From an optimization exercise on the open Yosys and OpenROAD flow, aimed at small area, a short achievable clock period and few clock cycles per item; shortcuts taken in it are not production practice.
Where RTL was checked, it was by simulation tests only, not by an equivalence proof against the original.
The series may have gaps, and a smaller design here may also do less where the tests do not look.
Function not checked in runs 2 to 8: the RTL went through the layout flow alone.

--- flow/design.v: outline only ---
// module dotproduct: 1566 lines
module dotproduct (
    input  logic         clk_i,
    input  logic         rst_ni,
    input  logic         start_i,
    input  logic [7:0]   nnz_i,
    input  logic [31:0]  a0_i, a1_i, a2_i, a3_i, a4_i,
                         a5_i, a6_i, a7_i, a8_i, a9_i,
    input  logic [31:0]  b0_i, b1_i, b2_i, b3_i, b4_i,
                         b5_i, b6_i, b7_i, b8_i, b9_i,
    input  logic [31:0]  c_i,
    output logic [63:0]  result_o,
    output logic         busy_o,
    output logic         result_valid_o,
    output logic [31:0]  cycle_count_o
);
  // ...
==> flow/flow/run.sh <==
#!/bin/bash
set -o pipefail
export BUFFER_PORTS_ARGS="-buffer_cell sky130_fd_sc_hd__buf_1"
bash standard.sh finish > standard.log 2>&1
==> flow/standard.sh <==
#!/bin/bash
# synth_recipe.tcl (not shown) runs the flow's synth.tcl, then flattens the netlist and writes it again
# the make line also repeats each setting of config.mk as NAME=value (left out here)
make -C /OpenROAD-flow-scripts/flow DESIGN_CONFIG=/design/flow/config.mk WORK_HOME=/design/flow/orfs CLKGATE_MAP_FILE= SYNTH_SCRIPT=/design/flow/synth_recipe.tcl "${@:-finish}"
==> flow/config.mk <==
export PLATFORM = sky130hd
export DESIGN_NAME = dotproduct
export DESIGN_NICKNAME = dotproduct
export VERILOG_FILES = /design/flow/design.v
export SDC_FILE = /design/flow/constraint.sdc
export NUM_CORES = 4
export LEC_CHECK = 0
export ABC_AREA = 1
export CAP_MARGIN = 20
export CORE_MARGIN = 2
export CORE_UTILIZATION = 40
export SLEW_MARGIN = 20
==> flow/constraint.sdc <==
create_clock -name core_clock -period 15.0 [get_ports {clk_i}]
set_input_delay 3.0000 -clock core_clock [delete_from_list [all_inputs] [get_ports {clk_i}]]
set_output_delay 3.0000 -clock core_clock [all_outputs]
set_load 0.01 [all_outputs]
**Run 1: power grid**

Drawn at 2 px/um. Pins as bars on the die edge.
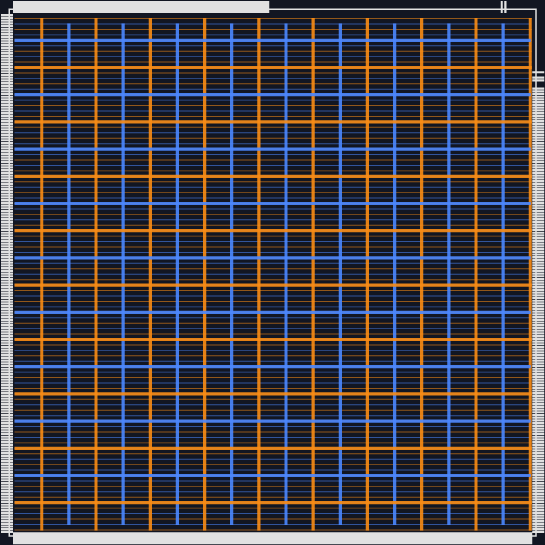
VDD -> blue
VSS -> orange
met5 straps = 18
rows = 94

**Run 1: placed cells, one colour a class**

Drawn at 2 px/um.
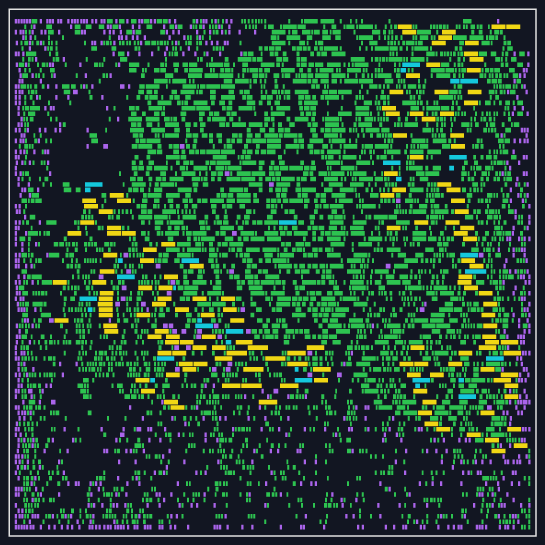
clock drivers and dummy loads -> cyan  # cells 32
remaining buffers and delay cells -> purple  # cells 801
sequential cells -> yellow  # cells 147
combinational and other logic -> green  # cells 3590

**Run 1: routed clock nets over the placement**

Drawn at 2 px/um.
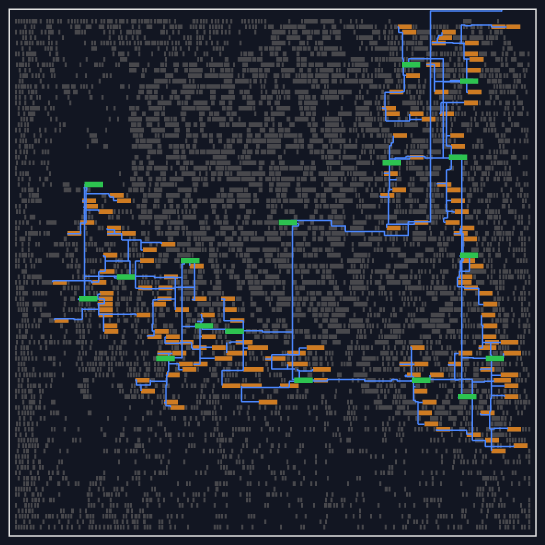
flip-flops -> orange  # count 147
clock wires -> blue  # length 2440 um
clock drivers -> green  # count 17
routed clock nets = 18

==> flow_metrics.env, run 1 <==
export IMPL_status="complete, no violations"
export IMPL_crit_chain="ha_1 > ha_1 > nand2_1 > nor2_1 > nand2_1 > o21ai_2 > inv_1 > o21ai_0 > nand3_1 > o2111ai_1 > nand4_1 > xor2_1 > buf_1"
export IMPL_path_max_fanout=5
export IMPL_clkTransAtPathRegs_ns=0.07
export IMPL_cts_buffers=17
export IMPL_grt_max_degree=95
export IMPL_crit_buf_inv=2
export IMPL_layout_commonest_cell="nand2_1"
export IMPL_core_um2=66000
export IMPL_worst_setup_path_type="register to output pin"
export IMPL_slew_violations=0
export IMPL_synth_top_flop_cell="dfxtp_1"
export IMPL_postCtsSetupBuffers=0
export IMPL_synthTopCellsByCount="nand2_1, inv_1, xor2_1"
export IMPL_whs_path_depth=2
export IMPL_r2r_cells=26
export IMPL_h_tree_depth=4
export IMPL_syn_inst=3984
export IMPL_io_buffers=752
export IMPL_finalSetupTns_ns=0
export IMPL_rows=94
export IMPL_critPathRequiredTime_ns=12.00
export IMPL_reg2reg_slack_ns=8.82
export IMPL_vias=30200
export IMPL_whs_ns=0.496
export IMPL_clock_latency_ns=0.49
export IMPL_ys_top_cells_by_area="fa_1, nand2_1, xor2_1, dfxtp_1, inv_1"
export IMPL_grt_pass1_vias=29100
export IMPL_avgSynthCellArea_um2=6.72
export IMPL_dp_cells=5402
export IMPL_fin_cells=5450
export IMPL_slew_headroom_pct=29.3
export IMPL_cts_resized=0
export IMPL_pre_cts_ws_ns=8.68
export IMPL_setup_violations_final=0
export IMPL_setup_ws_ns=8.55
export IMPL_fin_crit_sh_pct=43.0
export IMPL_seq_area_frac_synth_pct=11.3
export IMPL_largest_reg_flops=64
export IMPL_crit_slowest_cell="o21ai_0"
export IMPL_hold_class="register to register"
export IMPL_drive_gt1_share_pct=3.11
Testbench counts for the RTL of run 1, summed over its fixed seeds: cycles 18,851, items 2,400.
==> run 1: cells by family (layout without fill, tap and decap cells) <==
logic type	Yosys count	count (layout)	synth area share, %
simple gates	1738	1738	26.6
buf+inv	787	1346	12.6
compound gates	602	602	14.1
fa+ha+maj	365	365	24.1
xor+xnor	340	340	11.1
flops	147	147	11.3
mux	4	4	0.150
other cells	1	44	0.0140
==> run 1: layer usage <==
| metal | GRT usage (%) | wire [um] | part of all wire, % | vias to the layer above |
|---|---|---|---|---|
| li1 | - | - | - | 13800 |
| met1 | 52.4 | 57900 | 41 | 14200 |
| met2 | 62.0 | 61900 | 43 | 1821 |
| met3 | 8.96 | 14200 | 10 | 305 |
| met4 | 22.0 | 8350 | 5.9 | 10 |
| met5 | 0 | 64 | 0.045 | - |
==> run 1: final cells by class <==
type | count | area [um^2]
diodes | 16 | 40.0
fillers | 7322 | 35600
flip-flops and latches | 147 | 3070
repair buffers | 801 | 3190
inverters | 513 | 1930
clock inverters | 14 | 130
well taps | 864 | 1080
clock buffers | 18 | 439
multi-input cells | 3077 | 20500
## Run 2: what changed since run 1
--- a/flow/design.v
+++ b/flow/design.v
@@ -20,5 +20,7 @@
     logic [3:0]  cnt_q;       
     logic [9:0]  sel;         
-    logic        ch;          
+    logic        pend;        
+    logic        plast;       
+    logic [16:0] P;           
     logic [31:0] M;           
     logic [7:0]  bneg, bone, btwo;    
@@ -26,5 +28,6 @@
     logic [63:0] acc;
     wire start_ok = start_i & ~fvalid;
-    wire go       = start_ok | fetching;
+    wire issue0   = start_ok | (fetching & ~pend);    
+    wire go       = issue0 | pend;                     
     logic [31:0] A, B;
     always_comb begin
@@ -45,11 +48,11 @@
     wire nB = (B[31:15] == {17{B[31]}});
     wire two  = ~nA & ~nB;
-    wire [31:0] X  = nB ? A : B;
-    wire [16:0] Qn = ch ? A[31:15] : (nB ? {B[15:0], 1'b0} : {A[15:0], 1'b0});
-    wire last_chunk = ~two | ch;
+    wire [31:0] X  = pend ? M : (nB ? A : B);
+    wire [16:0] Qn = pend ? P : (nB ? {B[15:0], 1'b0} : {A[15:0], 1'b0});
     wire last_elem  = |(sel & lastsel);
-    wire last_job   = last_chunk & last_elem;
     always_ff @(posedge clk_i) begin
         M     <= X;
+        P     <= A[31:15];
+        plast <= last_elem;
         for (int i = 0; i < 8; i++) begin
             bneg[i] <= go & Qn[2*i+2];
@@ -58,6 +61,6 @@
                              (~Qn[2*i+2] & Qn[2*i+1] & Qn[2*i]));
         end
-        sh    <= ch;
-        flast <= last_job;
+        sh    <= pend;
+        flast <= pend ? plast : (last_elem & ~two);
     end
     always_ff @(posedge clk_i or negedge rst_ni) begin
@@ -65,18 +68,14 @@
             fvalid   <= 1'b0;
             fetching <= 1'b0;
+            pend     <= 1'b0;
             valid_q  <= 1'b0;
             cnt_q    <= 4'd0;
             sel      <= 10'd1;
-            ch       <= 1'b0;
         end else begin
             fvalid   <= go;
-            fetching <= go & ~last_job;
-            if (go) begin
-                if (last_chunk) begin
-                    ch  <= 1'b0;
-                    sel <= last_elem ? 10'd1 : {sel[8:0], 1'b0};
-                end else begin
-                    ch  <= 1'b1;
-                end
+            pend     <= issue0 & two;
+            if (issue0) begin
+                fetching <= ~last_elem;
+                sel      <= last_elem ? 10'd1 : {sel[8:0], 1'b0};
             end
             if (start_ok) begin
@@ -1533,5 +1532,5 @@
     assign fsum = {fs713, fs711, fs709, fs707, fs705, fs703, fs701, fs699, fs697, fs695, fs693, fs691, fs689, fs687, fs685, fs683, fs681, fs679, fs677, fs675, fs673, fs671, fs669, fs667, fs665, fs663, fs661, fs659, fs657, fs655, fs653, fs651, fs649, fs647, fs645, fs643, fs641, fs639, fs637, fs635, fs633, fs631, fs629, fs627, fs625, fs623, fs621, fs619, fs617, fs615, fs613, fs611, fs609, fs607, fs605, fs603, fs601, fs599, fs597, fs595, fs593, fs591, fs589, fs587};
     assign fcar = {fc712, fc710, fc708, fc706, fc704, fc702, fc700, fc698, fc696, fc694, fc692, fc690, fc688, fc686, fc684, fc682, fc680, fc678, fc676, fc674, fc672, fc670, fc668, fc666, fc664, fc662, fc660, fc658, fc656, fc654, fc652, fc650, fc648, fc646, fc644, fc642, fc640, fc638, fc636, fc634, fc632, fc630, fc628, fc626, fc624, fc622, fc620, fc618, fc616, fc614, fc612, fc610, fc608, fc606, fc604, fc602, fc600, fc598, fc596, fc594, fc592, fc590, fc588, mc524};
-    localparam int BW = 8;
+    localparam int BW = 16;
     localparam int NB = 64 / BW;
     logic [NB-2:0] bc;
==> flow/flow/run.sh (replaced) <==
#!/bin/bash
set -o pipefail
export BUFFER_PORTS_ARGS="-buffer_cell sky130_fd_sc_hd__buf_1"
bash standard.sh SETUP_SLACK_MARGIN=8.5 finish > standard.log 2>&1
==> run 2 against run 1 <==
Compared with the run above: via count is 3.0% lower; hold slack worse by 0.012 ns; first-iteration DRC count is 7.7% lower; wire length is 5.6% lower; setup slack better by 0.25 ns; utilization is 0.35 points higher; non-clock buffer count is 12 higher; design area is 0.41% higher; register-to-register slack worse by 0.02 ns; largest cell class unchanged.
==> flow_metrics.env, run 2 <==
export IMPL_reg2reg_slack_ns=8.80
export IMPL_drive_gt1_share_pct=5.03
export IMPL_async_flop_share_pct=11.2
export IMPL_largest_reg_flops=64
export IMPL_layout_commonest_cell="nand2_1"
export IMPL_vias=29300
export IMPL_netlist_area_um2=26500
export IMPL_clock_latency_ns=0.50
export IMPL_clkTransAtPathRegs_ns=0.09
export IMPL_cts_buffers=17
export IMPL_grt_max_degree=78
export IMPL_finalSetupTns_ns=0
export IMPL_synth_top_family_by_area="adder cells"
export IMPL_synthAdderAreaFrac_pct=23.7
export IMPL_h_tree_depth=4
export IMPL_setup_ws_ns=8.80
export IMPL_crit_buf_inv=4
export IMPL_path_max_fanout=16
export IMPL_core_um2=65700
export IMPL_fillers=7057
export IMPL_critPathRequiredTime_ns=15.35
export IMPL_post_synth_top_count_cell="nand2_1"
export IMPL_setup_violations_final=0
export IMPL_fin_crit_sh_pct=41.3
export IMPL_pre_cts_ws_ns=8.64
export IMPL_ys_top_cells_by_area="fa_1, nand2_1, xor2_1, dfxtp_1, inv_1"
export IMPL_rows=94
export IMPL_slew_headroom_pct=24.7
export IMPL_avgSynthCellArea_um2=7.07
export IMPL_worst_setup_path_type="register to register"
export IMPL_yosys_area_share_xor_xnor_pct=11.1
export IMPL_whs_ns=0.484
export IMPL_synth_mux_area_share_pct=0.113
export IMPL_hold_class="register to register"
export IMPL_final_antenna_net_count=0
export IMPL_r2r_cells=24
export IMPL_crit_chain="clkinvlp_4 > o22ai_1 > xor2_1 > fa_1 > fa_1 > inv_1 > fa_1 > inv_1 > fa_1 > mux2i_1 > fa_1 > inv_1 > ha_1 > nand2_1 > o21ai_1 > a21oi_1 > o21ai_1 > a21boi_0 > o21ai_1 > nand2_1 > nand2_1 > nand2_1 > nand2_1 > o21ai_1"
export IMPL_seq_area_frac_synth_pct=13.7
export IMPL_synthSimpleGateAreaFrac_pct=23.1
export IMPL_io_buffers=752
export IMPL_cts_resized=0
export IMPL_synthTopCellsByCount="nand2_1, inv_1, xor2_1"
export IMPL_rsz0062_at_grt="no"
export IMPL_syn2layout_area_growth_pct=14.9
export IMPL_status="complete, no violations"
export IMPL_whs_path_depth=2
export IMPL_ys_seq_elements=161
export IMPL_syn_inst=3753
export IMPL_drc_errors=0
export IMPL_slew_violations=0
export IMPL_antenna_found_initial=14
export IMPL_crit_slowest_cell="fa_1"
export IMPL_grt_pass1_vias=27400
export IMPL_postCtsSetupBuffers=0
export IMPL_synth_top_flop_cell="dfxtp_1"
export IMPL_synth_compound_area_share_pct=16.7
## run 2: stage by stage
step                      cells  util, %
after CTS                  5210     46.0
after floorplan            3780        -
after global routing       5228     46.3
after global placement     5178     45.1
final                      5233     46.3
after detailed placement   5178     45.1
## run 2: kinds of logic (layout without fill, tap and decap cells)
logic type / Yosys count / after routing
buffers and inverters: 735 / 1313
XOR/XNOR: 337 / 337
other: 1 / 39
AO/OA/AOI/OAI: 699 / 699
flip-flops: 161 / 161
multiplexers: 3 / 3
adder cells (fa/ha/maj): 356 / 356
AND/OR/NAND/NOR: 1461 / 1461
## run 2: cell type report
type,instances,area [um^2],area share [%]
clock buffers,17,425,1.40
inverters,468,1830,6.00
repair buffers,813,3290,10.8
flip-flops and latches,161,3650,12.0
diodes,11,27.5,0.0903
well taps,864,1080,3.55
multi-input cells,2884,20000,65.5
clock inverters,15,208,0.682
## run 2: layer usage
layer | share of wire, % | up-vias | global-route usage, %
li1 | - | 13400 | -
met1 | 40 | 14000 | 50.2
met2 | 45 | 1686 | 60.4
met3 | 9.4 | 269 | 8.23
met4 | 5.1 | 6 | 17.5
met5 | 0.025 | - | 0
**Run 2: signal wires by layer**

Drawn at 2 px/um. Two of the layers only.
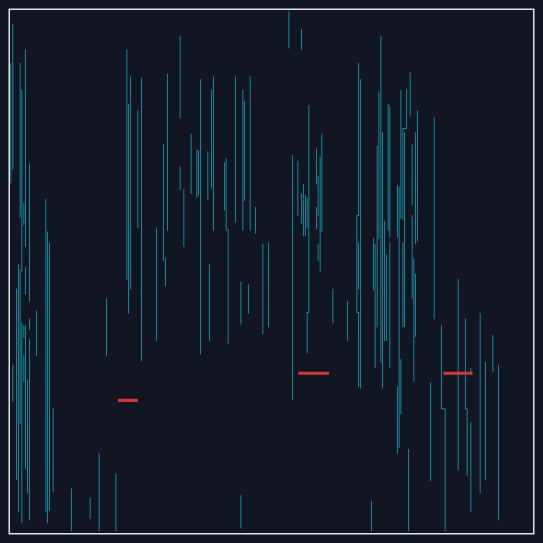
metal 5 -> red  # wire length 35.0 um
metal 4 -> cyan  # wire length 6850 um

**Run 2: routed clock nets over the placement**

Drawn at 2 px/um.
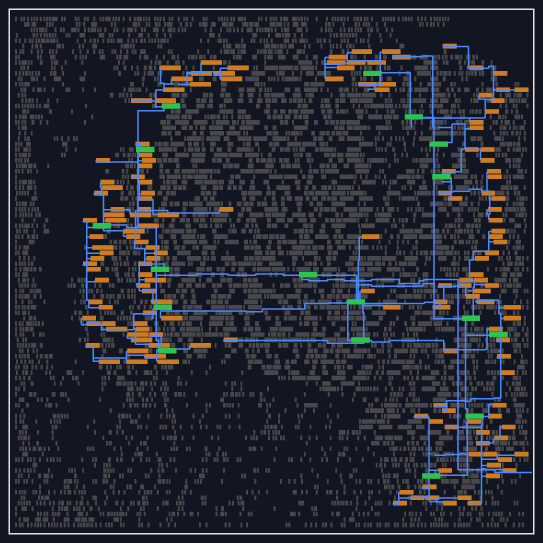
clock drivers -> green  # count 17
clock wires -> blue  # length 2830 um
flip-flops -> orange  # count 161
routed clock nets = 18

**Run 2: power grid**

Drawn at 2 px/um. Pins as bars on the die edge.
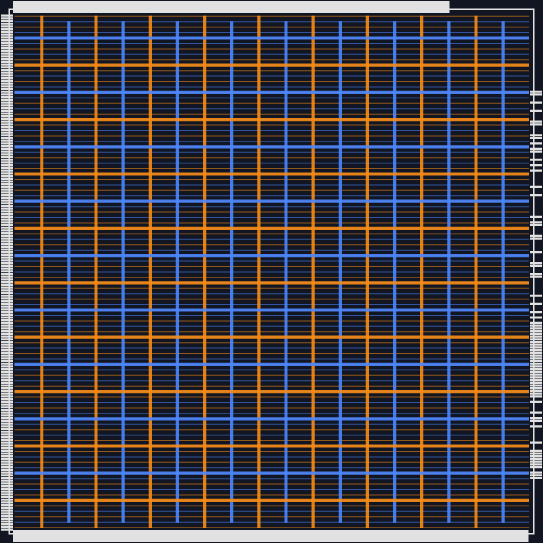
VSS -> orange
VDD -> blue
met1 rails = 95
met5 straps = 18

**Run 2: placed cells, one colour a class**

Drawn at 2 px/um.
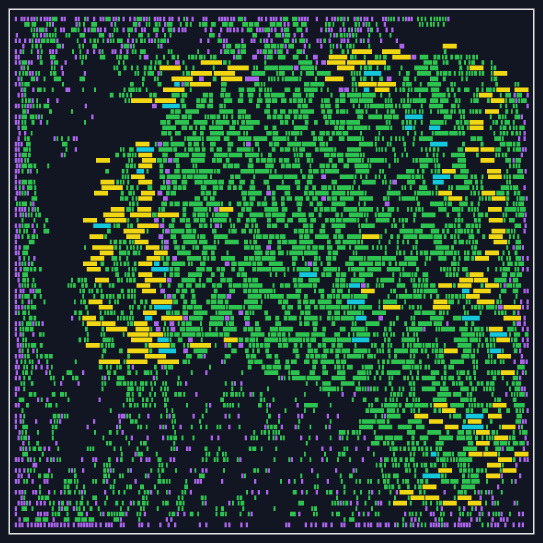
combinational and other logic -> green  # cells 3352
remaining buffers and delay cells -> purple  # cells 813
clock drivers and dummy loads -> cyan  # cells 32
sequential cells -> yellow  # cells 161

## Run 3: what changed since run 2
--- a/flow/design.v
+++ b/flow/design.v
@@ -1532,5 +1532,5 @@
     assign fsum = {fs713, fs711, fs709, fs707, fs705, fs703, fs701, fs699, fs697, fs695, fs693, fs691, fs689, fs687, fs685, fs683, fs681, fs679, fs677, fs675, fs673, fs671, fs669, fs667, fs665, fs663, fs661, fs659, fs657, fs655, fs653, fs651, fs649, fs647, fs645, fs643, fs641, fs639, fs637, fs635, fs633, fs631, fs629, fs627, fs625, fs623, fs621, fs619, fs617, fs615, fs613, fs611, fs609, fs607, fs605, fs603, fs601, fs599, fs597, fs595, fs593, fs591, fs589, fs587};
     assign fcar = {fc712, fc710, fc708, fc706, fc704, fc702, fc700, fc698, fc696, fc694, fc692, fc690, fc688, fc686, fc684, fc682, fc680, fc678, fc676, fc674, fc672, fc670, fc668, fc666, fc664, fc662, fc660, fc658, fc656, fc654, fc652, fc650, fc648, fc646, fc644, fc642, fc640, fc638, fc636, fc634, fc632, fc630, fc628, fc626, fc624, fc622, fc620, fc618, fc616, fc614, fc612, fc610, fc608, fc606, fc604, fc602, fc600, fc598, fc596, fc594, fc592, fc590, fc588, mc524};
-    localparam int BW = 16;
+    localparam int BW = 8;
     localparam int NB = 64 / BW;
     logic [NB-2:0] bc;
==> run 3 against run 2 <==
Compared with the run above: clock-buffer cell count is the same; synthesized area up 0.60%; register-to-register slack hardly changed; utilization about the same; clock skew decreased by 0.0066 ns; setup slack lost 0.073 ns; critical path depth is 9 lower; still clean on timing, DRC and antenna.
==> flow_metrics.env, run 3 <==
export IMPL_status="complete, no violations"
export IMPL_clock_latency_ns=0.50
export IMPL_fin_crit_sh_pct=41.8
export IMPL_vias=29100
export IMPL_setup_violations_final=0
export IMPL_start_util_pct=40.5
export IMPL_fillers=7040
export IMPL_cts_path_max_buffers=2
export IMPL_netlist_area_um2=26700
export IMPL_seq_area_frac_synth_pct=13.9
export IMPL_clkTransAtPathRegs_ns=0.08
export IMPL_crit_buf_inv=2
export IMPL_worst_setup_path_type="register to output pin"
export IMPL_drc_errors=0
export IMPL_reg2reg_slack_ns=8.79
export IMPL_async_flop_share_pct=10.9
export IMPL_crit_slowest_cell="dfxtp_1"
export IMPL_post_synth_top_count_cell="nand2_1"
export IMPL_core_um2=65900
export IMPL_fin_nets=5407
export IMPL_avgSynthCellArea_um2=7.08
export IMPL_synthTopCellsByCount="nand2_1, inv_1, xor2_1"
export IMPL_dp_cells=5200
export IMPL_syn_inst=3771
export IMPL_grt_max_degree=85
export IMPL_crit_chain="ha_1 > ha_1 > nand2_1 > nor2_2 > nand2_2 > o21ai_4 > nand2_2 > o21ai_4 > nand2_2 > nand2_2 > inv_2 > o21ai_2 > nand4_1 > xor2_1 > buf_1"
export IMPL_r2r_cells=22
export IMPL_drive_gt1_share_pct=4.21
export IMPL_whs_ns=0.441
export IMPL_slew_violations=0
export IMPL_pre_cts_ws_ns=8.83
export IMPL_rsz0062_at_grt="yes"
export IMPL_syn2layout_area_growth_pct=14.4
export IMPL_h_tree_depth=4
export IMPL_io_buffers=752
export IMPL_whs_path_depth=2
export IMPL_layout_commonest_cell="nand2_1"
export IMPL_ys_top_cells_by_area="fa_1, nand2_1, xor2_1, dfxtp_1, inv_1"
export IMPL_rows=94
export IMPL_dr_pass1_iters=6
export IMPL_antenna_found_initial=8
export IMPL_grt_pass1_vias=27600
export IMPL_final_antenna_net_count=0
export IMPL_cts_resized=0
export IMPL_slew_headroom_pct=31.2
==> run 3: cell type report <==
type / instances / area [um^2] / share of cell area (%)
flip-flops and latches: 165 / 3730 / 12.2
inverters: 512 / 1950 / 6.38
repair buffers: 798 / 3210 / 10.5
clock inverters: 15 / 211 / 0.692
diodes: 7 / 17.5 / 0.0574
multi-input cells: 2862 / 19900 / 65.2
repair inverters: 3 / 20.0 / 0.0656
well taps: 864 / 1080 / 3.54
clock buffers: 17 / 425 / 1.39
==> run 3: routing by layer <==
metal / up-vias / track usage (%) / wire length [um]
li1: 13300 / - / -
met1: 13900 / 49.2 / 53900
met2: 1591 / 59.9 / 60700
met3: 237 / 6.62 / 12000
met4: 6 / 13.9 / 5670
met5: - / 0 / 40
==> run 3: kinds of logic after synthesis <==
logic type                 Yosys count  synth area share (%)
xor gates and xnor gates           331                  10.9
other                                1                0.0141
buffers and inverters              771                  12.0
AOI/OAI and AO/OA                  671                  16.3
and+or+nand+nor                   1464                  22.6
DFF                                165                  13.9
adders and majority gates          365                  24.2
muxes                                3                 0.113
**Run 3: worst path highlighted**

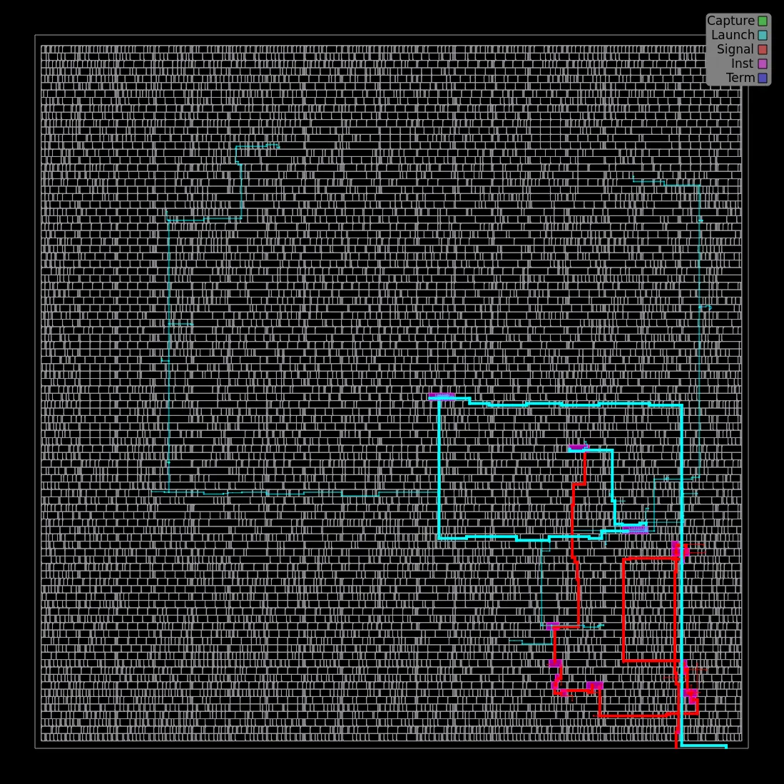
final core utilization: 46.4%
post-route worst setup slack: 8.73 ns
setup_tns: 0 ns
Non-Filler Instances: 5243
Tmin final: 6.27 ns

**Run 3: placed cells, one colour a class**

Drawn at 2 px/um.
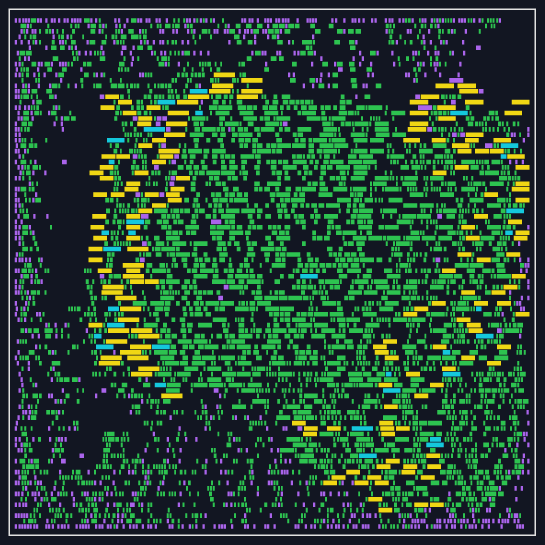
remaining buffers and delay cells -> purple  # cells 798
clock drivers and dummy loads -> cyan  # cells 32
sequential cells -> yellow  # cells 165
combinational and other logic -> green  # cells 3377

**Run 3: routed clock nets over the placement**

Drawn at 2 px/um.
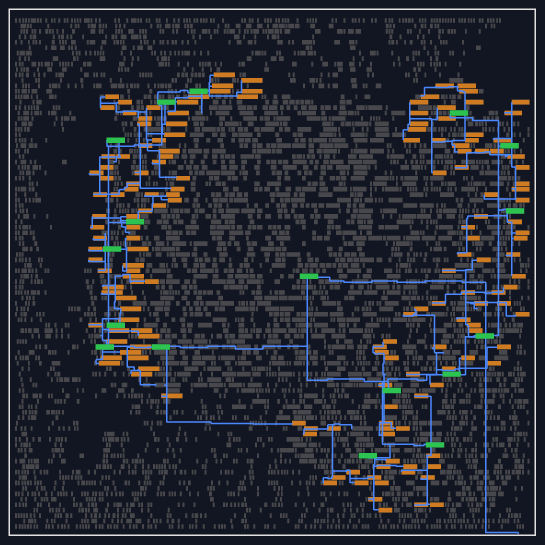
flip-flops -> orange  # count 165
clock drivers -> green  # count 17
clock wires -> blue  # length 2720 um
routed clock nets = 18
flops lie = spread over the die

**Run 3: power grid**

Drawn at 2 px/um. Pins as bars on the die edge.
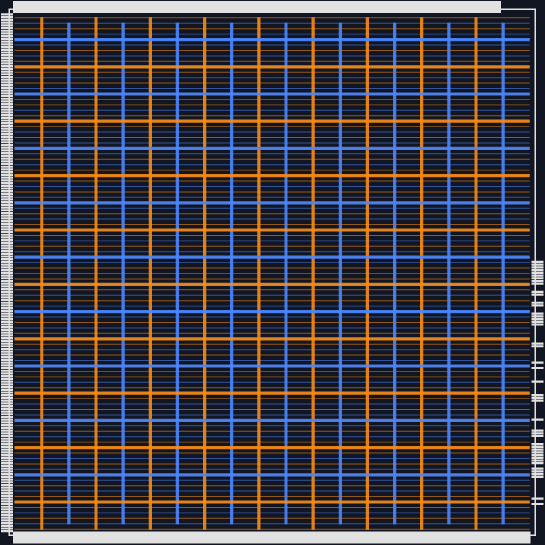
VDD -> blue
VSS -> orange
met1 rails = 95
rows = 94
signal pins = 781
met4 straps = 18

## Run 4: what changed since run 3
==> flow/flow/run.sh (replaced) <==
#!/bin/bash
set -o pipefail
export BUFFER_PORTS_ARGS="-buffer_cell sky130_fd_sc_hd__buf_1"
bash standard.sh SETUP_SLACK_MARGIN=9.0 finish > standard.log 2>&1
==> run 4 against run 3 <==
Compared with the run above: synthesized area did not move; global-route usage rose by 0.34 points; clock skew about the same; highest routed layer unchanged.
==> flow_metrics.env, run 4 <==
export IMPL_status="complete, no violations"
export IMPL_avgSynthCellArea_um2=7.08
export IMPL_pre_cts_ws_ns=8.83
export IMPL_fin_nets=5568
export IMPL_n_tap_cell=864
export IMPL_crit_slowest_cell="dfxtp_4"
export IMPL_n_all_inverters=521
export IMPL_rows=94
export IMPL_finalSetupTns_ns=0
export IMPL_ys_top_cells_by_area="fa_1, nand2_1, xor2_1, dfxtp_1, inv_1"
export IMPL_clk_share_pct=1.97
export IMPL_seq_area_um2=3750
export IMPL_syn_inst=3771
export IMPL_r2r_cells=24
export IMPL_cts_buffers=17
export IMPL_fin_crit_ns=5.92
export IMPL_clkbuf_count=17
export IMPL_antenna_found_initial=8
export IMPL_area_dominant_class="multi-input gates"
export IMPL_flops_and_latches=165
export IMPL_cts_resized=27
export IMPL_slew_violations=0
export IMPL_crit_buf_inv=2
export IMPL_worst_setup_path_type="register to output pin"
export IMPL_post_synth_top_count_cell="nand2_1"
export IMPL_setup_violations_final=0
export IMPL_dr_pass1_iters=9
export IMPL_whs_path_depth=2
export IMPL_postCtsSetupBuffers=5
export IMPL_final_antenna_net_count=0
export IMPL_start_util_pct=40.5
export IMPL_io_buffers=752
export IMPL_ys_seq_elements=165
export IMPL_grt_max_degree=85
export IMPL_clock_latency_ns=0.50
export IMPL_async_flop_share_pct=10.9
export IMPL_grt_pass1_vias=27800
export IMPL_fillers=6862
export IMPL_drive_gt1_share_pct=9.22
export IMPL_buffer_area_share_pct=14.3
export IMPL_netlist_area_um2=26700
export IMPL_n_all_buffers=953
export IMPL_diodes=7
export IMPL_synth_compound_area_share_pct=16.3
export IMPL_synth_mux_area_share_pct=0.113
export IMPL_yosys_area_share_xor_xnor_pct=10.9
export IMPL_synthSimpleGateAreaFrac_pct=22.6
export IMPL_critPathRequiredTime_ns=12.00
export IMPL_crit_chain="ha_2 > ha_2 > nand2_1 > nor2_2 > nand2_2 > o21ai_4 > nand2_4 > o21ai_4 > nand2_2 > nand2_4 > inv_2 > o21ai_4 > nand4_1 > xor2_2 > buf_2"
export IMPL_hold_class="register to register"
export IMPL_seq_share_pct=11.6
export IMPL_synth_top_flop_cell="dfxtp_1"
export IMPL_rsz0062_at_grt="yes"
export IMPL_cts_path_max_buffers=2
export IMPL_path_max_fanout=4
[run 4: changes by cell type in the layout (fill, tap and decap cells not counted), sizes merged]
cell / previous run / this run
buf: 798 / 949
clkinvlp: 10 / 46
clkbuf: 17 / 21
inv: 509 / 478
clkinv: 9 / 10
[run 4: routing by layer]
layer / global-route usage (%) / share of wire [%] / wire length [um]
met1: 49.2 / 40 / 54000
met2: 60.3 / 45 / 61300
met3: 7.38 / 9.9 / 13400
met4: 14.2 / 4.9 / 6700
met5: 0 / 0.029 / 39
[run 4: logic make-up after synthesis]
family / after synthesis
mux: 3
xor+xnor: 331
compound gates: 671
other cells: 1
flops: 165
fa+ha+maj: 365
simple gates: 1464
buf+inv: 771
[run 4: stage by stage]
step,instance area (um^2),utilization (%),cells,hold WS (ns)
after global placement,29800,45.3,5199,0.413
final,32300,49.1,5404,0.444
after CTS,30600,46.5,5243,0.446
after detailed placement,29800,45.3,5200,0.421
after floorplan,26800,-,3798,0.403
after global routing,32300,49.1,5401,0.470
[run 4: tightest hold or removal path: stages, from the launching register on]
cell and delay [ns]:
dfxtp_1 0.32, nand2_1 0.05, nand2_1 0.05
**Run 4: worst path highlighted**

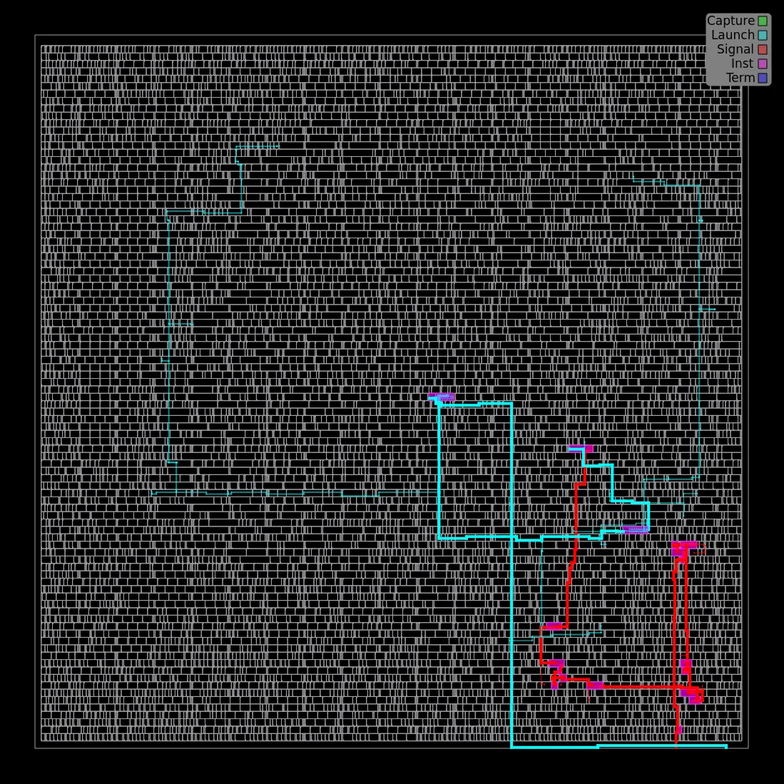
final core utilization: 49.1%
post-route worst setup slack: 9.08 ns
Non-Filler Instances: 5404

**Run 4: routed clock nets over the placement**

Drawn at 2 px/um.
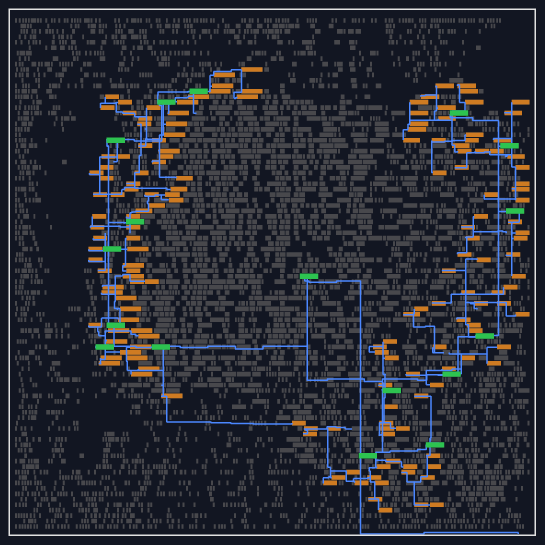
clock drivers -> green  # count 17
clock wires -> blue  # length 2720 um
flip-flops -> orange  # count 165
flops lie = spread over the die
routed clock nets = 18

**Run 4: signal wires by layer**

Drawn at 2 px/um. Two of the layers only.
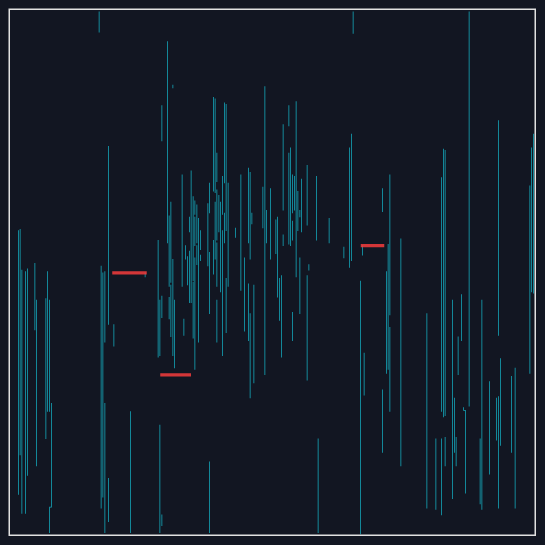
metal 4 -> cyan  # wire length 6700 um
metal 5 -> red  # wire length 39.6 um

**Run 4: placed cells, one colour a class**

Drawn at 2 px/um.
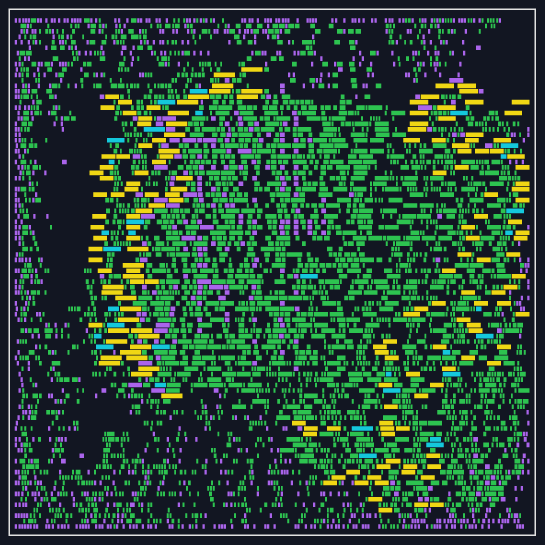
sequential cells -> yellow  # cells 165
clock drivers and dummy loads -> cyan  # cells 32
remaining buffers and delay cells -> purple  # cells 953
combinational and other logic -> green  # cells 3383

## Run 5: what changed since run 4
==> flow/flow/run.sh (replaced) <==
#!/bin/bash
set -o pipefail
export BUFFER_PORTS_ARGS="-buffer_cell sky130_fd_sc_hd__buf_1"
bash standard.sh SETUP_SLACK_MARGIN=9.25 finish > standard.log 2>&1
==> run 5 against run 4 <==
Compared with the run above: still clean; first-iteration DRC count is 1.3% lower; sequential cell count stayed put; hold slack worse by 0.0015 ns; wire length is 1.4% higher; die area stayed put; critical endpoint unchanged.
==> flow_metrics.env, run 5 <==
export IMPL_status="complete, no violations"
export IMPL_grt_pass1_vias=28200
export IMPL_ys_seq_elements=165
export IMPL_dr_pass1_iters=8
export IMPL_synthTopCellsByCount="nand2_1, inv_1, xor2_1"
export IMPL_ys_top_cells_by_area="fa_1, nand2_1, xor2_1, dfxtp_1, inv_1"
export IMPL_h_tree_depth=4
export IMPL_post_synth_top_count_cell="nand2_1"
export IMPL_io_buffers=752
export IMPL_netlist_area_um2=26700
export IMPL_synth_top_family_by_area="adder cells"
export IMPL_async_flop_share_pct=10.9
export IMPL_synthAdderAreaFrac_pct=24.2
export IMPL_cts_path_max_buffers=2
export IMPL_whs_ns=0.443
export IMPL_rows=94
export IMPL_slew_violations=0
export IMPL_crit_chain="ha_4 > ha_4 > nand2_4 > nor2_4 > nand2_2 > o21ai_4 > nand2_4 > o21ai_4 > nand2_2 > nand2_4 > inv_2 > o21ai_4 > nand4_1 > xor2_2 > buf_2"
export IMPL_path_max_fanout=4
export IMPL_critPathRequiredTime_ns=12.00
export IMPL_avgSynthCellArea_um2=7.08
export IMPL_synth_top_flop_cell="dfxtp_1"
export IMPL_largest_reg_flops=64
export IMPL_layout_commonest_cell="nand2_1"
export IMPL_syn2layout_area_growth_pct=25.0
export IMPL_grt_max_degree=85
export IMPL_rsz0062_at_grt="yes"
export IMPL_worst_setup_path_type="register to output pin"
export IMPL_crit_buf_inv=2
export IMPL_crit_slowest_cell="dfxtp_4"
export IMPL_fin_crit_ns=5.89
export IMPL_reg2reg_slack_ns=9.30
export IMPL_yosys_area_share_xor_xnor_pct=10.9
export IMPL_antenna_found_initial=8
export IMPL_dp_cells=5200
export IMPL_vias=30200
export IMPL_seq_area_frac_synth_pct=13.9
export IMPL_slew_headroom_pct=28.2
export IMPL_whs_path_depth=2
export IMPL_cts_buffers=17
export IMPL_drc_errors=0
export IMPL_setup_violations_final=0
export IMPL_start_util_pct=40.5
export IMPL_synth_mux_area_share_pct=0.113
export IMPL_final_antenna_net_count=0
export IMPL_clock_latency_ns=0.50
export IMPL_hold_class="register to register"
==> run 5: timing repair <==
action	4_1_cts	5_1_grt
endpoints found under the setup margin	45	49
gates cloned	6	4
resized for setup	91	225
pin swaps	10	62
setup buffers	73	118
==> run 5: area by class of cell <==
class	count	area [um^2]
Antenna cell	8	20.0
Clock buffer	17	425
Clock inverter	15	211
Fill cell	6707	32500
Inverter	512	2080
Multi-Input combinational cell	2862	20700
Sequential cell	165	3780
Tap cell	864	1080
Timing Repair Buffer	988	5030
Timing Repair inverter	10	72.6
==> run 5: worst min-delay path, delay by kind of cell, from the launching register on <==
kind | cells | cell delay [ns]
flip-flops | 1 | 0.32
AND/OR/NAND/NOR | 2 | 0.10
==> run 5: layer usage <==
layer / routed length (um) / GRT usage (%)
met5: 38 / 0
met4: 7290 / 14.9
met3: 13500 / 7.96
met2: 62000 / 60.9
met1: 54600 / 49.4
==> run 5: metrics by stage <==
stage                     instance area [um^2]  setup WS, ns  util, %
after floorplan                          26800          9.40        -
after global placement                   29800          8.90     45.3
after detailed placement                 29800          8.83     45.3
after CTS                                31500          9.08     47.8
after global routing                     33400          9.04     50.6
final                                    33400          9.11     50.7
**Run 5: placed cells, one colour a class**

Drawn at 2 px/um.
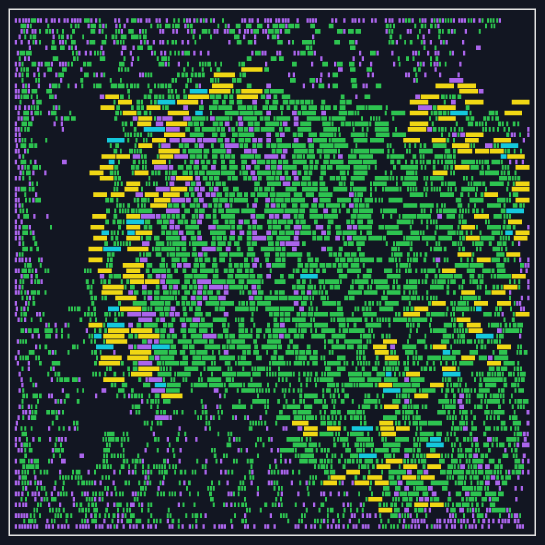
combinational and other logic -> green  # cells 3384
clock drivers and dummy loads -> cyan  # cells 32
remaining buffers and delay cells -> purple  # cells 988
sequential cells -> yellow  # cells 165

**Run 5: worst path highlighted**

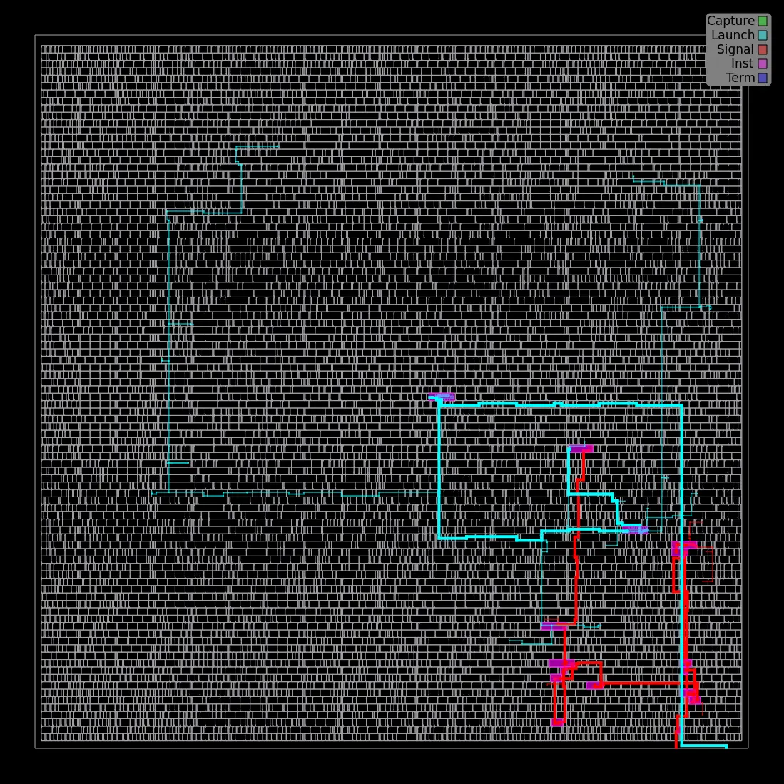
Non-Filler Instances: 5441
post-route worst setup slack: 9.11 ns

**Run 5: routed clock nets over the placement**

Drawn at 2 px/um.
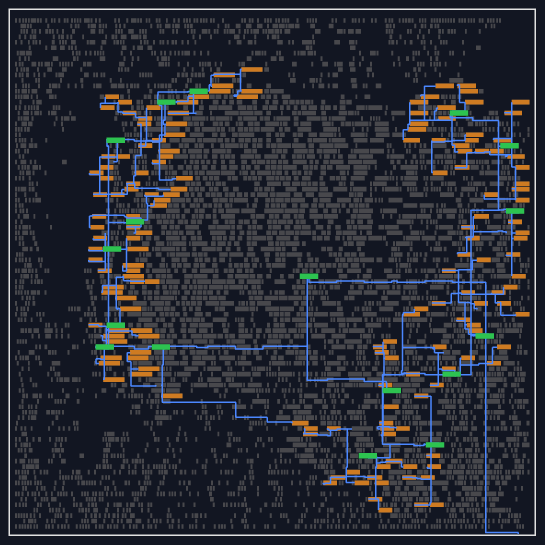
clock drivers -> green  # count 17
clock wires -> blue  # length 2740 um
flip-flops -> orange  # count 165
routed clock nets = 18
flops lie = spread over the die

**Run 5: signal wires by layer**

Drawn at 2 px/um. Two of the layers only.
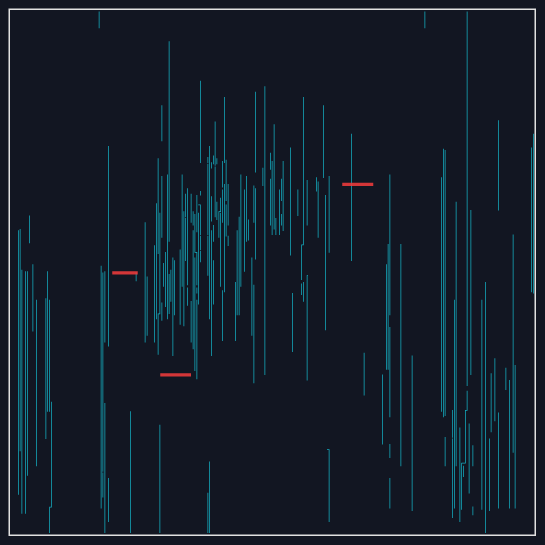
metal 5 -> red  # wire length 38.6 um
metal 4 -> cyan  # wire length 7290 um

## Run 6: what changed since run 5
--- a/flow/config.mk
+++ b/flow/config.mk
@@ -7,6 +7,7 @@
 export LEC_CHECK = 0
 export ABC_AREA = 1
-export CAP_MARGIN = 20
+export CAP_MARGIN = 50
 export CORE_MARGIN = 2
 export CORE_UTILIZATION = 40
-export SLEW_MARGIN = 20
+export CTS_BUF_LIST = sky130_fd_sc_hd__clkbuf_4 sky130_fd_sc_hd__clkbuf_8
+export SLEW_MARGIN = 60
==> run 6 against run 5 <==
Compared with the run above: still clean; design area is 4.0% lower; critical path depth stayed put; sequential share of layout area is 0.49 points higher; wire length is 2.8% lower; clock-buffer cell count stayed put; via count is 3.0% lower; clock skew is 0.0096 ns higher; setup slack better by 0.0020 ns; register-to-register slack better by 0.08 ns; synthesized cell count stayed put; critical path type unchanged; critical endpoint unchanged; highest routed layer unchanged.
==> flow_metrics.env, run 6 <==
export IMPL_met1Wirelength_mm=53.6
export IMPL_hold_class="register to register"
export IMPL_synth_compound_area_share_pct=16.3
export IMPL_top_layer="met5"
export IMPL_ys_top_cells_by_area="fa_1, nand2_1, xor2_1, dfxtp_1, inv_1"
export IMPL_core_um2=65900
export IMPL_antenna_found_initial=13
export IMPL_layout_commonest_cell="nand2_1"
export IMPL_drc_errors=0
export IMPL_rows=94
export IMPL_cts_resized=83
export IMPL_whs_ns=0.450
export IMPL_status="complete, no violations"
export IMPL_worst_setup_path_type="register to output pin"
export IMPL_finalSetupTns_ns=0
export IMPL_io_buffers=752
export IMPL_clock_latency_ns=0.59
export IMPL_vias=29300
export IMPL_syn2layout_area_growth_pct=20.1
export IMPL_clkTransAtPathRegs_ns=0.11
export IMPL_synth_mux_area_share_pct=0.113
export IMPL_ys_seq_elements=165
export IMPL_grt_pass1_vias=27700
export IMPL_grt_busiest_layer="met2"
export IMPL_synth_top_family_by_area="adder cells"
export IMPL_yosysWarnings=1
export IMPL_gr_usage_met3_pct=8.56
export IMPL_fin_crit_sh_pct=39.3
export IMPL_fin_nets=5476
export IMPL_post_synth_top_count_cell="nand2_1"
export IMPL_synthTopCellsByCount="nand2_1, inv_1, xor2_1"
export IMPL_seq_area_frac_synth_pct=13.9
export IMPL_postCtsSetupBuffers=24
export IMPL_async_flop_share_pct=10.9
export IMPL_final_antenna_net_count=0
export IMPL_grt_use_met1_pct=48.7
export IMPL_slew_violations=0
export IMPL_cts_buffers=17
export IMPL_setup_violations_final=0
export IMPL_drive_gt1_share_pct=9.71
export IMPL_reg2reg_slack_ns=9.38
export IMPL_dr_pass1_iters=8
export IMPL_grt_max_degree=85
export IMPL_synthAdderAreaFrac_pct=24.2
export IMPL_critPathRequiredTime_ns=12.00
export IMPL_yosys_area_share_xor_xnor_pct=10.9
export IMPL_synthSimpleGateAreaFrac_pct=22.6
export IMPL_rsz0062_at_grt="yes"
export IMPL_largest_reg_flops=64
export IMPL_synth_top_flop_cell="dfxtp_1"
export IMPL_wl_met3_mm=12.6
export IMPL_whs_path_depth=2
export IMPL_pre_cts_ws_ns=8.96
export IMPL_slew_headroom_pct=58.4
export IMPL_syn_inst=3771
export IMPL_cts_path_max_buffers=2
export IMPL_use_met2_pct=59.0
run 6: final cells by class:
type                            count  area (um^2)
Clock buffer                       17          234
Multi-Input combinational cell   2862        20600
Sequential cell                   165         3780
Fill cell                        6890        33800
Tap cell                          864         1080
Antenna cell                       11         27.5
Inverter                          512         2060
Timing Repair Buffer              870         4050
Clock inverter                     15          183
run 6: logic make-up after synthesis:
logic type      after synthesis
mux                           3
flops                       165
fa+ha+maj                   365
simple gates               1464
buf+inv                     771
compound gates              671
xor+xnor                    331
other cells                   1
run 6: worst max-delay path: stages, from the launching register on:
cell     delay [ns]
dfxtp_4        0.40
ha_4           0.15
ha_4           0.14
nand2_4        0.05
nor2_4         0.09
nand2_2        0.08
o21ai_4        0.18
nand2_4        0.08
o21ai_4        0.15
nand2_2        0.09
nand2_4        0.08
inv_2          0.05
o21ai_4        0.18
nand4_1        0.16
xor2_2         0.25
buf_2          0.18
run 6: stage by stage:
stage / cells / cell area, um^2 / util, %
finish: 5316 / 32000 / 48.7
global route: 5312 / 32000 / 48.6
CTS: 5262 / 30900 / 46.9
detailed placement: 5206 / 30000 / 45.5
global placement: 5199 / 29800 / 45.3
floorplan: 3798 / 26800 / -
**Run 6: placed cells, one colour a class**

Drawn at 2 px/um.
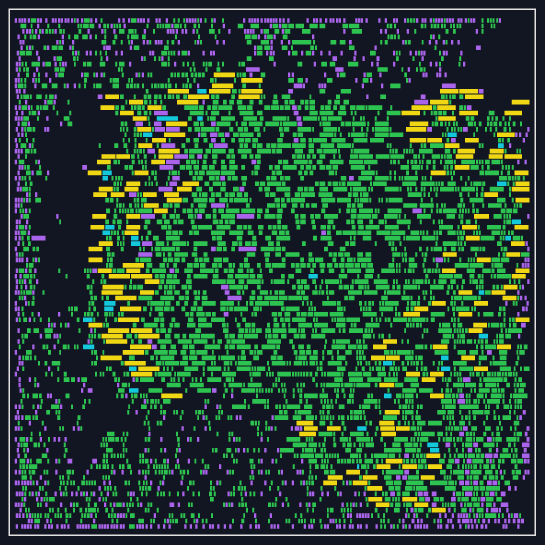
sequential cells -> yellow  # cells 165
clock drivers and dummy loads -> cyan  # cells 32
remaining buffers and delay cells -> purple  # cells 870
combinational and other logic -> green  # cells 3374

**Run 6: signal wires by layer**

Drawn at 2 px/um. Two of the layers only.
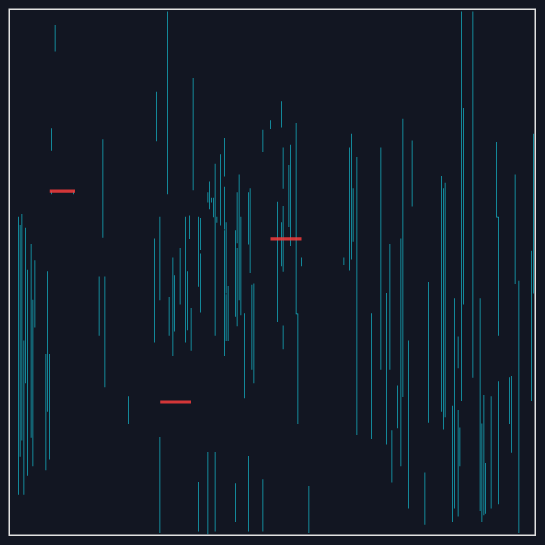
metal 5 -> red  # wire length 38.6 um
metal 4 -> cyan  # wire length 6260 um

**Run 6: worst path highlighted**

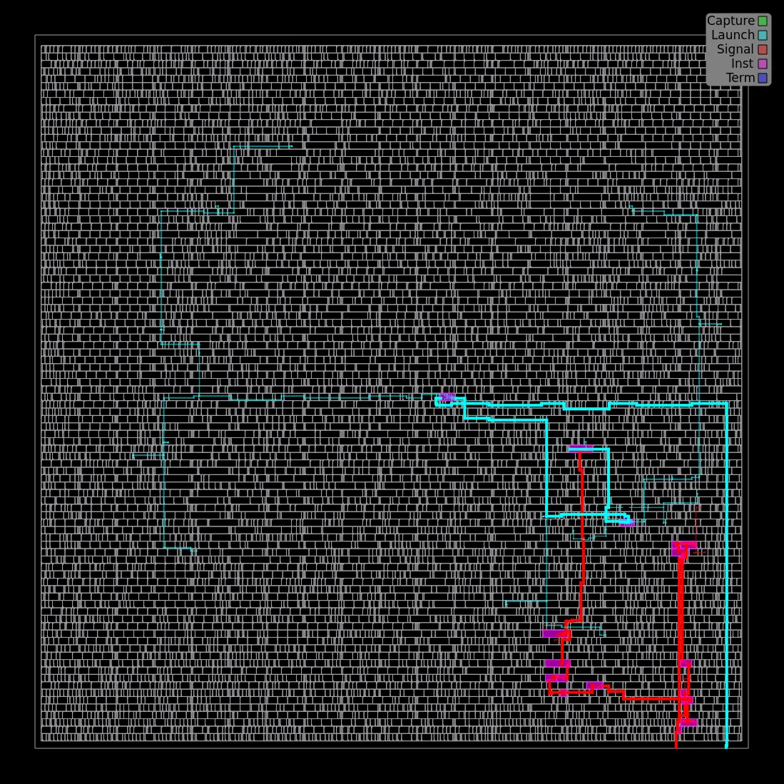
final core utilization: 48.7%
Non-Filler Instances: 5316
Tmin final: 5.89 ns
post-route worst setup slack: 9.11 ns

**Run 6: routed clock nets over the placement**

Drawn at 2 px/um.
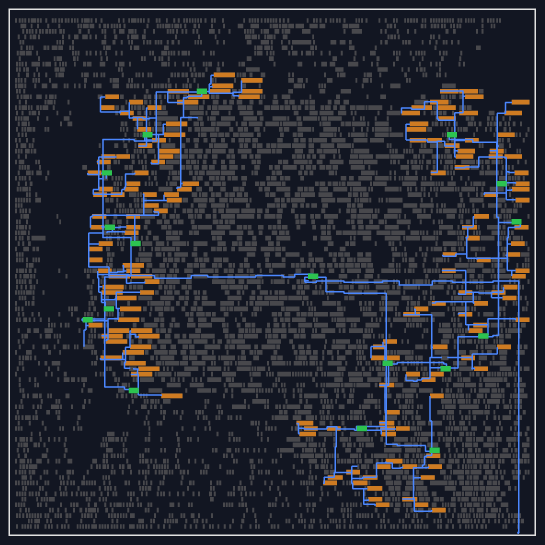
clock drivers -> green  # count 17
clock wires -> blue  # length 2660 um
flip-flops -> orange  # count 165
flops lie = spread over the die
routed clock nets = 18

## Run 7: what changed since run 6
--- a/flow/design.v
+++ b/flow/design.v
@@ -1532,32 +1532,12 @@
     assign fsum = {fs713, fs711, fs709, fs707, fs705, fs703, fs701, fs699, fs697, fs695, fs693, fs691, fs689, fs687, fs685, fs683, fs681, fs679, fs677, fs675, fs673, fs671, fs669, fs667, fs665, fs663, fs661, fs659, fs657, fs655, fs653, fs651, fs649, fs647, fs645, fs643, fs641, fs639, fs637, fs635, fs633, fs631, fs629, fs627, fs625, fs623, fs621, fs619, fs617, fs615, fs613, fs611, fs609, fs607, fs605, fs603, fs601, fs599, fs597, fs595, fs593, fs591, fs589, fs587};
     assign fcar = {fc712, fc710, fc708, fc706, fc704, fc702, fc700, fc698, fc696, fc694, fc692, fc690, fc688, fc686, fc684, fc682, fc680, fc678, fc676, fc674, fc672, fc670, fc668, fc666, fc664, fc662, fc660, fc658, fc656, fc654, fc652, fc650, fc648, fc646, fc644, fc642, fc640, fc638, fc636, fc634, fc632, fc630, fc628, fc626, fc624, fc622, fc620, fc618, fc616, fc614, fc612, fc610, fc608, fc606, fc604, fc602, fc600, fc598, fc596, fc594, fc592, fc590, fc588, mc524};
-    localparam int BW = 8;
-    localparam int NB = 64 / BW;
-    logic [NB-2:0] bc;
-    logic [63:0]   bcw;
-    logic [63:0]   acc_next;
-    logic [NB-2:0] bc_next;
-    always_comb begin
-        bcw = 64'd0;
-        for (int k = 1; k < NB; k++) bcw[k*BW] = bc[k-1];
-    end
-    assign {bc_next[0], acc_next[BW-1:0]} = {1'b0, fsum[BW-1:0]} + {1'b0, fcar[BW-1:0]};
-    for (genvar k = 1; k < NB; k++) begin : g_blk
-        wire [BW+1:0] t = {1'b0, fsum[k*BW +: BW], 1'b1} + {1'b0, fcar[k*BW +: BW], bc[k-1]};
-        assign acc_next[k*BW +: BW] = t[BW:1];
-        if (k < NB - 1) begin : g_co
-            assign bc_next[k] = t[BW+1];
-        end
-    end
+    wire [63:0] acc_next = fsum + fcar;
     always_ff @(posedge clk_i) begin
-        if (start_ok) begin
+        if (start_ok)
             acc <= {{32{c_i[31]}}, c_i};
-            bc  <= '0;
-        end else begin
+        else
             acc <= acc_next;
-            bc  <= bc_next;
-        end
     end
-    assign result_o       = acc + bcw;
+    assign result_o       = acc;
     assign busy_o         = fvalid;
     assign result_valid_o = valid_q;
==> flow/flow/run.sh (replaced) <==
#!/bin/bash
set -o pipefail
export BUFFER_PORTS_ARGS="-buffer_cell sky130_fd_sc_hd__buf_1"
bash standard.sh SETUP_SLACK_MARGIN=8.5 finish > standard.log 2>&1
==> flow/config.mk (replaced) <==
export PLATFORM = sky130hd
export DESIGN_NAME = dotproduct
export DESIGN_NICKNAME = dotproduct
export VERILOG_FILES = /design/flow/design.v
export SDC_FILE = /design/flow/constraint.sdc
export NUM_CORES = 4
export LEC_CHECK = 0
export ABC_AREA = 1
export CAP_MARGIN = 20
export CORE_MARGIN = 2
export CORE_UTILIZATION = 65
export PLACE_DENSITY = 0.75
export SLEW_MARGIN = 20
==> run 7 against run 6 <==
Compared with the run above: synthesized cell count grew 6.9%; the flow now stops in 3_2_place_iop; synthesized area grew 2.1%.
==> flow_metrics.env, run 7 <==
export IMPL_netlist_area_um2=27300
export IMPL_synthTopCellsByCount="nand2_1, inv_1, nor2_1, xor2_1, o22ai_1"
export IMPL_yosysWarnings=1
export IMPL_async_flop_share_pct=11.4
export IMPL_die_w_um=209
export IMPL_synth_cell_types=52
export IMPL_post_synth_top_area_cell="fa_1"
export IMPL_avgSynthCellArea_um2=6.76
export IMPL_ys_top_cells_by_area="fa_1, nand2_1, xor2_1, dfxtp_1, inv_1"
export IMPL_seq_area_frac_synth_pct=13.1
export IMPL_lastStage="3_2_place_iop"
export IMPL_status="did not finish"
export IMPL_start_util_pct=65.4
export IMPL_stop_error="[ERROR PPL-0024] Number of IO pins (781) exceeds maximum number of available positions (750). Increase the die perimeter from 835.18um to 1062.16um."
export IMPL_rows=75
export IMPL_synth_edf_count=32
export IMPL_die_h_um=209
export IMPL_ys_seq_elements=158
export IMPL_post_synth_top_count_cell="nand2_1"
export IMPL_synth_top_cell_area_share_pct=17.8
export IMPL_syn_inst=4033
export IMPL_synth_top_flop_cell="dfxtp_1"
==> run 7: cell count changes after synthesis, sizes merged, moves of 9 or more <==
cell	change
nor2	+57
fa	-9
a21oi	+62
inv	+68
clkbuf	-10
o31ai	-10
nand2	+67
nand3	+48
xor2	-45
nand4	+21
a31oi	+14
o21ai	+29
==> run 7: kinds of logic after synthesis <==
logic type	share of synthesized area, %
adder cells (fa/ha/maj)	22.6
buffers and inverters	12.4
AND/OR/NAND/NOR	25.7
XOR/XNOR	8.96
other	0.0138
flip-flops	13.1
multiplexers	0.0734
AO/OA/AOI/OAI	17.2
## Run 8: what changed since run 7
--- a/flow/config.mk
+++ b/flow/config.mk
@@ -9,5 +9,5 @@
 export CAP_MARGIN = 20
 export CORE_MARGIN = 2
-export CORE_UTILIZATION = 65
-export PLACE_DENSITY = 0.75
+export CORE_UTILIZATION = 40
+export PLACE_DENSITY = 0.8
 export SLEW_MARGIN = 20
==> run 8 against run 7 <==
Compared with the run above: the run now finishes clean; synthesized cell count did not move; synthesized area unchanged.
==> flow_metrics.env, run 8 <==
export IMPL_status="complete, no violations"
export IMPL_whs_path_depth=2
export IMPL_rsz0062_at_grt="yes"
export IMPL_fillers=6862
export IMPL_ys_top_cells_by_area="fa_1, nand2_1, xor2_1, dfxtp_1, inv_1"
export IMPL_dr_pass1_iters=7
export IMPL_rows=95
export IMPL_cts_path_max_buffers=2
export IMPL_die_h_um=265
export IMPL_core_um2=67300
export IMPL_synth_cell_types=52
export IMPL_syn2layout_area_growth_pct=18.1
export IMPL_finalSetupTns_ns=0
export IMPL_start_util_pct=40.5
export IMPL_synth_top_cell_area_share_pct=17.8
export IMPL_clkTransAtPathRegs_ns=0.07
export IMPL_dp_cells=5475
export IMPL_reg2reg_slack_ns=8.61
export IMPL_synthTopCellsByCount="nand2_1, inv_1, nor2_1, xor2_1, o22ai_1"
export IMPL_worst_setup_path_type="register to register"
export IMPL_async_flop_share_pct=11.4
export IMPL_post_synth_top_area_cell="fa_1"
export IMPL_vias=32900
export IMPL_fin_nets=5735
export IMPL_seq_area_um2=3590
export IMPL_top_layer="met5"
export IMPL_clock_latency_ns=0.51
export IMPL_use_met2_pct=60.5
export IMPL_syn_inst=4033
export IMPL_fin_crit_sh_pct=42.6
export IMPL_yosysWarnings=1
export IMPL_fin_cells=5593
export IMPL_ys_seq_elements=158
export IMPL_cp_depth=25
export IMPL_fin_crit_ns=6.39
export IMPL_synth_top_flop_cell="dfxtp_1"
export IMPL_r2r_cells=25
export IMPL_multi_input_area_um2=20500
export IMPL_wl_met2_mm=63.3
export IMPL_layout_commonest_cell="nand2_1"
export IMPL_grt_busiest_layer="met2"
export IMPL_slew_headroom_pct=21.7
export IMPL_antenna_found_initial=10
export IMPL_crit_slowest_cell="fa_1"
export IMPL_drive_gt1_share_pct=6.95
export IMPL_h_tree_depth=4
export IMPL_cpPeakStageDelay_ns=0.58
export IMPL_synth_edf_count=32
export IMPL_met1Wirelength_mm=53.8
export IMPL_grt_pass1_vias=30300
export IMPL_largest_reg_flops=64
export IMPL_hold_class="register to register"
export IMPL_postCtsSetupBuffers=13
export IMPL_cts_buffers=17
export IMPL_final_antenna_net_count=0
export IMPL_critPathRequiredTime_ns=15.33
export IMPL_slew_violations=0
export IMPL_seq_area_frac_synth_pct=13.1
export IMPL_critPathTopFamily="adder cells"
export IMPL_die_w_um=265
export IMPL_io_buffers=752
export IMPL_setup_violations_final=0
run 8: cell counts after synthesis:
Identical to the previous run, type by type.
run 8: logic make-up (layout without fill, tap and decap cells):
family | after synthesis | after routing | synth area share [%]
adder cells (fa/ha/maj) | 348 | 348 | 22.6
AO/OA/AOI/OAI | 756 | 756 | 17.2
multiplexers | 2 | 2 | 0.0734
AND/OR/NAND/NOR | 1657 | 1657 | 25.7
buffers and inverters | 832 | 1489 | 12.4
flip-flops | 158 | 158 | 13.1
XOR/XNOR | 279 | 279 | 8.96
other | 1 | 31 | 0.0138
run 8: area by class of cell:
type                    count  share of cell area [%]
repair inverters            5                   0.109
clock buffers              20                    1.52
flip-flops and latches    158                    11.2
diodes                      3                  0.0233
well taps                 873                    3.39
multi-input cells        3070                    63.6
inverters                 578                    7.16
clock inverters            12                   0.423
repair buffers            874                    12.6
run 8: stage by stage:
stage,instance area (um^2),setup WS (ns),hold WS [ns]
final,32200,8.61,0.447
after global routing,32200,8.35,0.472
after CTS,31300,8.50,0.451
after detailed placement,30400,8.18,0.423
after global placement,30400,8.19,0.417
after floorplan,27400,9.35,0.403
**Run 8: routed clock nets over the placement**

Drawn at 2 px/um.
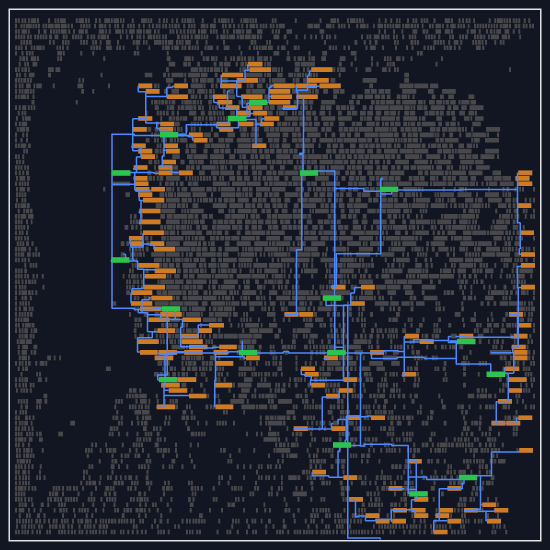
clock drivers -> green  # count 17
clock wires -> blue  # length 2690 um
flip-flops -> orange  # count 158
flops lie = spread over the die

**Run 8: placed cells, one colour a class**

Drawn at 2 px/um.
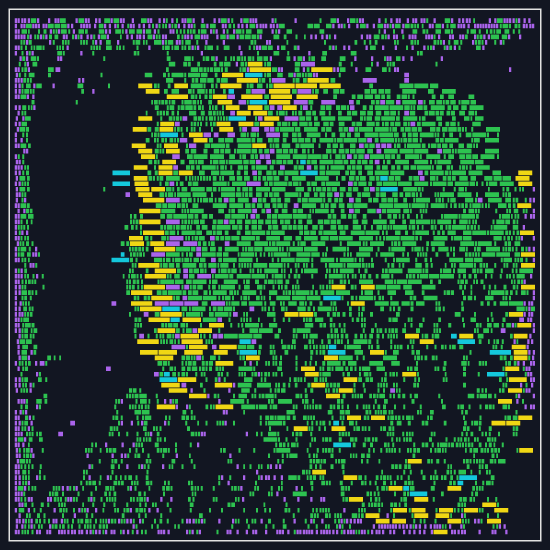
combinational and other logic -> green  # cells 3653
sequential cells -> yellow  # cells 158
remaining buffers and delay cells -> purple  # cells 874
clock drivers and dummy loads -> cyan  # cells 32

**Run 8: signal wires by layer**

Drawn at 2 px/um. Two of the layers only.
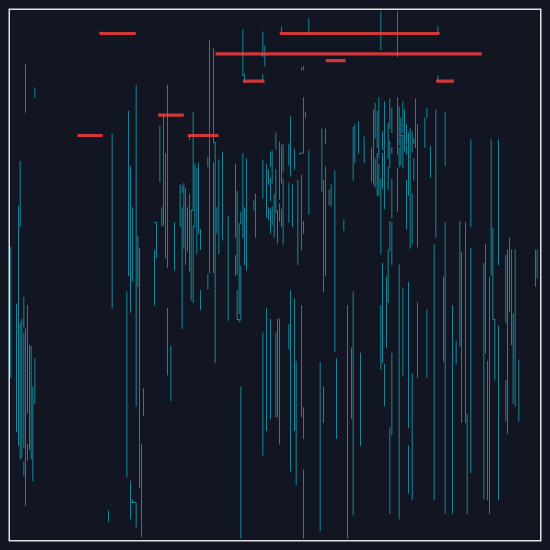
metal 4 -> cyan  # wire length 9060 um
metal 5 -> red  # wire length 287 um

**Run 8: worst path highlighted**

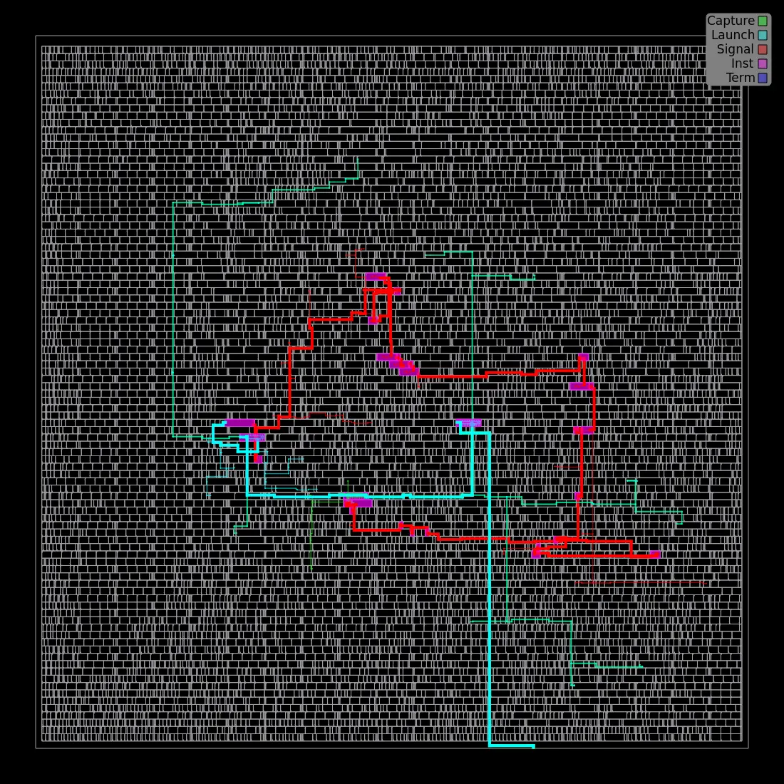
final core utilization: 47.9%
post-route worst setup slack: 8.61 ns

==> re-timing with driven ports <==
The results above use ideal ports. As a check the final layouts listed here were re-extracted and re-timed, cells and wires unchanged. Step 1, drivers: a clkbuf_16 drives clk_i and a buf_2 each remaining input, both assumed. Step 2 moves the port delays by t, midway between the first and last clock arrival at a register: inputs arrive t later, outputs are due t later. That takes back most of the time a late clock gives input paths. Slacks: ideal ports / drivers / drivers and shift; pairs: ideal ports / drivers.
run	t, ns	setup WS [ns]	worst register clock-pin slew, ns	cell pins on the clock port's net
run 1	0.544	8.549 / 8.487 / 8.564	0.07 / 0.07	1
run 2	0.559	8.799 / 8.799 / 8.716	0.09 / 0.09	1
run 3	0.559	8.725 / 8.660 / 8.790	0.08 / 0.08	1
run 4	0.557	9.079 / 9.016 / 9.121	0.08 / 0.08	1
run 5	0.564	9.108 / 9.041 / 9.111	0.08 / 0.08	1
run 6	0.642	9.110 / 9.040 / 9.286	0.12 / 0.12	1
run 8	0.546	8.611 / 8.611 / 8.611	0.09 / 0.09	1
After both steps setup and hold are still met in every run listed. The setup slack of run 2, which loses most, moves by 0.000 ns with the drivers and by -0.083 ns with both steps.
